From an optimization exercise on the open Yosys and OpenROAD flow, aimed at small area, a short achievable clock period and few clock cycles per item; shortcuts taken in it are not production practice. Function was checked by simulation only, so behaviour that the tests miss may differ from the original. The series may have gaps, and a smaller design here may also do less where the tests do not look. Power figures rest on the tool's default switching activity, not on a simulated workload.

Fig. 1: run 1, wiring by layer
Scale bar: 100 um.
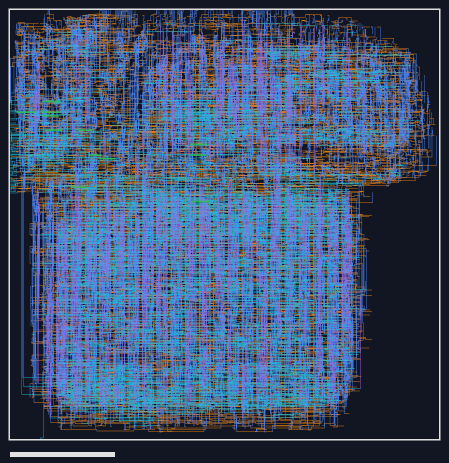
Fig. 2: run 1, register map, names as in the netlist
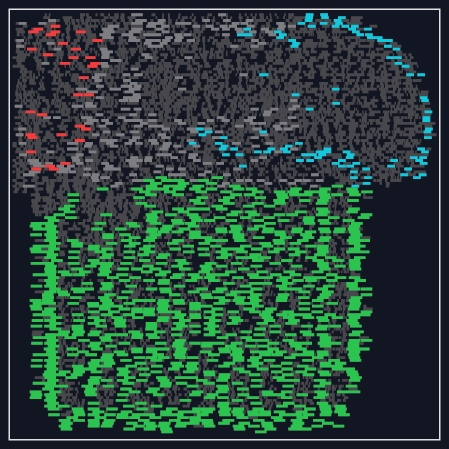
Fig. 3: run 1, routing congestion map
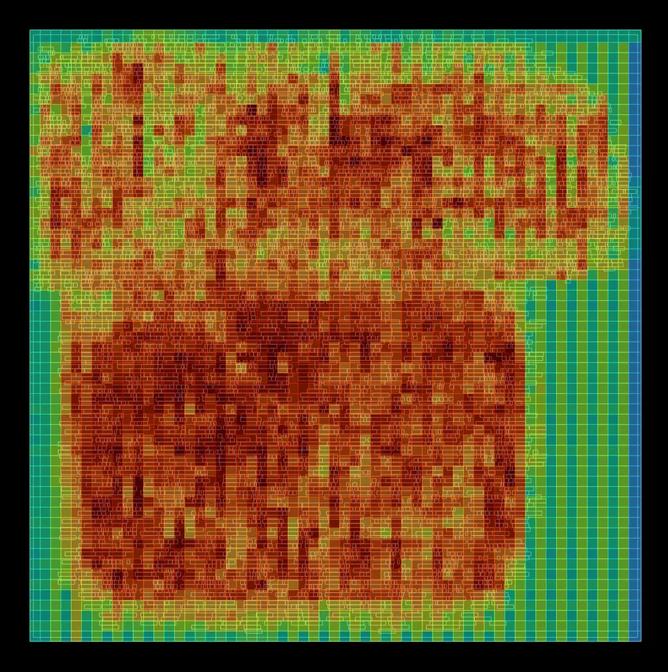
Fig. 4: run 1, wires at chosen ports, followed through buffers
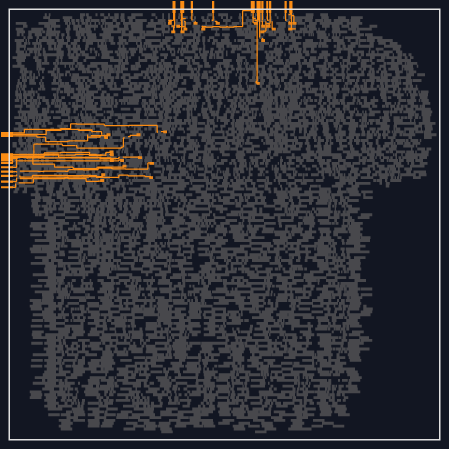
==> flow/design.v <==
module mul_s1(input [31:0] a, input [31:0] b, output [107:0] r);
wire bm0 = 1'b0, b00 = b[0], b10 = b[1];
wire one0 = b00 ^ bm0;
wire two0 = (b10 & ~b00 & ~bm0) | (~b10 & b00 & bm0);
wire neg0 = b10 & ~(b00 & bm0);
wire p0_0 = ((one0 & a[0]) | (two0 & 1'b0)) ^ neg0;
wire p0_1 = ((one0 & a[1]) | (two0 & a[0])) ^ neg0;
wire p0_2 = ((one0 & a[2]) | (two0 & a[1])) ^ neg0;
wire p0_3 = ((one0 & a[3]) | (two0 & a[2])) ^ neg0;
wire p0_4 = ((one0 & a[4]) | (two0 & a[3])) ^ neg0;
wire p0_5 = ((one0 & a[5]) | (two0 & a[4])) ^ neg0;
wire p0_6 = ((one0 & a[6]) | (two0 & a[5])) ^ neg0;
wire p0_7 = ((one0 & a[7]) | (two0 & a[6])) ^ neg0;
wire p0_8 = ((one0 & a[8]) | (two0 & a[7])) ^ neg0;
wire p0_9 = ((one0 & a[9]) | (two0 & a[8])) ^ neg0;
wire p0_10 = ((one0 & a[10]) | (two0 & a[9])) ^ neg0;
wire p0_11 = ((one0 & a[11]) | (two0 & a[10])) ^ neg0;
wire p0_12 = ((one0 & a[12]) | (two0 & a[11])) ^ neg0;
wire p0_13 = ((one0 & a[13]) | (two0 & a[12])) ^ neg0;
wire p0_14 = ((one0 & a[14]) | (two0 & a[13])) ^ neg0;
wire p0_15 = ((one0 & a[15]) | (two0 & a[14])) ^ neg0;
wire p0_16 = ((one0 & a[16]) | (two0 & a[15])) ^ neg0;
wire p0_17 = ((one0 & a[17]) | (two0 & a[16])) ^ neg0;
wire p0_18 = ((one0 & a[18]) | (two0 & a[17])) ^ neg0;
wire p0_19 = ((one0 & a[19]) | (two0 & a[18])) ^ neg0;
wire p0_20 = ((one0 & a[20]) | (two0 & a[19])) ^ neg0;
wire p0_21 = ((one0 & a[21]) | (two0 & a[20])) ^ neg0;
wire p0_22 = ((one0 & a[22]) | (two0 & a[21])) ^ neg0;
wire p0_23 = ((one0 & a[23]) | (two0 & a[22])) ^ neg0;
wire p0_24 = ((one0 & a[24]) | (two0 & a[23])) ^ neg0;
wire p0_25 = ((one0 & a[25]) | (two0 & a[24])) ^ neg0;
wire p0_26 = ((one0 & a[26]) | (two0 & a[25])) ^ neg0;
wire p0_27 = ((one0 & a[27]) | (two0 & a[26])) ^ neg0;
wire p0_28 = ((one0 & a[28]) | (two0 & a[27])) ^ neg0;
wire p0_29 = ((one0 & a[29]) | (two0 & a[28])) ^ neg0;
wire p0_30 = ((one0 & a[30]) | (two0 & a[29])) ^ neg0;
wire p0_31 = ((one0 & a[31]) | (two0 & a[30])) ^ neg0;
wire bm1 = b[1], b01 = b[2], b11 = b[3];
wire one1 = b01 ^ bm1;
wire two1 = (b11 & ~b01 & ~bm1) | (~b11 & b01 & bm1);
wire neg1 = b11 & ~(b01 & bm1);
wire p1_0 = ((one1 & a[0]) | (two1 & 1'b0)) ^ neg1;
wire p1_1 = ((one1 & a[1]) | (two1 & a[0])) ^ neg1;
wire p1_2 = ((one1 & a[2]) | (two1 & a[1])) ^ neg1;
wire p1_3 = ((one1 & a[3]) | (two1 & a[2])) ^ neg1;
wire p1_4 = ((one1 & a[4]) | (two1 & a[3])) ^ neg1;
wire p1_5 = ((one1 & a[5]) | (two1 & a[4])) ^ neg1;
wire p1_6 = ((one1 & a[6]) | (two1 & a[5])) ^ neg1;
wire p1_7 = ((one1 & a[7]) | (two1 & a[6])) ^ neg1;
wire p1_8 = ((one1 & a[8]) | (two1 & a[7])) ^ neg1;
wire p1_9 = ((one1 & a[9]) | (two1 & a[8])) ^ neg1;
wire p1_10 = ((one1 & a[10]) | (two1 & a[9])) ^ neg1;
wire p1_11 = ((one1 & a[11]) | (two1 & a[10])) ^ neg1;
wire p1_12 = ((one1 & a[12]) | (two1 & a[11])) ^ neg1;
wire p1_13 = ((one1 & a[13]) | (two1 & a[12])) ^ neg1;
wire p1_14 = ((one1 & a[14]) | (two1 & a[13])) ^ neg1;
wire p1_15 = ((one1 & a[15]) | (two1 & a[14])) ^ neg1;
wire p1_16 = ((one1 & a[16]) | (two1 & a[15])) ^ neg1;
wire p1_17 = ((one1 & a[17]) | (two1 & a[16])) ^ neg1;
wire p1_18 = ((one1 & a[18]) | (two1 & a[17])) ^ neg1;
wire p1_19 = ((one1 & a[19]) | (two1 & a[18])) ^ neg1;
wire p1_20 = ((one1 & a[20]) | (two1 & a[19])) ^ neg1;
wire p1_21 = ((one1 & a[21]) | (two1 & a[20])) ^ neg1;
wire p1_22 = ((one1 & a[22]) | (two1 & a[21])) ^ neg1;
wire p1_23 = ((one1 & a[23]) | (two1 & a[22])) ^ neg1;
wire p1_24 = ((one1 & a[24]) | (two1 & a[23])) ^ neg1;
wire p1_25 = ((one1 & a[25]) | (two1 & a[24])) ^ neg1;
wire p1_26 = ((one1 & a[26]) | (two1 & a[25])) ^ neg1;
wire p1_27 = ((one1 & a[27]) | (two1 & a[26])) ^ neg1;
wire p1_28 = ((one1 & a[28]) | (two1 & a[27])) ^ neg1;
wire p1_29 = ((one1 & a[29]) | (two1 & a[28])) ^ neg1;
wire bm2 = b[3], b02 = b[4], b12 = b[5];
wire one2 = b02 ^ bm2;
wire two2 = (b12 & ~b02 & ~bm2) | (~b12 & b02 & bm2);
wire neg2 = b12 & ~(b02 & bm2);
wire p2_0 = ((one2 & a[0]) | (two2 & 1'b0)) ^ neg2;
wire p2_1 = ((one2 & a[1]) | (two2 & a[0])) ^ neg2;
wire p2_2 = ((one2 & a[2]) | (two2 & a[1])) ^ neg2;
wire p2_3 = ((one2 & a[3]) | (two2 & a[2])) ^ neg2;
wire p2_4 = ((one2 & a[4]) | (two2 & a[3])) ^ neg2;
wire p2_5 = ((one2 & a[5]) | (two2 & a[4])) ^ neg2;
wire p2_6 = ((one2 & a[6]) | (two2 & a[5])) ^ neg2;
wire p2_7 = ((one2 & a[7]) | (two2 & a[6])) ^ neg2;
wire p2_8 = ((one2 & a[8]) | (two2 & a[7])) ^ neg2;
wire p2_9 = ((one2 & a[9]) | (two2 & a[8])) ^ neg2;
wire p2_10 = ((one2 & a[10]) | (two2 & a[9])) ^ neg2;
wire p2_11 = ((one2 & a[11]) | (two2 & a[10])) ^ neg2;
wire p2_12 = ((one2 & a[12]) | (two2 & a[11])) ^ neg2;
wire p2_13 = ((one2 & a[13]) | (two2 & a[12])) ^ neg2;
wire p2_14 = ((one2 & a[14]) | (two2 & a[13])) ^ neg2;
wire p2_15 = ((one2 & a[15]) | (two2 & a[14])) ^ neg2;
wire p2_16 = ((one2 & a[16]) | (two2 & a[15])) ^ neg2;
wire p2_17 = ((one2 & a[17]) | (two2 & a[16])) ^ neg2;
wire p2_18 = ((one2 & a[18]) | (two2 & a[17])) ^ neg2;
wire p2_19 = ((one2 & a[19]) | (two2 & a[18])) ^ neg2;
wire p2_20 = ((one2 & a[20]) | (two2 & a[19])) ^ neg2;
wire p2_21 = ((one2 & a[21]) | (two2 & a[20])) ^ neg2;
wire p2_22 = ((one2 & a[22]) | (two2 & a[21])) ^ neg2;
wire p2_23 = ((one2 & a[23]) | (two2 & a[22])) ^ neg2;
wire p2_24 = ((one2 & a[24]) | (two2 & a[23])) ^ neg2;
wire p2_25 = ((one2 & a[25]) | (two2 & a[24])) ^ neg2;
wire p2_26 = ((one2 & a[26]) | (two2 & a[25])) ^ neg2;
wire p2_27 = ((one2 & a[27]) | (two2 & a[26])) ^ neg2;
wire bm3 = b[5], b03 = b[6], b13 = b[7];
wire one3 = b03 ^ bm3;
wire two3 = (b13 & ~b03 & ~bm3) | (~b13 & b03 & bm3);
wire neg3 = b13 & ~(b03 & bm3);
wire p3_0 = ((one3 & a[0]) | (two3 & 1'b0)) ^ neg3;
wire p3_1 = ((one3 & a[1]) | (two3 & a[0])) ^ neg3;
wire p3_2 = ((one3 & a[2]) | (two3 & a[1])) ^ neg3;
wire p3_3 = ((one3 & a[3]) | (two3 & a[2])) ^ neg3;
wire p3_4 = ((one3 & a[4]) | (two3 & a[3])) ^ neg3;
wire p3_5 = ((one3 & a[5]) | (two3 & a[4])) ^ neg3;
wire p3_6 = ((one3 & a[6]) | (two3 & a[5])) ^ neg3;
wire p3_7 = ((one3 & a[7]) | (two3 & a[6])) ^ neg3;
wire p3_8 = ((one3 & a[8]) | (two3 & a[7])) ^ neg3;
wire p3_9 = ((one3 & a[9]) | (two3 & a[8])) ^ neg3;
wire p3_10 = ((one3 & a[10]) | (two3 & a[9])) ^ neg3;
wire p3_11 = ((one3 & a[11]) | (two3 & a[10])) ^ neg3;
wire p3_12 = ((one3 & a[12]) | (two3 & a[11])) ^ neg3;
wire p3_13 = ((one3 & a[13]) | (two3 & a[12])) ^ neg3;
wire p3_14 = ((one3 & a[14]) | (two3 & a[13])) ^ neg3;
wire p3_15 = ((one3 & a[15]) | (two3 & a[14])) ^ neg3;
wire p3_16 = ((one3 & a[16]) | (two3 & a[15])) ^ neg3;
wire p3_17 = ((one3 & a[17]) | (two3 & a[16])) ^ neg3;
wire p3_18 = ((one3 & a[18]) | (two3 & a[17])) ^ neg3;
wire p3_19 = ((one3 & a[19]) | (two3 & a[18])) ^ neg3;
wire p3_20 = ((one3 & a[20]) | (two3 & a[19])) ^ neg3;
wire p3_21 = ((one3 & a[21]) | (two3 & a[20])) ^ neg3;
wire p3_22 = ((one3 & a[22]) | (two3 & a[21])) ^ neg3;
wire p3_23 = ((one3 & a[23]) | (two3 & a[22])) ^ neg3;
wire p3_24 = ((one3 & a[24]) | (two3 & a[23])) ^ neg3;
wire p3_25 = ((one3 & a[25]) | (two3 & a[24])) ^ neg3;
wire bm4 = b[7], b04 = b[8], b14 = b[9];
wire one4 = b04 ^ bm4;
wire two4 = (b14 & ~b04 & ~bm4) | (~b14 & b04 & bm4);
wire neg4 = b14 & ~(b04 & bm4);
wire p4_0 = ((one4 & a[0]) | (two4 & 1'b0)) ^ neg4;
wire p4_1 = ((one4 & a[1]) | (two4 & a[0])) ^ neg4;
wire p4_2 = ((one4 & a[2]) | (two4 & a[1])) ^ neg4;
wire p4_3 = ((one4 & a[3]) | (two4 & a[2])) ^ neg4;
wire p4_4 = ((one4 & a[4]) | (two4 & a[3])) ^ neg4;
wire p4_5 = ((one4 & a[5]) | (two4 & a[4])) ^ neg4;
wire p4_6 = ((one4 & a[6]) | (two4 & a[5])) ^ neg4;
wire p4_7 = ((one4 & a[7]) | (two4 & a[6])) ^ neg4;
wire p4_8 = ((one4 & a[8]) | (two4 & a[7])) ^ neg4;
wire p4_9 = ((one4 & a[9]) | (two4 & a[8])) ^ neg4;
wire p4_10 = ((one4 & a[10]) | (two4 & a[9])) ^ neg4;
wire p4_11 = ((one4 & a[11]) | (two4 & a[10])) ^ neg4;
wire p4_12 = ((one4 & a[12]) | (two4 & a[11])) ^ neg4;
wire p4_13 = ((one4 & a[13]) | (two4 & a[12])) ^ neg4;
wire p4_14 = ((one4 & a[14]) | (two4 & a[13])) ^ neg4;
wire p4_15 = ((one4 & a[15]) | (two4 & a[14])) ^ neg4;
wire p4_16 = ((one4 & a[16]) | (two4 & a[15])) ^ neg4;
wire p4_17 = ((one4 & a[17]) | (two4 & a[16])) ^ neg4;
wire p4_18 = ((one4 & a[18]) | (two4 & a[17])) ^ neg4;
wire p4_19 = ((one4 & a[19]) | (two4 & a[18])) ^ neg4;
wire p4_20 = ((one4 & a[20]) | (two4 & a[19])) ^ neg4;
wire p4_21 = ((one4 & a[21]) | (two4 & a[20])) ^ neg4;
wire p4_22 = ((one4 & a[22]) | (two4 & a[21])) ^ neg4;
wire p4_23 = ((one4 & a[23]) | (two4 & a[22])) ^ neg4;
wire bm5 = b[9], b05 = b[10], b15 = b[11];
wire one5 = b05 ^ bm5;
wire two5 = (b15 & ~b05 & ~bm5) | (~b15 & b05 & bm5);
wire neg5 = b15 & ~(b05 & bm5);
wire p5_0 = ((one5 & a[0]) | (two5 & 1'b0)) ^ neg5;
wire p5_1 = ((one5 & a[1]) | (two5 & a[0])) ^ neg5;
wire p5_2 = ((one5 & a[2]) | (two5 & a[1])) ^ neg5;
wire p5_3 = ((one5 & a[3]) | (two5 & a[2])) ^ neg5;
wire p5_4 = ((one5 & a[4]) | (two5 & a[3])) ^ neg5;
wire p5_5 = ((one5 & a[5]) | (two5 & a[4])) ^ neg5;
wire p5_6 = ((one5 & a[6]) | (two5 & a[5])) ^ neg5;
wire p5_7 = ((one5 & a[7]) | (two5 & a[6])) ^ neg5;
wire p5_8 = ((one5 & a[8]) | (two5 & a[7])) ^ neg5;
wire p5_9 = ((one5 & a[9]) | (two5 & a[8])) ^ neg5;
wire p5_10 = ((one5 & a[10]) | (two5 & a[9])) ^ neg5;
wire p5_11 = ((one5 & a[11]) | (two5 & a[10])) ^ neg5;
wire p5_12 = ((one5 & a[12]) | (two5 & a[11])) ^ neg5;
wire p5_13 = ((one5 & a[13]) | (two5 & a[12])) ^ neg5;
wire p5_14 = ((one5 & a[14]) | (two5 & a[13])) ^ neg5;
wire p5_15 = ((one5 & a[15]) | (two5 & a[14])) ^ neg5;
wire p5_16 = ((one5 & a[16]) | (two5 & a[15])) ^ neg5;
wire p5_17 = ((one5 & a[17]) | (two5 & a[16])) ^ neg5;
wire p5_18 = ((one5 & a[18]) | (two5 & a[17])) ^ neg5;
wire p5_19 = ((one5 & a[19]) | (two5 & a[18])) ^ neg5;
wire p5_20 = ((one5 & a[20]) | (two5 & a[19])) ^ neg5;
wire p5_21 = ((one5 & a[21]) | (two5 & a[20])) ^ neg5;
wire bm6 = b[11], b06 = b[12], b16 = b[13];
wire one6 = b06 ^ bm6;
wire two6 = (b16 & ~b06 & ~bm6) | (~b16 & b06 & bm6);
wire neg6 = b16 & ~(b06 & bm6);
wire p6_0 = ((one6 & a[0]) | (two6 & 1'b0)) ^ neg6;
wire p6_1 = ((one6 & a[1]) | (two6 & a[0])) ^ neg6;
wire p6_2 = ((one6 & a[2]) | (two6 & a[1])) ^ neg6;
wire p6_3 = ((one6 & a[3]) | (two6 & a[2])) ^ neg6;
wire p6_4 = ((one6 & a[4]) | (two6 & a[3])) ^ neg6;
wire p6_5 = ((one6 & a[5]) | (two6 & a[4])) ^ neg6;
wire p6_6 = ((one6 & a[6]) | (two6 & a[5])) ^ neg6;
wire p6_7 = ((one6 & a[7]) | (two6 & a[6])) ^ neg6;
wire p6_8 = ((one6 & a[8]) | (two6 & a[7])) ^ neg6;
wire p6_9 = ((one6 & a[9]) | (two6 & a[8])) ^ neg6;
wire p6_10 = ((one6 & a[10]) | (two6 & a[9])) ^ neg6;
wire p6_11 = ((one6 & a[11]) | (two6 & a[10])) ^ neg6;
wire p6_12 = ((one6 & a[12]) | (two6 & a[11])) ^ neg6;
wire p6_13 = ((one6 & a[13]) | (two6 & a[12])) ^ neg6;
wire p6_14 = ((one6 & a[14]) | (two6 & a[13])) ^ neg6;
wire p6_15 = ((one6 & a[15]) | (two6 & a[14])) ^ neg6;
wire p6_16 = ((one6 & a[16]) | (two6 & a[15])) ^ neg6;
wire p6_17 = ((one6 & a[17]) | (two6 & a[16])) ^ neg6;
wire p6_18 = ((one6 & a[18]) | (two6 & a[17])) ^ neg6;
wire p6_19 = ((one6 & a[19]) | (two6 & a[18])) ^ neg6;
wire bm7 = b[13], b07 = b[14], b17 = b[15];
wire one7 = b07 ^ bm7;
wire two7 = (b17 & ~b07 & ~bm7) | (~b17 & b07 & bm7);
wire neg7 = b17 & ~(b07 & bm7);
wire p7_0 = ((one7 & a[0]) | (two7 & 1'b0)) ^ neg7;
wire p7_1 = ((one7 & a[1]) | (two7 & a[0])) ^ neg7;
wire p7_2 = ((one7 & a[2]) | (two7 & a[1])) ^ neg7;
wire p7_3 = ((one7 & a[3]) | (two7 & a[2])) ^ neg7;
wire p7_4 = ((one7 & a[4]) | (two7 & a[3])) ^ neg7;
wire p7_5 = ((one7 & a[5]) | (two7 & a[4])) ^ neg7;
wire p7_6 = ((one7 & a[6]) | (two7 & a[5])) ^ neg7;
wire p7_7 = ((one7 & a[7]) | (two7 & a[6])) ^ neg7;
wire p7_8 = ((one7 & a[8]) | (two7 & a[7])) ^ neg7;
wire p7_9 = ((one7 & a[9]) | (two7 & a[8])) ^ neg7;
wire p7_10 = ((one7 & a[10]) | (two7 & a[9])) ^ neg7;
wire p7_11 = ((one7 & a[11]) | (two7 & a[10])) ^ neg7;
wire p7_12 = ((one7 & a[12]) | (two7 & a[11])) ^ neg7;
wire p7_13 = ((one7 & a[13]) | (two7 & a[12])) ^ neg7;
wire p7_14 = ((one7 & a[14]) | (two7 & a[13])) ^ neg7;
wire p7_15 = ((one7 & a[15]) | (two7 & a[14])) ^ neg7;
wire p7_16 = ((one7 & a[16]) | (two7 & a[15])) ^ neg7;
wire p7_17 = ((one7 & a[17]) | (two7 & a[16])) ^ neg7;
wire bm8 = b[15], b08 = b[16], b18 = b[17];
wire one8 = b08 ^ bm8;
wire two8 = (b18 & ~b08 & ~bm8) | (~b18 & b08 & bm8);
wire neg8 = b18 & ~(b08 & bm8);
wire p8_0 = ((one8 & a[0]) | (two8 & 1'b0)) ^ neg8;
wire p8_1 = ((one8 & a[1]) | (two8 & a[0])) ^ neg8;
wire p8_2 = ((one8 & a[2]) | (two8 & a[1])) ^ neg8;
wire p8_3 = ((one8 & a[3]) | (two8 & a[2])) ^ neg8;
wire p8_4 = ((one8 & a[4]) | (two8 & a[3])) ^ neg8;
wire p8_5 = ((one8 & a[5]) | (two8 & a[4])) ^ neg8;
wire p8_6 = ((one8 & a[6]) | (two8 & a[5])) ^ neg8;
wire p8_7 = ((one8 & a[7]) | (two8 & a[6])) ^ neg8;
wire p8_8 = ((one8 & a[8]) | (two8 & a[7])) ^ neg8;
wire p8_9 = ((one8 & a[9]) | (two8 & a[8])) ^ neg8;
wire p8_10 = ((one8 & a[10]) | (two8 & a[9])) ^ neg8;
wire p8_11 = ((one8 & a[11]) | (two8 & a[10])) ^ neg8;
wire p8_12 = ((one8 & a[12]) | (two8 & a[11])) ^ neg8;
wire p8_13 = ((one8 & a[13]) | (two8 & a[12])) ^ neg8;
wire p8_14 = ((one8 & a[14]) | (two8 & a[13])) ^ neg8;
wire p8_15 = ((one8 & a[15]) | (two8 & a[14])) ^ neg8;
wire bm9 = b[17], b09 = b[18], b19 = b[19];
wire one9 = b09 ^ bm9;
wire two9 = (b19 & ~b09 & ~bm9) | (~b19 & b09 & bm9);
wire neg9 = b19 & ~(b09 & bm9);
wire p9_0 = ((one9 & a[0]) | (two9 & 1'b0)) ^ neg9;
wire p9_1 = ((one9 & a[1]) | (two9 & a[0])) ^ neg9;
wire p9_2 = ((one9 & a[2]) | (two9 & a[1])) ^ neg9;
wire p9_3 = ((one9 & a[3]) | (two9 & a[2])) ^ neg9;
wire p9_4 = ((one9 & a[4]) | (two9 & a[3])) ^ neg9;
wire p9_5 = ((one9 & a[5]) | (two9 & a[4])) ^ neg9;
wire p9_6 = ((one9 & a[6]) | (two9 & a[5])) ^ neg9;
wire p9_7 = ((one9 & a[7]) | (two9 & a[6])) ^ neg9;
wire p9_8 = ((one9 & a[8]) | (two9 & a[7])) ^ neg9;
wire p9_9 = ((one9 & a[9]) | (two9 & a[8])) ^ neg9;
wire p9_10 = ((one9 & a[10]) | (two9 & a[9])) ^ neg9;
wire p9_11 = ((one9 & a[11]) | (two9 & a[10])) ^ neg9;
wire p9_12 = ((one9 & a[12]) | (two9 & a[11])) ^ neg9;
wire p9_13 = ((one9 & a[13]) | (two9 & a[12])) ^ neg9;
wire bm10 = b[19], b010 = b[20], b110 = b[21];
wire one10 = b010 ^ bm10;
wire two10 = (b110 & ~b010 & ~bm10) | (~b110 & b010 & bm10);
wire neg10 = b110 & ~(b010 & bm10);
wire p10_0 = ((one10 & a[0]) | (two10 & 1'b0)) ^ neg10;
wire p10_1 = ((one10 & a[1]) | (two10 & a[0])) ^ neg10;
wire p10_2 = ((one10 & a[2]) | (two10 & a[1])) ^ neg10;
wire p10_3 = ((one10 & a[3]) | (two10 & a[2])) ^ neg10;
wire p10_4 = ((one10 & a[4]) | (two10 & a[3])) ^ neg10;
wire p10_5 = ((one10 & a[5]) | (two10 & a[4])) ^ neg10;
wire p10_6 = ((one10 & a[6]) | (two10 & a[5])) ^ neg10;
wire p10_7 = ((one10 & a[7]) | (two10 & a[6])) ^ neg10;
wire p10_8 = ((one10 & a[8]) | (two10 & a[7])) ^ neg10;
wire p10_9 = ((one10 & a[9]) | (two10 & a[8])) ^ neg10;
wire p10_10 = ((one10 & a[10]) | (two10 & a[9])) ^ neg10;
wire p10_11 = ((one10 & a[11]) | (two10 & a[10])) ^ neg10;
wire bm11 = b[21], b011 = b[22], b111 = b[23];
wire one11 = b011 ^ bm11;
wire two11 = (b111 & ~b011 & ~bm11) | (~b111 & b011 & bm11);
wire neg11 = b111 & ~(b011 & bm11);
wire p11_0 = ((one11 & a[0]) | (two11 & 1'b0)) ^ neg11;
wire p11_1 = ((one11 & a[1]) | (two11 & a[0])) ^ neg11;
wire p11_2 = ((one11 & a[2]) | (two11 & a[1])) ^ neg11;
wire p11_3 = ((one11 & a[3]) | (two11 & a[2])) ^ neg11;
wire p11_4 = ((one11 & a[4]) | (two11 & a[3])) ^ neg11;
wire p11_5 = ((one11 & a[5]) | (two11 & a[4])) ^ neg11;
wire p11_6 = ((one11 & a[6]) | (two11 & a[5])) ^ neg11;
wire p11_7 = ((one11 & a[7]) | (two11 & a[6])) ^ neg11;
wire p11_8 = ((one11 & a[8]) | (two11 & a[7])) ^ neg11;
wire p11_9 = ((one11 & a[9]) | (two11 & a[8])) ^ neg11;
wire bm12 = b[23], b012 = b[24], b112 = b[25];
wire one12 = b012 ^ bm12;
wire two12 = (b112 & ~b012 & ~bm12) | (~b112 & b012 & bm12);
wire neg12 = b112 & ~(b012 & bm12);
wire p12_0 = ((one12 & a[0]) | (two12 & 1'b0)) ^ neg12;
wire p12_1 = ((one12 & a[1]) | (two12 & a[0])) ^ neg12;
wire p12_2 = ((one12 & a[2]) | (two12 & a[1])) ^ neg12;
wire p12_3 = ((one12 & a[3]) | (two12 & a[2])) ^ neg12;
wire p12_4 = ((one12 & a[4]) | (two12 & a[3])) ^ neg12;
wire p12_5 = ((one12 & a[5]) | (two12 & a[4])) ^ neg12;
wire p12_6 = ((one12 & a[6]) | (two12 & a[5])) ^ neg12;
wire p12_7 = ((one12 & a[7]) | (two12 & a[6])) ^ neg12;
wire bm13 = b[25], b013 = b[26], b113 = b[27];
wire one13 = b013 ^ bm13;
wire two13 = (b113 & ~b013 & ~bm13) | (~b113 & b013 & bm13);
wire neg13 = b113 & ~(b013 & bm13);
wire p13_0 = ((one13 & a[0]) | (two13 & 1'b0)) ^ neg13;
wire p13_1 = ((one13 & a[1]) | (two13 & a[0])) ^ neg13;
wire p13_2 = ((one13 & a[2]) | (two13 & a[1])) ^ neg13;
wire p13_3 = ((one13 & a[3]) | (two13 & a[2])) ^ neg13;
wire p13_4 = ((one13 & a[4]) | (two13 & a[3])) ^ neg13;
wire p13_5 = ((one13 & a[5]) | (two13 & a[4])) ^ neg13;
wire bm14 = b[27], b014 = b[28], b114 = b[29];
wire one14 = b014 ^ bm14;
wire two14 = (b114 & ~b014 & ~bm14) | (~b114 & b014 & bm14);
wire neg14 = b114 & ~(b014 & bm14);
wire p14_0 = ((one14 & a[0]) | (two14 & 1'b0)) ^ neg14;
wire p14_1 = ((one14 & a[1]) | (two14 & a[0])) ^ neg14;
wire p14_2 = ((one14 & a[2]) | (two14 & a[1])) ^ neg14;
wire p14_3 = ((one14 & a[3]) | (two14 & a[2])) ^ neg14;
wire bm15 = b[29], b015 = b[30], b115 = b[31];
wire one15 = b015 ^ bm15;
wire two15 = (b115 & ~b015 & ~bm15) | (~b115 & b015 & bm15);
wire neg15 = b115 & ~(b015 & bm15);
wire p15_0 = ((one15 & a[0]) | (two15 & 1'b0)) ^ neg15;
wire p15_1 = ((one15 & a[1]) | (two15 & a[0])) ^ neg15;
wire s1 = p0_24 ^ p1_22;
wire c2 = p0_24 & p1_22;
wire s3 = p0_25 ^ p1_23;
wire c4 = p0_25 & p1_23;
wire s5 = p0_26 ^ p1_24 ^ p2_22;
wire c6 = (p0_26 & p1_24) | (p0_26 & p2_22) | (p1_24 & p2_22);
wire s7 = p3_20 ^ p4_18;
wire c8 = p3_20 & p4_18;
wire s9 = p0_27 ^ p1_25 ^ p2_23;
wire c10 = (p0_27 & p1_25) | (p0_27 & p2_23) | (p1_25 & p2_23);
wire s11 = p3_21 ^ p4_19;
wire c12 = p3_21 & p4_19;
wire s13 = p0_28 ^ p1_26 ^ p2_24;
wire c14 = (p0_28 & p1_26) | (p0_28 & p2_24) | (p1_26 & p2_24);
wire s15 = p3_22 ^ p4_20 ^ p5_18;
wire c16 = (p3_22 & p4_20) | (p3_22 & p5_18) | (p4_20 & p5_18);
wire s17 = p6_16 ^ p7_14;
wire c18 = p6_16 & p7_14;
wire s19 = p0_29 ^ p1_27 ^ p2_25;
wire c20 = (p0_29 & p1_27) | (p0_29 & p2_25) | (p1_27 & p2_25);
wire s21 = p3_23 ^ p4_21 ^ p5_19;
wire c22 = (p3_23 & p4_21) | (p3_23 & p5_19) | (p4_21 & p5_19);
wire s23 = p6_17 ^ p7_15;
wire c24 = p6_17 & p7_15;
wire s25 = p0_30 ^ p1_28 ^ p2_26;
wire c26 = (p0_30 & p1_28) | (p0_30 & p2_26) | (p1_28 & p2_26);
wire s27 = p3_24 ^ p4_22 ^ p5_20;
wire c28 = (p3_24 & p4_22) | (p3_24 & p5_20) | (p4_22 & p5_20);
wire s29 = p6_18 ^ p7_16 ^ p8_14;
wire c30 = (p6_18 & p7_16) | (p6_18 & p8_14) | (p7_16 & p8_14);
wire s31 = p9_12 ^ p10_10;
wire c32 = p9_12 & p10_10;
wire s33 = p0_16 ^ p1_14;
wire c34 = p0_16 & p1_14;
wire s35 = p0_17 ^ p1_15;
wire c36 = p0_17 & p1_15;
wire s37 = p0_18 ^ p1_16 ^ p2_14;
wire c38 = (p0_18 & p1_16) | (p0_18 & p2_14) | (p1_16 & p2_14);
wire s39 = p3_12 ^ p4_10;
wire c40 = p3_12 & p4_10;
wire s41 = p0_19 ^ p1_17 ^ p2_15;
wire c42 = (p0_19 & p1_17) | (p0_19 & p2_15) | (p1_17 & p2_15);
wire s43 = p3_13 ^ p4_11;
wire c44 = p3_13 & p4_11;
wire s45 = p0_20 ^ p1_18 ^ p2_16;
wire c46 = (p0_20 & p1_18) | (p0_20 & p2_16) | (p1_18 & p2_16);
wire s47 = p3_14 ^ p4_12 ^ p5_10;
wire c48 = (p3_14 & p4_12) | (p3_14 & p5_10) | (p4_12 & p5_10);
wire s49 = p6_8 ^ p7_6;
wire c50 = p6_8 & p7_6;
wire s51 = p0_21 ^ p1_19 ^ p2_17;
wire c52 = (p0_21 & p1_19) | (p0_21 & p2_17) | (p1_19 & p2_17);
wire s53 = p3_15 ^ p4_13 ^ p5_11;
wire c54 = (p3_15 & p4_13) | (p3_15 & p5_11) | (p4_13 & p5_11);
wire s55 = p6_9 ^ p7_7;
wire c56 = p6_9 & p7_7;
wire s57 = p0_22 ^ p1_20 ^ p2_18;
wire c58 = (p0_22 & p1_20) | (p0_22 & p2_18) | (p1_20 & p2_18);
wire s59 = p3_16 ^ p4_14 ^ p5_12;
wire c60 = (p3_16 & p4_14) | (p3_16 & p5_12) | (p4_14 & p5_12);
wire s61 = p6_10 ^ p7_8 ^ p8_6;
wire c62 = (p6_10 & p7_8) | (p6_10 & p8_6) | (p7_8 & p8_6);
wire s63 = p9_4 ^ p10_2;
wire c64 = p9_4 & p10_2;
wire s65 = p0_23 ^ p1_21 ^ p2_19;
wire c66 = (p0_23 & p1_21) | (p0_23 & p2_19) | (p1_21 & p2_19);
wire s67 = p3_17 ^ p4_15 ^ p5_13;
wire c68 = (p3_17 & p4_15) | (p3_17 & p5_13) | (p4_15 & p5_13);
wire s69 = p6_11 ^ p7_9 ^ p8_7;
wire c70 = (p6_11 & p7_9) | (p6_11 & p8_7) | (p7_9 & p8_7);
wire s71 = p9_5 ^ p10_3;
wire c72 = p9_5 & p10_3;
wire s73 = p2_20 ^ p3_18 ^ p4_16;
wire c74 = (p2_20 & p3_18) | (p2_20 & p4_16) | (p3_18 & p4_16);
wire s75 = p5_14 ^ p6_12 ^ p7_10;
wire c76 = (p5_14 & p6_12) | (p5_14 & p7_10) | (p6_12 & p7_10);
wire s77 = p8_8 ^ p9_6 ^ p10_4;
wire c78 = (p8_8 & p9_6) | (p8_8 & p10_4) | (p9_6 & p10_4);
wire s79 = p11_2 ^ p12_0 ^ neg12;
wire c80 = (p11_2 & p12_0) | (p11_2 & neg12) | (p12_0 & neg12);
wire s81 = p2_21 ^ p3_19 ^ p4_17;
wire c82 = (p2_21 & p3_19) | (p2_21 & p4_17) | (p3_19 & p4_17);
wire s83 = p5_15 ^ p6_13 ^ p7_11;
wire c84 = (p5_15 & p6_13) | (p5_15 & p7_11) | (p6_13 & p7_11);
wire s85 = p8_9 ^ p9_7 ^ p10_5;
wire c86 = (p8_9 & p9_7) | (p8_9 & p10_5) | (p9_7 & p10_5);
wire s87 = p11_3 ^ p12_1 ^ s3;
wire c88 = (p11_3 & p12_1) | (p11_3 & s3) | (p12_1 & s3);
wire s89 = p5_16 ^ p6_14 ^ p7_12;
wire c90 = (p5_16 & p6_14) | (p5_16 & p7_12) | (p6_14 & p7_12);
wire s91 = p8_10 ^ p9_8 ^ p10_6;
wire c92 = (p8_10 & p9_8) | (p8_10 & p10_6) | (p9_8 & p10_6);
wire s93 = p11_4 ^ p12_2 ^ p13_0;
wire c94 = (p11_4 & p12_2) | (p11_4 & p13_0) | (p12_2 & p13_0);
wire s95 = neg13 ^ s5 ^ s7;
wire c96 = (neg13 & s5) | (neg13 & s7) | (s5 & s7);
wire s97 = p5_17 ^ p6_15 ^ p7_13;
wire c98 = (p5_17 & p6_15) | (p5_17 & p7_13) | (p6_15 & p7_13);
wire s99 = p8_11 ^ p9_9 ^ p10_7;
wire c100 = (p8_11 & p9_9) | (p8_11 & p10_7) | (p9_9 & p10_7);
wire s101 = p11_5 ^ p12_3 ^ p13_1;
wire c102 = (p11_5 & p12_3) | (p11_5 & p13_1) | (p12_3 & p13_1);
wire s103 = s9 ^ s11 ^ c6;
wire c104 = (s9 & s11) | (s9 & c6) | (s11 & c6);
wire s105 = p8_12 ^ p9_10 ^ p10_8;
wire c106 = (p8_12 & p9_10) | (p8_12 & p10_8) | (p9_10 & p10_8);
wire s107 = p11_6 ^ p12_4 ^ p13_2;
wire c108 = (p11_6 & p12_4) | (p11_6 & p13_2) | (p12_4 & p13_2);
wire s109 = p14_0 ^ neg14 ^ s13;
wire c110 = (p14_0 & neg14) | (p14_0 & s13) | (neg14 & s13);
wire s111 = s15 ^ s17 ^ c10;
wire c112 = (s15 & s17) | (s15 & c10) | (s17 & c10);
wire s113 = p8_13 ^ p9_11 ^ p10_9;
wire c114 = (p8_13 & p9_11) | (p8_13 & p10_9) | (p9_11 & p10_9);
wire s115 = p11_7 ^ p12_5 ^ p13_3;
wire c116 = (p11_7 & p12_5) | (p11_7 & p13_3) | (p12_5 & p13_3);
wire s117 = p14_1 ^ s19 ^ s21;
wire c118 = (p14_1 & s19) | (p14_1 & s21) | (s19 & s21);
wire s119 = s23 ^ c14 ^ c16;
wire c120 = (s23 & c14) | (s23 & c16) | (c14 & c16);
wire s121 = p11_8 ^ p12_6 ^ p13_4;
wire c122 = (p11_8 & p12_6) | (p11_8 & p13_4) | (p12_6 & p13_4);
wire s123 = p14_2 ^ p15_0 ^ neg15;
wire c124 = (p14_2 & p15_0) | (p14_2 & neg15) | (p15_0 & neg15);
wire s125 = s25 ^ s27 ^ s29;
wire c126 = (s25 & s27) | (s25 & s29) | (s27 & s29);
wire s127 = s31 ^ c20 ^ c22;
wire c128 = (s31 & c20) | (s31 & c22) | (c20 & c22);
wire s129 = p0_10 ^ p1_8;
wire c130 = p0_10 & p1_8;
wire s131 = p0_11 ^ p1_9;
wire c132 = p0_11 & p1_9;
wire s133 = p0_12 ^ p1_10 ^ p2_8;
wire c134 = (p0_12 & p1_10) | (p0_12 & p2_8) | (p1_10 & p2_8);
wire s135 = p3_6 ^ p4_4;
wire c136 = p3_6 & p4_4;
wire s137 = p0_13 ^ p1_11 ^ p2_9;
wire c138 = (p0_13 & p1_11) | (p0_13 & p2_9) | (p1_11 & p2_9);
wire s139 = p3_7 ^ p4_5;
wire c140 = p3_7 & p4_5;
wire s141 = p0_14 ^ p1_12 ^ p2_10;
wire c142 = (p0_14 & p1_12) | (p0_14 & p2_10) | (p1_12 & p2_10);
wire s143 = p3_8 ^ p4_6 ^ p5_4;
wire c144 = (p3_8 & p4_6) | (p3_8 & p5_4) | (p4_6 & p5_4);
wire s145 = p6_2 ^ p7_0;
wire c146 = p6_2 & p7_0;
wire s147 = p0_15 ^ p1_13 ^ p2_11;
wire c148 = (p0_15 & p1_13) | (p0_15 & p2_11) | (p1_13 & p2_11);
wire s149 = p3_9 ^ p4_7 ^ p5_5;
wire c150 = (p3_9 & p4_7) | (p3_9 & p5_5) | (p4_7 & p5_5);
wire s151 = p6_3 ^ p7_1;
wire c152 = p6_3 & p7_1;
wire s153 = p2_12 ^ p3_10 ^ p4_8;
wire c154 = (p2_12 & p3_10) | (p2_12 & p4_8) | (p3_10 & p4_8);
wire s155 = p5_6 ^ p6_4 ^ p7_2;
wire c156 = (p5_6 & p6_4) | (p5_6 & p7_2) | (p6_4 & p7_2);
wire s157 = p8_0 ^ neg8 ^ s33;
wire c158 = (p8_0 & neg8) | (p8_0 & s33) | (neg8 & s33);
wire s159 = p2_13 ^ p3_11 ^ p4_9;
wire c160 = (p2_13 & p3_11) | (p2_13 & p4_9) | (p3_11 & p4_9);
wire s161 = p5_7 ^ p6_5 ^ p7_3;
wire c162 = (p5_7 & p6_5) | (p5_7 & p7_3) | (p6_5 & p7_3);
wire s163 = p8_1 ^ s35 ^ c34;
wire c164 = (p8_1 & s35) | (p8_1 & c34) | (s35 & c34);
wire s165 = p5_8 ^ p6_6 ^ p7_4;
wire c166 = (p5_8 & p6_6) | (p5_8 & p7_4) | (p6_6 & p7_4);
wire s167 = p8_2 ^ p9_0 ^ neg9;
wire c168 = (p8_2 & p9_0) | (p8_2 & neg9) | (p9_0 & neg9);
wire s169 = s37 ^ s39 ^ c36;
wire c170 = (s37 & s39) | (s37 & c36) | (s39 & c36);
wire s171 = p5_9 ^ p6_7 ^ p7_5;
wire c172 = (p5_9 & p6_7) | (p5_9 & p7_5) | (p6_7 & p7_5);
wire s173 = p8_3 ^ p9_1 ^ s41;
wire c174 = (p8_3 & p9_1) | (p8_3 & s41) | (p9_1 & s41);
wire s175 = s43 ^ c38 ^ c40;
wire c176 = (s43 & c38) | (s43 & c40) | (c38 & c40);
wire s177 = p8_4 ^ p9_2 ^ p10_0;
wire c178 = (p8_4 & p9_2) | (p8_4 & p10_0) | (p9_2 & p10_0);
wire s179 = neg10 ^ s45 ^ s47;
wire c180 = (neg10 & s45) | (neg10 & s47) | (s45 & s47);
wire s181 = s49 ^ c42 ^ c44;
wire c182 = (s49 & c42) | (s49 & c44) | (c42 & c44);
wire s183 = p8_5 ^ p9_3 ^ p10_1;
wire c184 = (p8_5 & p9_3) | (p8_5 & p10_1) | (p9_3 & p10_1);
wire s185 = s51 ^ s53 ^ s55;
wire c186 = (s51 & s53) | (s51 & s55) | (s53 & s55);
wire s187 = c46 ^ c48 ^ c50;
wire c188 = (c46 & c48) | (c46 & c50) | (c48 & c50);
wire s189 = p11_0 ^ neg11 ^ s57;
wire c190 = (p11_0 & neg11) | (p11_0 & s57) | (neg11 & s57);
wire s191 = s59 ^ s61 ^ s63;
wire c192 = (s59 & s61) | (s59 & s63) | (s61 & s63);
wire s193 = c52 ^ c54 ^ c56;
wire c194 = (c52 & c54) | (c52 & c56) | (c54 & c56);
wire s195 = p11_1 ^ s65 ^ s67;
wire c196 = (p11_1 & s65) | (p11_1 & s67) | (s65 & s67);
wire s197 = s69 ^ s71 ^ c58;
wire c198 = (s69 & s71) | (s69 & c58) | (s71 & c58);
wire s199 = c60 ^ c62 ^ c64;
wire c200 = (c60 & c62) | (c60 & c64) | (c62 & c64);
wire s201 = s1 ^ s73 ^ s75;
wire c202 = (s1 & s73) | (s1 & s75) | (s73 & s75);
wire s203 = s77 ^ s79 ^ c66;
wire c204 = (s77 & s79) | (s77 & c66) | (s79 & c66);
wire s205 = c68 ^ c70 ^ c72;
wire c206 = (c68 & c70) | (c68 & c72) | (c70 & c72);
wire s207 = c2 ^ s81 ^ s83;
wire c208 = (c2 & s81) | (c2 & s83) | (s81 & s83);
wire s209 = s85 ^ s87 ^ c74;
wire c210 = (s85 & s87) | (s85 & c74) | (s87 & c74);
wire s211 = c76 ^ c78 ^ c80;
wire c212 = (c76 & c78) | (c76 & c80) | (c78 & c80);
wire s213 = c4 ^ s89 ^ s91;
wire c214 = (c4 & s89) | (c4 & s91) | (s89 & s91);
wire s215 = s93 ^ s95 ^ c82;
wire c216 = (s93 & s95) | (s93 & c82) | (s95 & c82);
wire s217 = c84 ^ c86 ^ c88;
wire c218 = (c84 & c86) | (c84 & c88) | (c86 & c88);
wire s219 = c8 ^ s97 ^ s99;
wire c220 = (c8 & s97) | (c8 & s99) | (s97 & s99);
wire s221 = s101 ^ s103 ^ c90;
wire c222 = (s101 & s103) | (s101 & c90) | (s103 & c90);
wire s223 = c92 ^ c94 ^ c96;
wire c224 = (c92 & c94) | (c92 & c96) | (c94 & c96);
wire s225 = c12 ^ s105 ^ s107;
wire c226 = (c12 & s105) | (c12 & s107) | (s105 & s107);
wire s227 = s109 ^ s111 ^ c98;
wire c228 = (s109 & s111) | (s109 & c98) | (s111 & c98);
wire s229 = c100 ^ c102 ^ c104;
wire c230 = (c100 & c102) | (c100 & c104) | (c102 & c104);
wire s231 = c18 ^ s113 ^ s115;
wire c232 = (c18 & s113) | (c18 & s115) | (s113 & s115);
wire s233 = s117 ^ s119 ^ c106;
wire c234 = (s117 & s119) | (s117 & c106) | (s119 & c106);
wire s235 = c108 ^ c110 ^ c112;
wire c236 = (c108 & c110) | (c108 & c112) | (c110 & c112);
wire s237 = c24 ^ s121 ^ s123;
wire c238 = (c24 & s121) | (c24 & s123) | (s121 & s123);
wire s239 = s125 ^ s127 ^ c114;
wire c240 = (s125 & s127) | (s125 & c114) | (s127 & c114);
wire s241 = c116 ^ c118 ^ c120;
wire c242 = (c116 & c118) | (c116 & c120) | (c118 & c120);
wire s243 = c26 ^ c28 ^ c30;
wire s245 = c32 ^ c122 ^ c124;
wire s247 = c126 ^ c128;
wire s249 = p0_6 ^ p1_4;
wire c250 = p0_6 & p1_4;
wire s251 = p0_7 ^ p1_5;
wire c252 = p0_7 & p1_5;
wire s253 = p0_8 ^ p1_6 ^ p2_4;
wire c254 = (p0_8 & p1_6) | (p0_8 & p2_4) | (p1_6 & p2_4);
wire s255 = p3_2 ^ p4_0;
wire c256 = p3_2 & p4_0;
wire s257 = p0_9 ^ p1_7 ^ p2_5;
wire c258 = (p0_9 & p1_7) | (p0_9 & p2_5) | (p1_7 & p2_5);
wire s259 = p3_3 ^ p4_1;
wire c260 = p3_3 & p4_1;
wire s261 = p2_6 ^ p3_4 ^ p4_2;
wire c262 = (p2_6 & p3_4) | (p2_6 & p4_2) | (p3_4 & p4_2);
wire s263 = p5_0 ^ neg5 ^ s129;
wire c264 = (p5_0 & neg5) | (p5_0 & s129) | (neg5 & s129);
wire s265 = p2_7 ^ p3_5 ^ p4_3;
wire c266 = (p2_7 & p3_5) | (p2_7 & p4_3) | (p3_5 & p4_3);
wire s267 = p5_1 ^ s131 ^ c130;
wire c268 = (p5_1 & s131) | (p5_1 & c130) | (s131 & c130);
wire s269 = p5_2 ^ p6_0 ^ neg6;
wire c270 = (p5_2 & p6_0) | (p5_2 & neg6) | (p6_0 & neg6);
wire s271 = s133 ^ s135 ^ c132;
wire c272 = (s133 & s135) | (s133 & c132) | (s135 & c132);
wire s273 = p5_3 ^ p6_1 ^ s137;
wire c274 = (p5_3 & p6_1) | (p5_3 & s137) | (p6_1 & s137);
wire s275 = s139 ^ c134 ^ c136;
wire c276 = (s139 & c134) | (s139 & c136) | (c134 & c136);
wire s277 = neg7 ^ s141 ^ s143;
wire c278 = (neg7 & s141) | (neg7 & s143) | (s141 & s143);
wire s279 = s145 ^ c138 ^ c140;
wire c280 = (s145 & c138) | (s145 & c140) | (c138 & c140);
wire s281 = s147 ^ s149 ^ s151;
wire c282 = (s147 & s149) | (s147 & s151) | (s149 & s151);
wire s283 = c142 ^ c144 ^ c146;
wire c284 = (c142 & c144) | (c142 & c146) | (c144 & c146);
wire s285 = s153 ^ s155 ^ s157;
wire c286 = (s153 & s155) | (s153 & s157) | (s155 & s157);
wire s287 = c148 ^ c150 ^ c152;
wire c288 = (c148 & c150) | (c148 & c152) | (c150 & c152);
wire s289 = s159 ^ s161 ^ s163;
wire c290 = (s159 & s161) | (s159 & s163) | (s161 & s163);
wire s291 = c154 ^ c156 ^ c158;
wire c292 = (c154 & c156) | (c154 & c158) | (c156 & c158);
wire s293 = s165 ^ s167 ^ s169;
wire c294 = (s165 & s167) | (s165 & s169) | (s167 & s169);
wire s295 = c160 ^ c162 ^ c164;
wire c296 = (c160 & c162) | (c160 & c164) | (c162 & c164);
wire s297 = s171 ^ s173 ^ s175;
wire c298 = (s171 & s173) | (s171 & s175) | (s173 & s175);
wire s299 = c166 ^ c168 ^ c170;
wire c300 = (c166 & c168) | (c166 & c170) | (c168 & c170);
wire s301 = s177 ^ s179 ^ s181;
wire c302 = (s177 & s179) | (s177 & s181) | (s179 & s181);
wire s303 = c172 ^ c174 ^ c176;
wire c304 = (c172 & c174) | (c172 & c176) | (c174 & c176);
wire s305 = s183 ^ s185 ^ s187;
wire c306 = (s183 & s185) | (s183 & s187) | (s185 & s187);
wire s307 = c178 ^ c180 ^ c182;
wire c308 = (c178 & c180) | (c178 & c182) | (c180 & c182);
wire s309 = s189 ^ s191 ^ s193;
wire c310 = (s189 & s191) | (s189 & s193) | (s191 & s193);
wire s311 = c184 ^ c186 ^ c188;
wire c312 = (c184 & c186) | (c184 & c188) | (c186 & c188);
wire s313 = s195 ^ s197 ^ s199;
wire c314 = (s195 & s197) | (s195 & s199) | (s197 & s199);
wire s315 = c190 ^ c192 ^ c194;
wire c316 = (c190 & c192) | (c190 & c194) | (c192 & c194);
wire s317 = s201 ^ s203 ^ s205;
wire c318 = (s201 & s203) | (s201 & s205) | (s203 & s205);
wire s319 = c196 ^ c198 ^ c200;
wire c320 = (c196 & c198) | (c196 & c200) | (c198 & c200);
wire s321 = s207 ^ s209 ^ s211;
wire c322 = (s207 & s209) | (s207 & s211) | (s209 & s211);
wire s323 = c202 ^ c204 ^ c206;
wire c324 = (c202 & c204) | (c202 & c206) | (c204 & c206);
wire s325 = s213 ^ s215 ^ s217;
wire c326 = (s213 & s215) | (s213 & s217) | (s215 & s217);
wire s327 = c208 ^ c210 ^ c212;
wire c328 = (c208 & c210) | (c208 & c212) | (c210 & c212);
wire s329 = s219 ^ s221 ^ s223;
wire c330 = (s219 & s221) | (s219 & s223) | (s221 & s223);
wire s331 = c214 ^ c216 ^ c218;
wire c332 = (c214 & c216) | (c214 & c218) | (c216 & c218);
wire s333 = s225 ^ s227 ^ s229;
wire c334 = (s225 & s227) | (s225 & s229) | (s227 & s229);
wire s335 = c220 ^ c222 ^ c224;
wire c336 = (c220 & c222) | (c220 & c224) | (c222 & c224);
wire s337 = s231 ^ s233 ^ s235;
wire c338 = (s231 & s233) | (s231 & s235) | (s233 & s235);
wire s339 = c226 ^ c228 ^ c230;
wire c340 = (c226 & c228) | (c226 & c230) | (c228 & c230);
wire s341 = s237 ^ s239 ^ s241;
wire c342 = (s237 & s239) | (s237 & s241) | (s239 & s241);
wire s343 = c232 ^ c234 ^ c236;
wire c344 = (c232 & c234) | (c232 & c236) | (c234 & c236);
wire s345 = s243 ^ s245 ^ s247;
wire s347 = c238 ^ c240 ^ c242;
wire s349 = p0_4 ^ p1_2;
wire c350 = p0_4 & p1_2;
wire s351 = p0_5 ^ p1_3;
wire c352 = p0_5 & p1_3;
wire s353 = p2_2 ^ p3_0 ^ neg3;
wire c354 = (p2_2 & p3_0) | (p2_2 & neg3) | (p3_0 & neg3);
wire s355 = p2_3 ^ p3_1 ^ s251;
wire c356 = (p2_3 & p3_1) | (p2_3 & s251) | (p3_1 & s251);
wire s357 = neg4 ^ s253 ^ s255;
wire c358 = (neg4 & s253) | (neg4 & s255) | (s253 & s255);
wire s359 = s257 ^ s259 ^ c254;
wire c360 = (s257 & s259) | (s257 & c254) | (s259 & c254);
wire s361 = s261 ^ s263 ^ c258;
wire c362 = (s261 & s263) | (s261 & c258) | (s263 & c258);
wire s363 = s265 ^ s267 ^ c262;
wire c364 = (s265 & s267) | (s265 & c262) | (s267 & c262);
wire s365 = s269 ^ s271 ^ c266;
wire c366 = (s269 & s271) | (s269 & c266) | (s271 & c266);
wire s367 = s273 ^ s275 ^ c270;
wire c368 = (s273 & s275) | (s273 & c270) | (s275 & c270);
wire s369 = s277 ^ s279 ^ c274;
wire c370 = (s277 & s279) | (s277 & c274) | (s279 & c274);
wire s371 = s281 ^ s283 ^ c278;
wire c372 = (s281 & s283) | (s281 & c278) | (s283 & c278);
wire s373 = s285 ^ s287 ^ c282;
wire c374 = (s285 & s287) | (s285 & c282) | (s287 & c282);
wire s375 = s289 ^ s291 ^ c286;
wire c376 = (s289 & s291) | (s289 & c286) | (s291 & c286);
wire s377 = s293 ^ s295 ^ c290;
wire c378 = (s293 & s295) | (s293 & c290) | (s295 & c290);
wire s379 = s297 ^ s299 ^ c294;
wire c380 = (s297 & s299) | (s297 & c294) | (s299 & c294);
wire s381 = s301 ^ s303 ^ c298;
wire c382 = (s301 & s303) | (s301 & c298) | (s303 & c298);
wire s383 = s305 ^ s307 ^ c302;
wire c384 = (s305 & s307) | (s305 & c302) | (s307 & c302);
wire s385 = s309 ^ s311 ^ c306;
wire c386 = (s309 & s311) | (s309 & c306) | (s311 & c306);
wire x387 = p0_31 ^ p1_29 ^ p2_27;
wire x388 = p3_25 ^ p4_23 ^ p5_21;
wire x389 = p6_19 ^ p7_17 ^ p8_15;
wire x390 = p9_13 ^ p10_11 ^ p11_9;
wire x391 = p12_7 ^ p13_5 ^ p14_3;
wire x392 = p15_1;
assign r = {x392, x391, x390, x389, x388, x387, c344, c342, s347, s345, c340, c338, s343, s341, c336, c334, s339, s337, c332, c330, s335, s333, c328, c326, s331, s329, c324, c322, s327, s325, c320, c318, s323, s321, c316, c314, s319, s317, c386, c312, c310, s315, s313, c384, s385, c308, c382, s383, c304, c380, s381, c300, c378, s379, c296, c376, s377, c292, c374, s375, c288, c372, s373, c284, c370, s371, c280, c368, s369, c276, c366, s367, c272, c364, s365, c268, c362, s363, c264, c360, s361, c260, c358, s359, c256, c356, s357, c252, c354, s355, c250, c352, s353, s249, c350, s351, p2_1, s349, neg2, p2_0, p1_1, p0_3, neg1, p1_0, p0_2, p0_1, neg0, p0_0};
endmodule
module mul_s2(input [107:0] r, output [31:0] p);
wire s393 = r[65] ^ r[66] ^ r[67];
wire c394 = (r[65] & r[66]) | (r[65] & r[67]) | (r[66] & r[67]);
wire s395 = r[70] ^ r[71] ^ r[72];
wire c396 = (r[70] & r[71]) | (r[70] & r[72]) | (r[71] & r[72]);
wire s397 = r[74] ^ r[75] ^ r[76];
wire c398 = (r[74] & r[75]) | (r[74] & r[76]) | (r[75] & r[76]);
wire s399 = r[78] ^ r[79] ^ r[80];
wire c400 = (r[78] & r[79]) | (r[78] & r[80]) | (r[79] & r[80]);
wire s401 = r[82] ^ r[83] ^ r[84];
wire c402 = (r[82] & r[83]) | (r[82] & r[84]) | (r[83] & r[84]);
wire s403 = r[86] ^ r[87] ^ r[88];
wire c404 = (r[86] & r[87]) | (r[86] & r[88]) | (r[87] & r[88]);
wire s405 = r[90] ^ r[91] ^ r[92];
wire c406 = (r[90] & r[91]) | (r[90] & r[92]) | (r[91] & r[92]);
wire s407 = r[94] ^ r[95] ^ r[96];
wire c408 = (r[94] & r[95]) | (r[94] & r[96]) | (r[95] & r[96]);
wire s409 = r[98] ^ r[99] ^ r[100];
wire s411 = r[101] ^ r[102] ^ r[103];
wire s413 = r[104] ^ r[105] ^ r[106];
wire s415 = r[3] ^ r[4];
wire c416 = r[3] & r[4];
wire s417 = r[6] ^ r[7];
wire c418 = r[6] & r[7];
wire s419 = r[8] ^ r[9] ^ r[10];
wire c420 = (r[8] & r[9]) | (r[8] & r[10]) | (r[9] & r[10]);
wire s421 = r[11] ^ r[12] ^ r[13];
wire c422 = (r[11] & r[12]) | (r[11] & r[13]) | (r[12] & r[13]);
wire s423 = r[14] ^ r[15] ^ r[16];
wire c424 = (r[14] & r[15]) | (r[14] & r[16]) | (r[15] & r[16]);
wire s425 = r[17] ^ r[18] ^ r[19];
wire c426 = (r[17] & r[18]) | (r[17] & r[19]) | (r[18] & r[19]);
wire s427 = r[20] ^ r[21] ^ r[22];
wire c428 = (r[20] & r[21]) | (r[20] & r[22]) | (r[21] & r[22]);
wire s429 = r[23] ^ r[24] ^ r[25];
wire c430 = (r[23] & r[24]) | (r[23] & r[25]) | (r[24] & r[25]);
wire s431 = r[26] ^ r[27] ^ r[28];
wire c432 = (r[26] & r[27]) | (r[26] & r[28]) | (r[27] & r[28]);
wire s433 = r[29] ^ r[30] ^ r[31];
wire c434 = (r[29] & r[30]) | (r[29] & r[31]) | (r[30] & r[31]);
wire s435 = r[32] ^ r[33] ^ r[34];
wire c436 = (r[32] & r[33]) | (r[32] & r[34]) | (r[33] & r[34]);
wire s437 = r[35] ^ r[36] ^ r[37];
wire c438 = (r[35] & r[36]) | (r[35] & r[37]) | (r[36] & r[37]);
wire s439 = r[38] ^ r[39] ^ r[40];
wire c440 = (r[38] & r[39]) | (r[38] & r[40]) | (r[39] & r[40]);
wire s441 = r[41] ^ r[42] ^ r[43];
wire c442 = (r[41] & r[42]) | (r[41] & r[43]) | (r[42] & r[43]);
wire s443 = r[44] ^ r[45] ^ r[46];
wire c444 = (r[44] & r[45]) | (r[44] & r[46]) | (r[45] & r[46]);
wire s445 = r[47] ^ r[48] ^ r[49];
wire c446 = (r[47] & r[48]) | (r[47] & r[49]) | (r[48] & r[49]);
wire s447 = r[50] ^ r[51] ^ r[52];
wire c448 = (r[50] & r[51]) | (r[50] & r[52]) | (r[51] & r[52]);
wire s449 = r[53] ^ r[54] ^ r[55];
wire c450 = (r[53] & r[54]) | (r[53] & r[55]) | (r[54] & r[55]);
wire s451 = r[56] ^ r[57] ^ r[58];
wire c452 = (r[56] & r[57]) | (r[56] & r[58]) | (r[57] & r[58]);
wire s453 = r[59] ^ r[60] ^ r[61];
wire c454 = (r[59] & r[60]) | (r[59] & r[61]) | (r[60] & r[61]);
wire s455 = r[62] ^ r[63] ^ r[64];
wire c456 = (r[62] & r[63]) | (r[62] & r[64]) | (r[63] & r[64]);
wire s457 = r[68] ^ r[69] ^ s393;
wire c458 = (r[68] & r[69]) | (r[68] & s393) | (r[69] & s393);
wire s459 = r[73] ^ s395 ^ c394;
wire c460 = (r[73] & s395) | (r[73] & c394) | (s395 & c394);
wire s461 = r[77] ^ s397 ^ c396;
wire c462 = (r[77] & s397) | (r[77] & c396) | (s397 & c396);
wire s463 = r[81] ^ s399 ^ c398;
wire c464 = (r[81] & s399) | (r[81] & c398) | (s399 & c398);
wire s465 = r[85] ^ s401 ^ c400;
wire c466 = (r[85] & s401) | (r[85] & c400) | (s401 & c400);
wire s467 = r[89] ^ s403 ^ c402;
wire c468 = (r[89] & s403) | (r[89] & c402) | (s403 & c402);
wire s469 = r[93] ^ s405 ^ c404;
wire c470 = (r[93] & s405) | (r[93] & c404) | (s405 & c404);
wire s471 = r[97] ^ s407 ^ c406;
wire c472 = (r[97] & s407) | (r[97] & c406) | (s407 & c406);
wire s473 = r[107] ^ s409 ^ s411;
wire s475 = s413 ^ c408;
wire s477 = s473 ^ s475;
wire [31:0] x = {c472, s471, s469, s467, s465, s463, s461, s459, s457, s455, s453, s451, s449, s447, s445, s443, s441, s439, s437, s435, s433, s431, s429, s427, s425, s423, s421, s419, s417, r[5], r[2], r[0]};
wire [31:0] y = {s477, c470, c468, c466, c464, c462, c460, c458, c456, c454, c452, c450, c448, c446, c444, c442, c440, c438, c436, c434, c432, c430, c428, c426, c424, c422, c420, c418, c416, s415, 1'b0, r[1]};
assign p = x + y;
endmodule
module rf_read (
    input  [991:0] regs,     
    input  [4:0]   sel,
    output [31:0]  q
);
integer i;
reg [31:0] acc;
always @(*) begin
    acc = 32'd0;
    for (i = 1; i < 32; i = i + 1)
        acc = acc | ({32{sel == i}} & regs[(i-1)*32 +: 32]);
end
assign q = acc;
endmodule
module P_MIPS (
    input         clk,
    input         reset,
    output [31:0] imem_addr,
    input  [31:0] imem_data,
    output [31:0] dmem_addr,
    output [31:0] dmem_wdata,
    output        dmem_we,
    input  [31:0] dmem_rdata
);
localparam NMR = 108;    
reg  [31:0] pc;
reg         d_valid;
reg  [31:0] d_ir;
reg         d_pred;      
reg         d_cross;     
reg         e_we, e_late, e_load, e_mul, e_store, e_beq, e_pred;
reg  [4:0]  e_dest;
reg  [31:0] e_rsv, e_rtv, e_alt;
reg  [15:0] e_imm;
reg         e_bimm, e_add, e_sub, e_and, e_or, e_slt;
reg         m_we, m_load, m_mul, m_store;
reg  [4:0]  m_dest;
reg  [31:0] m_alu, m_sdata;
reg  [NMR-1:0] m_mr;
reg         w_we;
reg  [4:0]  w_dest;
reg  [31:0] w_val;
reg         rst_q;
reg  [31:0] rf [1:31];
wire [31:0] rf_wd = w_val & {32{rst_q}};
genvar gi;
generate
    for (gi = 1; gi < 32; gi = gi + 1) begin : g_rf
        always @(posedge clk)
            if (!rst_q || (w_we && w_dest == gi))
                rf[gi] <= rf_wd;
    end
endgenerate
always @(posedge clk or negedge reset)
    if (!reset) rst_q <= 1'b0;
    else        rst_q <= 1'b1;
wire [31:0] pc4 = pc + 32'd4;
wire [5:0]  f_op  = imem_data[31:26];
wire [15:0] f_imm = imem_data[15:0];
wire f_is_j   = f_op == 6'h02;
wire f_is_beq = f_op == 6'h04;
wire f_small  = (&f_imm[15:5]) || !(|f_imm[15:5]);
wire f_bt     = f_is_beq && f_small && (f_imm[15] || imem_data[25:21] == imem_data[20:16]);
wire f_taken  = f_is_j || f_bt;
wire [6:0]  f_low  = {1'b0, pc4[7:2]} + {1'b0, f_imm[5:0]};
wire [31:0] f_btgt = {pc4[31:8], f_low[5:0], 2'b00};
wire f_cross = f_low[6] != f_imm[15];
wire [31:0] f_jtgt = {pc4[31:28], imem_data[25:0], 2'b00};
wire [5:0]  op   = d_ir[31:26];
wire [4:0]  rs   = d_ir[25:21];
wire [4:0]  rt   = d_ir[20:16];
wire [4:0]  rd   = d_ir[15:11];
wire [5:0]  fn   = d_ir[5:0];
wire [15:0] imm  = d_ir[15:0];
wire is_r    = op == 6'h00;
wire is_beq  = op == 6'h04;
wire is_addi = op == 6'h08;
wire is_lw   = op == 6'h23;
wire is_sw   = op == 6'h2B;
wire is_mul  = is_r && fn == 6'h1C;
wire [5:0]  pcl_back = pc[7:2] - imm[5:0];
wire [31:0] d_pc4_t = {pc[31:8], pcl_back, 2'b00};    
wire [31:0] br_tgt  = pc + {{14{imm[15]}}, imm, 2'b00};   
wire [31:0] fix_tgt = {pc[31:8] + {{23{imm[15]}}, 1'b1}, pc[7:0]};
wire [4:0] dest  = is_r ? rd : rt;
wire d_wr    = (is_r || is_addi || is_lw) && dest != 5'd0;
wire use_rs  = is_r || is_addi || is_lw || is_sw || is_beq;
wire use_rt  = is_r || is_sw || is_beq;
wire stall = d_valid && e_late &&
             ((use_rs && rs == e_dest) || (use_rt && rt == e_dest));
wire [31:0] opb  = e_bimm ? {{16{e_imm[15]}}, e_imm} : e_rtv;
wire [31:0] opbx = opb ^ {32{e_sub | e_slt}};
wire [32:0] sum  = {1'b0, e_rsv} + {1'b0, opbx} + {32'd0, e_sub | e_slt};
wire [31:0] alu  = ({32{e_add | e_sub}} & sum[31:0]) |
                   ({32{e_and}} & (e_rsv & opb)) |
                   ({32{e_or}}  & (e_rsv | opb)) |
                   {31'd0, e_slt & !sum[32]};
wire e_mispredict = e_beq && ((e_rsv == e_rtv) != e_pred);
wire d_fix = d_valid && is_beq && d_pred && d_cross && !stall;
wire [31:0] pc_other = e_mispredict ? e_alt : d_fix ? fix_tgt : stall ? pc : pc4;
wire f_ok   = !stall && !e_mispredict && !d_fix;
wire f_go_b = f_ok && f_bt;
wire f_go_j = f_ok && f_is_j;
wire [NMR-1:0] mul_r;
mul_s1 u_mul1 (.a(e_rsv), .b(e_rtv), .r(mul_r));
wire [31:0] m_prod;
mul_s2 u_mul2 (.r(m_mr), .p(m_prod));
wire [31:0] m_vnm = m_load ? dmem_rdata : m_alu;    
assign dmem_addr  = m_alu;
assign dmem_wdata = m_sdata;
assign dmem_we    = m_store;
assign imem_addr  = pc;
wire [991:0] rf_flat;
generate
    for (gi = 1; gi < 32; gi = gi + 1) begin : g_rff
        assign rf_flat[(gi-1)*32 +: 32] = rf[gi];
    end
endgenerate
wire [31:0] rs_rf, rt_rf;
rf_read u_rs (.regs(rf_flat), .sel(rs), .q(rs_rf));
rf_read u_rt (.regs(rf_flat), .sel(rt), .q(rt_rf));
wire sa_e = e_we && !e_late && e_dest == rs;
wire sa_m = m_we && m_dest == rs;
wire sa_w = w_we && w_dest == rs;
wire sb_e = e_we && !e_late && e_dest == rt;
wire sb_m = m_we && m_dest == rt;
wire sb_w = w_we && w_dest == rt;
wire sa_p = !sa_e && sa_m && m_mul;
wire sb_p = !sb_e && sb_m && m_mul;
wire [31:0] rs_o = sa_m ? m_vnm : sa_w ? w_val : rs_rf;
wire [31:0] rt_o = sb_m ? m_vnm : sb_w ? w_val : rt_rf;
wire [31:0] rs_v = sa_p ? m_prod : sa_e ? alu : rs_o;
wire [31:0] rt_v = sb_p ? m_prod : sb_e ? alu : rt_o;
always @(posedge clk or negedge reset) begin
    if (!reset) begin
        pc      <= 32'd0;
        d_valid <= 1'b0;
        e_we <= 1'b0; e_late <= 1'b0; e_load <= 1'b0; e_mul <= 1'b0;
        e_store <= 1'b0; e_beq <= 1'b0;
        m_we <= 1'b0; m_load <= 1'b0; m_mul <= 1'b0; m_store <= 1'b0;
        w_we <= 1'b0;
    end else begin
        pc <= ({32{f_go_b}} & f_btgt) | ({32{f_go_j}} & f_jtgt) |
              ({32{!f_go_b && !f_go_j}} & pc_other);
        if (e_mispredict)  d_valid <= 1'b0;
        else if (!stall)   d_valid <= !d_fix;
        if (e_mispredict || stall || !d_valid) begin
            e_we <= 1'b0; e_late <= 1'b0; e_load <= 1'b0; e_mul <= 1'b0;
            e_store <= 1'b0; e_beq <= 1'b0;
        end else begin
            e_we    <= d_wr;
            e_late  <= is_lw || is_mul;
            e_load  <= is_lw;
            e_mul   <= is_mul;
            e_store <= is_sw;
            e_beq   <= is_beq;
        end
        m_we    <= e_we;
        m_load  <= e_load;
        m_mul   <= e_mul;
        m_store <= e_store;
        w_we    <= m_we;
    end
end
always @(posedge clk) begin
    if (!stall) begin
        d_ir   <= imem_data;
        d_pred <= f_taken;
        d_cross <= f_cross;
    end
    e_dest <= dest;
    e_rsv  <= rs_v;
    e_rtv  <= rt_v;
    e_pred <= d_pred;
    e_alt  <= d_pred ? d_pc4_t : br_tgt;
    e_imm  <= imm;
    e_bimm <= is_addi || is_lw || is_sw;
    e_add  <= is_addi || is_lw || is_sw || (is_r && fn == 6'h20);
    e_sub  <= is_r && fn == 6'h22;
    e_and  <= is_r && fn == 6'h24;
    e_or   <= is_r && fn == 6'h25;
    e_slt  <= is_r && fn == 6'h2A;
    m_dest  <= e_dest;
    m_alu   <= alu;
    m_sdata <= e_rtv;
    m_mr    <= mul_r;
    w_dest  <= m_dest;
    w_val   <= m_mul ? m_prod : m_vnm;
end
endmodule
==> flow/flow/run.sh <==
#!/bin/bash
set -euo pipefail
MARGIN=$(cat flow/margin.txt)
bash standard.sh SETUP_SLACK_MARGIN=$MARGIN finish > flow_make.log 2>&1
==> flow/flow/margin.txt <==
8.3
==> flow/standard.sh <==
#!/bin/bash
# synth_recipe.tcl (not shown) runs the flow's synth.tcl, then flattens the netlist and writes it again
# the make line also repeats each setting of config.mk as NAME=value (left out here)
make -C /OpenROAD-flow-scripts/flow DESIGN_CONFIG=/design/flow/config.mk WORK_HOME=/design/flow/orfs CLKGATE_MAP_FILE= SYNTH_SCRIPT=/design/flow/synth_recipe.tcl "${@:-finish}"
==> flow/config.mk <==
export PLATFORM = sky130hd
export DESIGN_NAME = P_MIPS
export DESIGN_NICKNAME = P_MIPS
export VERILOG_FILES = /design/flow/design.v
export SDC_FILE = /design/flow/constraint.sdc
export NUM_CORES = 4
export LEC_CHECK = 0
export ABC_CLOCK_PERIOD_IN_PS = 3500
export CAP_MARGIN = 20
export CORE_MARGIN = 2
export CORE_UTILIZATION = 45
export CTS_CLUSTER_DIAMETER = 70
export CTS_CLUSTER_SIZE = 30
export SLEW_MARGIN = 20
==> flow/constraint.sdc <==
create_clock -name core_clock -period 12.0 [get_ports {clk}]
set_input_delay 2.4000 -clock core_clock [delete_from_list [all_inputs] [get_ports {clk}]]
set_output_delay 2.4000 -clock core_clock [all_outputs]
set_load 0.01 [all_outputs]
==> flow_summary.yaml, run 1 <==
clock_network:
  cts.repair.resized: 796
  clock_sinks: 1408
  worstSkewPairLatency_ns: 0.79
  cts_setup_buffers: 116
final_layout:
  multi_input_gates: 4424
  final-seq-area_mm2: 0.0389
  drive_above_1_share_pct: 16.6
  final.fill_count: 14243
  nets: 7099
  reg_top3: "rf x992, m_mr x108"
routing:
  top_layer_used: "met5"
  ant_nets: 0
power:
  p_comb_uw: 9090
  seq_power_share_pct: 32.3
global_route:
  use_met3_pct: 15.6
logic_synthesis:
  synth_common_cells: "a22oi_1, edfxtp_1, nand2_1, clkbuf_1, dfxtp_1"
  ys_ff_latch: 1408
  async_flop_share_pct: 3.20
timing:
  post-route-period-util_pct: 32.5
  rsz0062_at_grt: "true"
  skew_ns: 0.0620
  finalWorstSetupSlack_ns: 8.10
  slew_headroom_pct: 16.0
floorplanning:
  die_h_um: 408
worst_setup_path:
  rr_endpoint: "e_rtv[17]"
  critPathCapture: "pc[13]"
  path_cells: "buf_4 > xnor2_2 > nand4_1 > o21ai_2 > nand3b_1 > a21boi_4 > buf_6 > a31oi_4 > nor2_1 > a211o_1 > a21boi_1 > a2111o_1"
worst_hold_path:
  whs_endpoint: "m_load"
placement:
  place_ws_ns: 6.29
status:
  outcome: "no timing/DRC/antenna violations"
Testbench counts for the RTL of run 1, summed over its fixed seeds: cycles 124,887, instrs 112,529.
About Fig. 1:
color	layer	wire length
green	met5	165 um
blue	met2	137 mm
cyan	met3	56.8 mm
purple	met4	30.4 mm
orange	met1	117 mm

About Fig. 2:
color	name in the netlist	flops
cyan	m_mr	108
red	pc	32
green	rf	992
not colored	276

About Fig. 3:
Total GRT Usage: 39.3%
met1 Track Usage GR: 49.9%
GR Util met2: 55.0%

About Fig. 4:
color	port	bits	direction	end cells	buffers	wire
orange	dmem_rdata	32	input	32	32	2090 um
count of input and output buffers: 162
# IOs: 163

==> run 2, diff against run 1 <==
--- a/flow/design.v
+++ b/flow/design.v
@@ -1,3 +1,3 @@
-module mul_s1(input [31:0] a, input [31:0] b, output [107:0] r);
+module mul_s1(input [31:0] a, input [31:0] b, output [105:0] r);
 wire bm0 = 1'b0, b00 = b[0], b10 = b[1];
 wire one0 = b00 ^ bm0;
@@ -717,32 +717,32 @@
 wire s385 = s309 ^ s311 ^ c306;
 wire c386 = (s309 & s311) | (s309 & c306) | (s311 & c306);
-wire x387 = p0_31 ^ p1_29 ^ p2_27;
-wire x388 = p3_25 ^ p4_23 ^ p5_21;
-wire x389 = p6_19 ^ p7_17 ^ p8_15;
-wire x390 = p9_13 ^ p10_11 ^ p11_9;
-wire x391 = p12_7 ^ p13_5 ^ p14_3;
-wire x392 = p15_1;
-assign r = {x392, x391, x390, x389, x388, x387, c344, c342, s347, s345, c340, c338, s343, s341, c336, c334, s339, s337, c332, c330, s335, s333, c328, c326, s331, s329, c324, c322, s327, s325, c320, c318, s323, s321, c316, c314, s319, s317, c386, c312, c310, s315, s313, c384, s385, c308, c382, s383, c304, c380, s381, c300, c378, s379, c296, c376, s377, c292, c374, s375, c288, c372, s373, c284, c370, s371, c280, c368, s369, c276, c366, s367, c272, c364, s365, c268, c362, s363, c264, c360, s361, c260, c358, s359, c256, c356, s357, c252, c354, s355, c250, c352, s353, s249, c350, s351, p2_1, s349, neg2, p2_0, p1_1, p0_3, neg1, p1_0, p0_2, p0_1, neg0, p0_0};
+wire s387 = s313 ^ s315 ^ c310;
+wire c388 = (s313 & s315) | (s313 & c310) | (s315 & c310);
+wire s389 = s317 ^ s319 ^ c314;
+wire c390 = (s317 & s319) | (s317 & c314) | (s319 & c314);
+wire x391 = p0_31 ^ p1_29 ^ p2_27;
+wire x392 = p3_25 ^ p4_23 ^ p5_21;
+wire x393 = p6_19 ^ p7_17 ^ p8_15;
+wire x394 = p9_13 ^ p10_11 ^ p11_9;
+wire x395 = p12_7 ^ p13_5 ^ p14_3;
+wire x396 = p15_1;
+assign r = {x396, x395, x394, x393, x392, x391, c344, c342, s347, s345, c340, c338, s343, s341, c336, c334, s339, s337, c332, c330, s335, s333, c328, c326, s331, s329, c324, c322, s327, s325, c390, c320, c318, s323, s321, c388, s389, c316, c386, s387, c312, c384, s385, c308, c382, s383, c304, c380, s381, c300, c378, s379, c296, c376, s377, c292, c374, s375, c288, c372, s373, c284, c370, s371, c280, c368, s369, c276, c366, s367, c272, c364, s365, c268, c362, s363, c264, c360, s361, c260, c358, s359, c256, c356, s357, c252, c354, s355, c250, c352, s353, s249, c350, s351, p2_1, s349, neg2, p2_0, p1_1, p0_3, neg1, p1_0, p0_2, p0_1, neg0, p0_0};
 endmodule
-module mul_s2(input [107:0] r, output [31:0] p);
-wire s393 = r[65] ^ r[66] ^ r[67];
-wire c394 = (r[65] & r[66]) | (r[65] & r[67]) | (r[66] & r[67]);
-wire s395 = r[70] ^ r[71] ^ r[72];
-wire c396 = (r[70] & r[71]) | (r[70] & r[72]) | (r[71] & r[72]);
-wire s397 = r[74] ^ r[75] ^ r[76];
-wire c398 = (r[74] & r[75]) | (r[74] & r[76]) | (r[75] & r[76]);
-wire s399 = r[78] ^ r[79] ^ r[80];
-wire c400 = (r[78] & r[79]) | (r[78] & r[80]) | (r[79] & r[80]);
-wire s401 = r[82] ^ r[83] ^ r[84];
-wire c402 = (r[82] & r[83]) | (r[82] & r[84]) | (r[83] & r[84]);
-wire s403 = r[86] ^ r[87] ^ r[88];
-wire c404 = (r[86] & r[87]) | (r[86] & r[88]) | (r[87] & r[88]);
-wire s405 = r[90] ^ r[91] ^ r[92];
-wire c406 = (r[90] & r[91]) | (r[90] & r[92]) | (r[91] & r[92]);
-wire s407 = r[94] ^ r[95] ^ r[96];
-wire c408 = (r[94] & r[95]) | (r[94] & r[96]) | (r[95] & r[96]);
-wire s409 = r[98] ^ r[99] ^ r[100];
-wire s411 = r[101] ^ r[102] ^ r[103];
-wire s413 = r[104] ^ r[105] ^ r[106];
+module mul_s2(input [105:0] r, output [31:0] p);
+wire s397 = r[71] ^ r[72] ^ r[73];
+wire c398 = (r[71] & r[72]) | (r[71] & r[73]) | (r[72] & r[73]);
+wire s399 = r[76] ^ r[77] ^ r[78];
+wire c400 = (r[76] & r[77]) | (r[76] & r[78]) | (r[77] & r[78]);
+wire s401 = r[80] ^ r[81] ^ r[82];
+wire c402 = (r[80] & r[81]) | (r[80] & r[82]) | (r[81] & r[82]);
+wire s403 = r[84] ^ r[85] ^ r[86];
+wire c404 = (r[84] & r[85]) | (r[84] & r[86]) | (r[85] & r[86]);
+wire s405 = r[88] ^ r[89] ^ r[90];
+wire c406 = (r[88] & r[89]) | (r[88] & r[90]) | (r[89] & r[90]);
+wire s407 = r[92] ^ r[93] ^ r[94];
+wire c408 = (r[92] & r[93]) | (r[92] & r[94]) | (r[93] & r[94]);
+wire s409 = r[96] ^ r[97] ^ r[98];
+wire s411 = r[99] ^ r[100] ^ r[101];
+wire s413 = r[102] ^ r[103] ^ r[104];
 wire s415 = r[3] ^ r[4];
 wire c416 = r[3] & r[4];
@@ -787,21 +787,21 @@
 wire s455 = r[62] ^ r[63] ^ r[64];
 wire c456 = (r[62] & r[63]) | (r[62] & r[64]) | (r[63] & r[64]);
-wire s457 = r[68] ^ r[69] ^ s393;
-wire c458 = (r[68] & r[69]) | (r[68] & s393) | (r[69] & s393);
-wire s459 = r[73] ^ s395 ^ c394;
-wire c460 = (r[73] & s395) | (r[73] & c394) | (s395 & c394);
-wire s461 = r[77] ^ s397 ^ c396;
-wire c462 = (r[77] & s397) | (r[77] & c396) | (s397 & c396);
-wire s463 = r[81] ^ s399 ^ c398;
-wire c464 = (r[81] & s399) | (r[81] & c398) | (s399 & c398);
-wire s465 = r[85] ^ s401 ^ c400;
-wire c466 = (r[85] & s401) | (r[85] & c400) | (s401 & c400);
-wire s467 = r[89] ^ s403 ^ c402;
-wire c468 = (r[89] & s403) | (r[89] & c402) | (s403 & c402);
-wire s469 = r[93] ^ s405 ^ c404;
-wire c470 = (r[93] & s405) | (r[93] & c404) | (s405 & c404);
-wire s471 = r[97] ^ s407 ^ c406;
-wire c472 = (r[97] & s407) | (r[97] & c406) | (s407 & c406);
-wire s473 = r[107] ^ s409 ^ s411;
+wire s457 = r[65] ^ r[66] ^ r[67];
+wire c458 = (r[65] & r[66]) | (r[65] & r[67]) | (r[66] & r[67]);
+wire s459 = r[68] ^ r[69] ^ r[70];
+wire c460 = (r[68] & r[69]) | (r[68] & r[70]) | (r[69] & r[70]);
+wire s461 = r[74] ^ r[75] ^ s397;
+wire c462 = (r[74] & r[75]) | (r[74] & s397) | (r[75] & s397);
+wire s463 = r[79] ^ s399 ^ c398;
+wire c464 = (r[79] & s399) | (r[79] & c398) | (s399 & c398);
+wire s465 = r[83] ^ s401 ^ c400;
+wire c466 = (r[83] & s401) | (r[83] & c400) | (s401 & c400);
+wire s467 = r[87] ^ s403 ^ c402;
+wire c468 = (r[87] & s403) | (r[87] & c402) | (s403 & c402);
+wire s469 = r[91] ^ s405 ^ c404;
+wire c470 = (r[91] & s405) | (r[91] & c404) | (s405 & c404);
+wire s471 = r[95] ^ s407 ^ c406;
+wire c472 = (r[95] & s407) | (r[95] & c406) | (s407 & c406);
+wire s473 = r[105] ^ s409 ^ s411;
 wire s475 = s413 ^ c408;
 wire s477 = s473 ^ s475;
@@ -834,5 +834,5 @@
     input  [31:0] dmem_rdata
 );
-localparam NMR = 108;    
+localparam NMR = 106;    
 reg  [31:0] pc;
 reg         d_valid;
Fig. 5: run 2, wires at chosen ports, followed through buffers
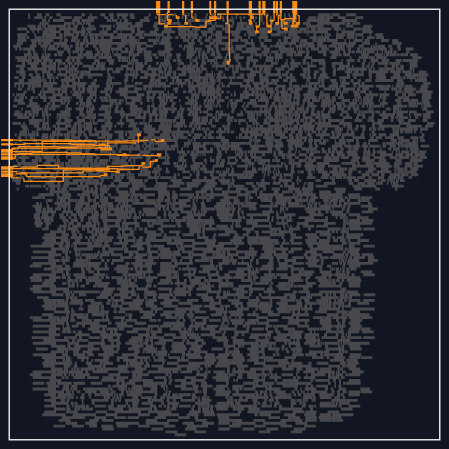
color	port	bits	direction	end cells	buffers	wire
orange	dmem_rdata	32	input	32	32	1880 um

Fig. 6: run 2, register map, names as in the netlist
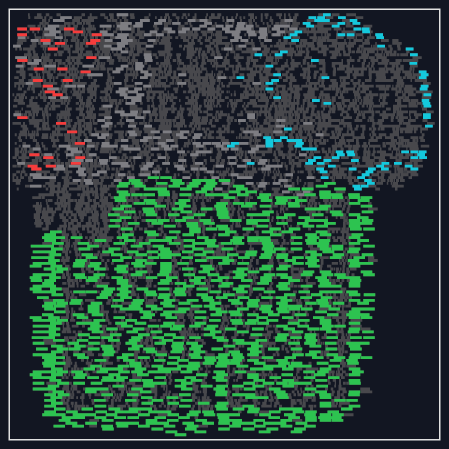
color	name in the netlist	flops
red	pc	32
cyan	m_mr	106
green	rf	992
not colored	276

==> run 2 against run 1 <==
  * Clock skew shrank 0.021 ns
  * Critical endpoint is now e_rtv[17]
  * Hold slack gained 0.0046 ns
  * Sequential power is essentially flat
  * Flip-flop and latch count shrank 2
  * Combinational power shrank 2.8%
  * Critical path type is now reg -> reg
  * Area after synthesis is essentially flat
  * Routed wire length shrank 0.27%
  * First-iteration DRC count grew 1.7%
  * Cell area is essentially flat
  * Total power shrank 0.85%
  * Via count grew 0.66%
==> flow_summary.yaml, run 2 <==
final_layout:
  reg_top3: "rf x992, m_mr x106"
  final.fill_count: 14186
  multi_input_area_share_pct: 40.1
  drive_above_1_share_pct: 16.6
  multi_input_gates: 4417
  final-seq-area_mm2: 0.0388
timing:
  rsz0062_at_grt: "true"
  skew_ns: 0.0406
  finalWorstSetupSlack_ns: 8.05
  hold_viol_final: 0
  slew_headroom_pct: 22.7
  post-route-period-util_pct: 32.9
floorplanning:
  ioPinCount: 163
  die_h_um: 408
placement:
  numPortBuffers: 162
  dp.cells: 8575
  place_ws_ns: 6.58
power:
  seq_power_share_pct: 32.6
routing:
  top_layer_used: "met5"
  ant_nets: 0
  wl_met3_mm: 55.7
worst_hold_path:
  holdPathStages: 0
  whs_endpoint: "m_mul"
global_route:
  met1_usage_pct: 52.0
  use_met3_pct: 14.0
  grt_util_all_layers_pct: 39.3
  overflow: 0
worst_setup_path:
  path_cells: "or2_4 > nor2_4 > buf_4 > buf_4 > a22oi_1 > nand2_1 > nor4_1 > nand4_1 > o221ai_1 > o311ai_0 > o21ai_0 > o21ai_0"
  critPathCapture: "e_rtv[17]"
logic_synthesis:
  synth_common_cells: "a22oi_1, edfxtp_1, nand2_1, clkbuf_1, dfxtp_1"
  async_flop_share_pct: 3.20
  ys_ff_latch: 1406
clock_network:
  cts_setup_buffers: 130
  cts.repair.resized: 727
  clock_sinks: 1406
status:
  outcome: "no timing/DRC/antenna violations"
Testbench counts for the RTL of run 2, summed over its fixed seeds: cycles 124,887, instrs 112,529.
Fig. 7: run 2, routing congestion map
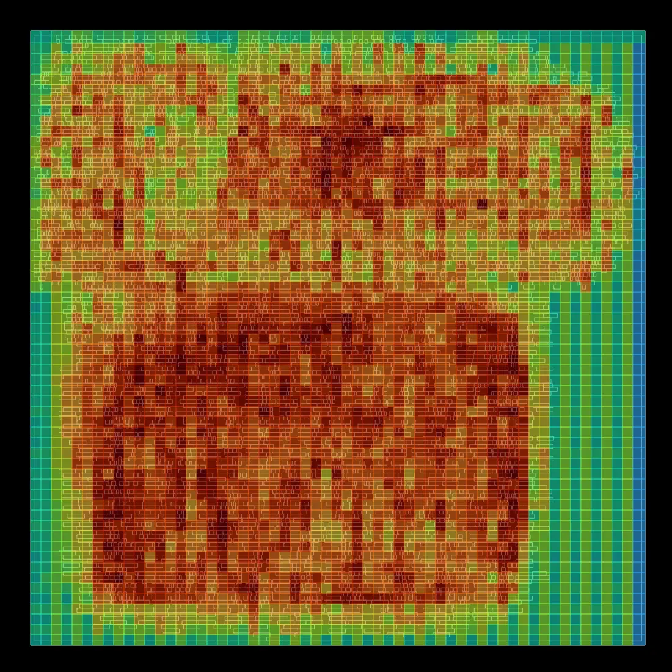
GR Util met2: 54.2%
Most Used Layer, Global Route: met2

Fig. 8: run 2, wiring by layer
Scale bar: 100 um.
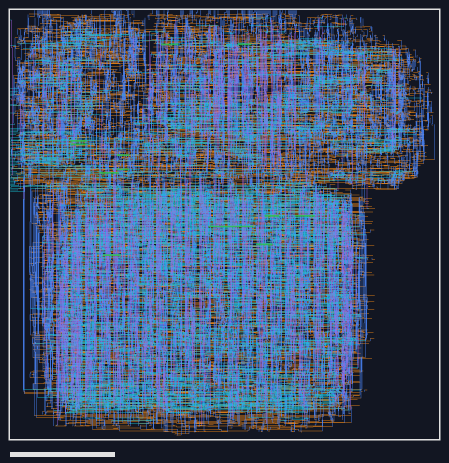

--- run 3: outline of the changes from run 2 ---
flow/design.v: 1001 -> 1595 lines; modules unchanged: 0
  mul_s1: edited, 730 -> 1315 lines
  mul_s2: edited, 81 -> 121 lines
  P_MIPS: edited, 176 -> 159 lines
  removed: rf_read
==> module P_MIPS as of run 3 <==
module P_MIPS (
    input         clk,
    input         reset,
    output [31:0] imem_addr,
    input  [31:0] imem_data,
    output [31:0] dmem_addr,
    output [31:0] dmem_wdata,
    output        dmem_we,
    input  [31:0] dmem_rdata
);
reg  [31:0] pc;
reg         d_valid;
reg  [31:0] d_ir;
reg  [31:0] d_pc4;
reg         e_we, e_late, e_load, e_mul, e_store, e_beq, e_pred;
reg  [4:0]  e_dest;
reg  [31:0] e_rsv, e_rtv, e_imm, e_alt;
reg         e_fam, e_faw, e_fbm, e_fbw, e_bimm;
reg         e_add, e_sub, e_and, e_or, e_slt;
reg         m_we, m_load, m_mul, m_store;
reg  [4:0]  m_dest;
reg  [31:0] m_alu, m_sdata;
reg         w_we;
reg  [4:0]  w_dest;
reg  [31:0] w_val;
reg         rst_q;
reg  [31:0] rf [1:31];
wire [31:0] rf_wd = w_val & {32{rst_q}};
genvar gi;
generate
    for (gi = 1; gi < 32; gi = gi + 1) begin : g_rf
        always @(posedge clk)
            if (!rst_q || (w_we && w_dest == gi))
                rf[gi] <= rf_wd;
    end
endgenerate
always @(posedge clk or negedge reset)
    if (!reset) rst_q <= 1'b0;
    else        rst_q <= 1'b1;
wire [5:0]  op   = d_ir[31:26];
wire [4:0]  rs   = d_ir[25:21];
wire [4:0]  rt   = d_ir[20:16];
wire [4:0]  rd   = d_ir[15:11];
wire [5:0]  fn   = d_ir[5:0];
wire [15:0] imm  = d_ir[15:0];
wire is_r    = op == 6'h00;
wire is_j    = op == 6'h02;
wire is_beq  = op == 6'h04;
wire is_addi = op == 6'h08;
wire is_lw   = op == 6'h23;
wire is_sw   = op == 6'h2B;
wire is_mul  = is_r && fn == 6'h1C;
wire [4:0] dest  = is_r ? rd : rt;
wire d_wr    = (is_r || is_addi || is_lw) && dest != 5'd0;
wire use_rs  = is_r || is_addi || is_lw || is_sw || is_beq;
wire use_rt  = is_r || is_sw || is_beq;
wire rs_eq_rt = rs == rt;
wire stall = d_valid && e_late &&
             ((use_rs && rs == e_dest) || (use_rt && rt == e_dest));
wire [31:0] rs_rf = (rs == 5'd0) ? 32'd0 : rf[rs];
wire [31:0] rt_rf = (rt == 5'd0) ? 32'd0 : rf[rt];
wire [31:0] rs_v  = (w_we && w_dest == rs) ? w_val : rs_rf;
wire [31:0] rt_v  = (w_we && w_dest == rt) ? w_val : rt_rf;
wire [31:0] sext  = {{16{imm[15]}}, imm};
wire [31:0] br_tgt = d_pc4 + {sext[29:0], 2'b00};
wire [31:0] j_tgt  = {d_pc4[31:28], d_ir[25:0], 2'b00};
wire br_taken_pred = imm[15] || rs_eq_rt;
wire d_redirect = d_valid && !stall && (is_j || (is_beq && br_taken_pred));
wire [31:0] d_tgt = is_j ? j_tgt : br_tgt;
wire fam = e_we && !e_late && e_dest == rs;
wire faw = !fam && m_we && m_dest == rs;
wire fbm = e_we && !e_late && e_dest == rt;
wire fbw = !fbm && m_we && m_dest == rt;
wire [31:0] opa = ({32{e_fam}} & m_alu) | ({32{e_faw}} & w_val) |
                  ({32{!e_fam && !e_faw}} & e_rsv);
wire [31:0] rtf = ({32{e_fbm}} & m_alu) | ({32{e_fbw}} & w_val) |
                  ({32{!e_fbm && !e_fbw}} & e_rtv);
wire [31:0] opb = e_bimm ? e_imm : rtf;
wire [31:0] opbx = opb ^ {32{e_sub | e_slt}};
wire [32:0] sum  = {1'b0, opa} + {1'b0, opbx} + {32'd0, e_sub | e_slt};
wire [31:0] alu  = ({32{e_add | e_sub}} & sum[31:0]) |
                   ({32{e_and}} & (opa & opb)) |
                   ({32{e_or}}  & (opa | opb)) |
                   {31'd0, e_slt & !sum[32]};
wire eq = opa == rtf;
wire e_mispredict = e_beq && (eq != e_pred);
wire [121:0] mul_r;
mul_s1 u_mul1 (.a(opa), .b(rtf), .r(mul_r));
reg  [121:0] m_mr;
wire [31:0]  m_prod;
mul_s2 u_mul2 (.r(m_mr), .p(m_prod));
wire [31:0] m_val = m_load ? dmem_rdata : m_mul ? m_prod : m_alu;
assign dmem_addr  = m_alu;
assign dmem_wdata = m_sdata;
assign dmem_we    = m_store;
assign imem_addr  = pc;
wire [31:0] pc4 = pc + 32'd4;
always @(posedge clk or negedge reset) begin
    if (!reset) begin
        pc      <= 32'd0;
        d_valid <= 1'b0;
        e_we <= 1'b0; e_late <= 1'b0; e_load <= 1'b0; e_mul <= 1'b0;
        e_store <= 1'b0; e_beq <= 1'b0;
        m_we <= 1'b0; m_load <= 1'b0; m_mul <= 1'b0; m_store <= 1'b0;
        w_we <= 1'b0;
    end else begin
        if (e_mispredict)    pc <= e_alt;
        else if (stall)      pc <= pc;
        else if (d_redirect) pc <= d_tgt;
        else                 pc <= pc4;
        if (e_mispredict)  d_valid <= 1'b0;
        else if (!stall)   d_valid <= !d_redirect;
        if (e_mispredict || stall || !d_valid) begin
            e_we <= 1'b0; e_late <= 1'b0; e_load <= 1'b0; e_mul <= 1'b0;
            e_store <= 1'b0; e_beq <= 1'b0;
        end else begin
            e_we    <= d_wr;
            e_late  <= is_lw || is_mul;
            e_load  <= is_lw;
            e_mul   <= is_mul;
            e_store <= is_sw;
            e_beq   <= is_beq && !rs_eq_rt;
        end
        m_we    <= e_we;
        m_load  <= e_load;
        m_mul   <= e_mul;
        m_store <= e_store;
        w_we    <= m_we;
    end
end
always @(posedge clk) begin
    if (!stall) begin
        d_ir  <= imem_data;
        d_pc4 <= pc4;
    end
    e_dest <= dest;
    e_rsv  <= rs_v;
    e_rtv  <= rt_v;
    e_imm  <= sext;
    e_pred <= br_taken_pred;
    e_alt  <= br_taken_pred ? d_pc4 : br_tgt;
    e_fam  <= fam;
    e_faw  <= faw;
    e_fbm  <= fbm;
    e_fbw  <= fbw;
    e_bimm <= is_addi || is_lw || is_sw;
    e_add  <= is_addi || is_lw || is_sw || (is_r && fn == 6'h20);
    e_sub  <= is_r && fn == 6'h22;
    e_and  <= is_r && fn == 6'h24;
    e_or   <= is_r && fn == 6'h25;
    e_slt  <= is_r && fn == 6'h2A;
    m_dest  <= e_dest;
    m_alu   <= alu;
    m_sdata <= rtf;
    m_mr    <= mul_r;
    w_dest  <= m_dest;
    w_val   <= m_val;
end
endmodule
==> flow/run.sh (new file) <==
#!/bin/bash
# synth_recipe.tcl (not shown) runs the flow's synth.tcl, then flattens the netlist and writes it again
# the make line also repeats each setting of config.mk as NAME=value (left out here)
make -C /OpenROAD-flow-scripts/flow DESIGN_CONFIG=/design/flow/config.mk WORK_HOME=/design/flow/orfs CLKGATE_MAP_FILE= SYNTH_SCRIPT=/design/flow/synth_recipe.tcl finish
--- a/flow/config.mk
+++ b/flow/config.mk
@@ -10,5 +10,4 @@
 export CORE_MARGIN = 2
 export CORE_UTILIZATION = 45
-export CTS_CLUSTER_DIAMETER = 70
-export CTS_CLUSTER_SIZE = 30
+export SETUP_SLACK_MARGIN = 5
 export SLEW_MARGIN = 20
removed: flow/flow/run.sh
removed: flow/flow/margin.txt
removed: flow/standard.sh
Fig. 9: run 3, wiring by layer
Scale bar: 100 um.
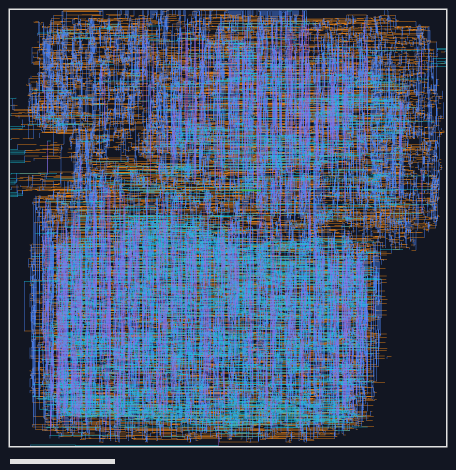
color	layer	wire length
orange	met1	123 mm
cyan	met3	51.5 mm
green	met5	16.6 um
blue	met2	141 mm
purple	met4	28.4 mm
Total GRT Usage: 39.1%
drt wl/cell: 38.2 um

Fig. 10: run 3, wires at chosen ports, followed through buffers
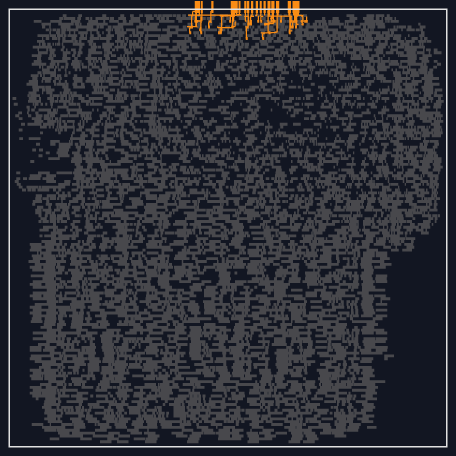
color	port	bits	direction	end cells	buffers	wire
orange	dmem_rdata	32	input	32	32	697 um

Fig. 11: run 3, routing congestion map
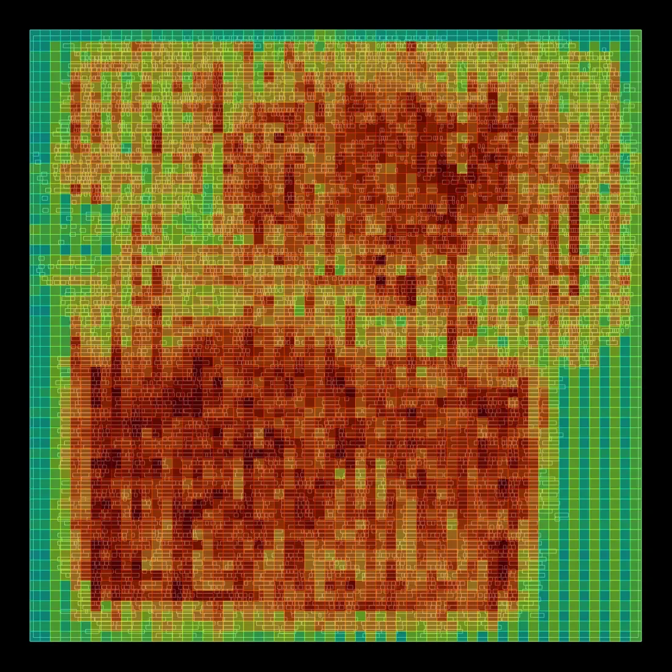
GR Util met2: 55.3%
fin util: 51.9%
met1 Track Usage GR: 50.9%
met3 usage: 13.0%

==> run 3 against run 2 <==
  * Clock power increased by 31%
  * Worst setup slack got worse by 2.2 ns
  * Flip-flop and latch count increased by 51
  * Critical path depth increased by 4
  * Combinational power decreased by 33%
  * First-iteration DRC count decreased by 3.8%
  * Global-route usage decreased by 0.21 points
  * Highest routed layer unchanged
  * Largest power group is now registers
  * Cell area increased by 1.7%
  * Register-to-register slack got worse by 2.2 ns
  * Maximum frequency decreased by 36%
  * Largest cell class unchanged
  * Sequential share of layout area increased by 0.53 points
  * Still clean on timing, DRC and antenna
==> flow_summary.yaml, run 3 <==
worst_hold_path:
  holdPathStages: 0
timing:
  skew_ns: 0.0785
  finalWorstSetupSlack_ns: 5.85
  slew_headroom_pct: 10.1
  hold_viol_final: 0
  post-route-period-util_pct: 51.2
  hold_slack_ns: 0.350
clock_network:
  ctsRootBufferMaster: "clkbuf_16"
  clock_sinks: 1457
  cts_setup_buffers: 0
  cts.repair.resized: 0
logic_synthesis:
  async_flop_share_pct: 3.09
  ys_ff_latch: 1457
routing:
  ant_nets: 0
  wl_met3_mm: 51.5
worst_setup_path:
  critPathCapture: "pc[29]"
  r2r_cells: 16
  path_cells: "buf_4 > nor2_4 > buf_4 > a21oi_2 > buf_4 > inv_1 > ha_1 > nor4_1 > nand4_1 > or4_1 > o31a_1 > o21ai_4 > buf_4 > nand2_1 > or4_1 > a32oi_1"
status:
  outcome: "no timing/DRC/antenna violations"
placement:
  dp.cells: 8723
  numPortBuffers: 162
final_layout:
  multi_input_area_share_pct: 38.4
  nets: 7296
  layout_common_cells: "edfxtp_1, a22oi_1, inv_1, nor2_1, nand2_1"
  final-seq-area_mm2: 0.0400
  drive_above_1_share_pct: 9.45
  final.fill_count: 14552
  buffer_area_share_pct: 3.63
  multi_input_gates: 4162
  reg_top3: "rf x992, m_mr x122"
power:
  p_clk_uw: 5240
  p_comb_uw: 5910
  seq_power_share_pct: 36.4
floorplanning:
  ioPinCount: 163
  start_util_pct: 45.3
  die_h_um: 415
Testbench counts for the RTL of run 3, summed over its fixed seeds: cycles 136,306, instrs 112,529.

## re-timing with driven ports
Ports are ideal in the flow. The routed layouts listed here were re-timed in OpenROAD.
Step 1 assumes that a clkbuf_16 drives the clock port and a buf_2 every other input.
Step 2 moves the port delays by t, midway between the first and last clock arrival at a register: inputs arrive t later, outputs are due t later. That takes back most of the time a late clock gives input paths.
a / b / c = ideal / step 1 / step 2; a / b = the first two.
run	shift t [ns]	slack for setup (ns)	hold WS [ns]
run 1	0.870	8.096 / 8.131 / 7.292	0.352 / 0.352 / 0.352
run 2	0.851	8.054 / 8.054 / 7.554	0.356 / 0.356 / 0.356
run 3	0.901	5.853 / 5.853 / 5.853	0.350 / 0.350 / 0.350
After both steps setup and hold are still met in every run listed. The setup slack of run 1, which loses most, moves by +0.035 ns with the drivers and by -0.804 ns with both steps.
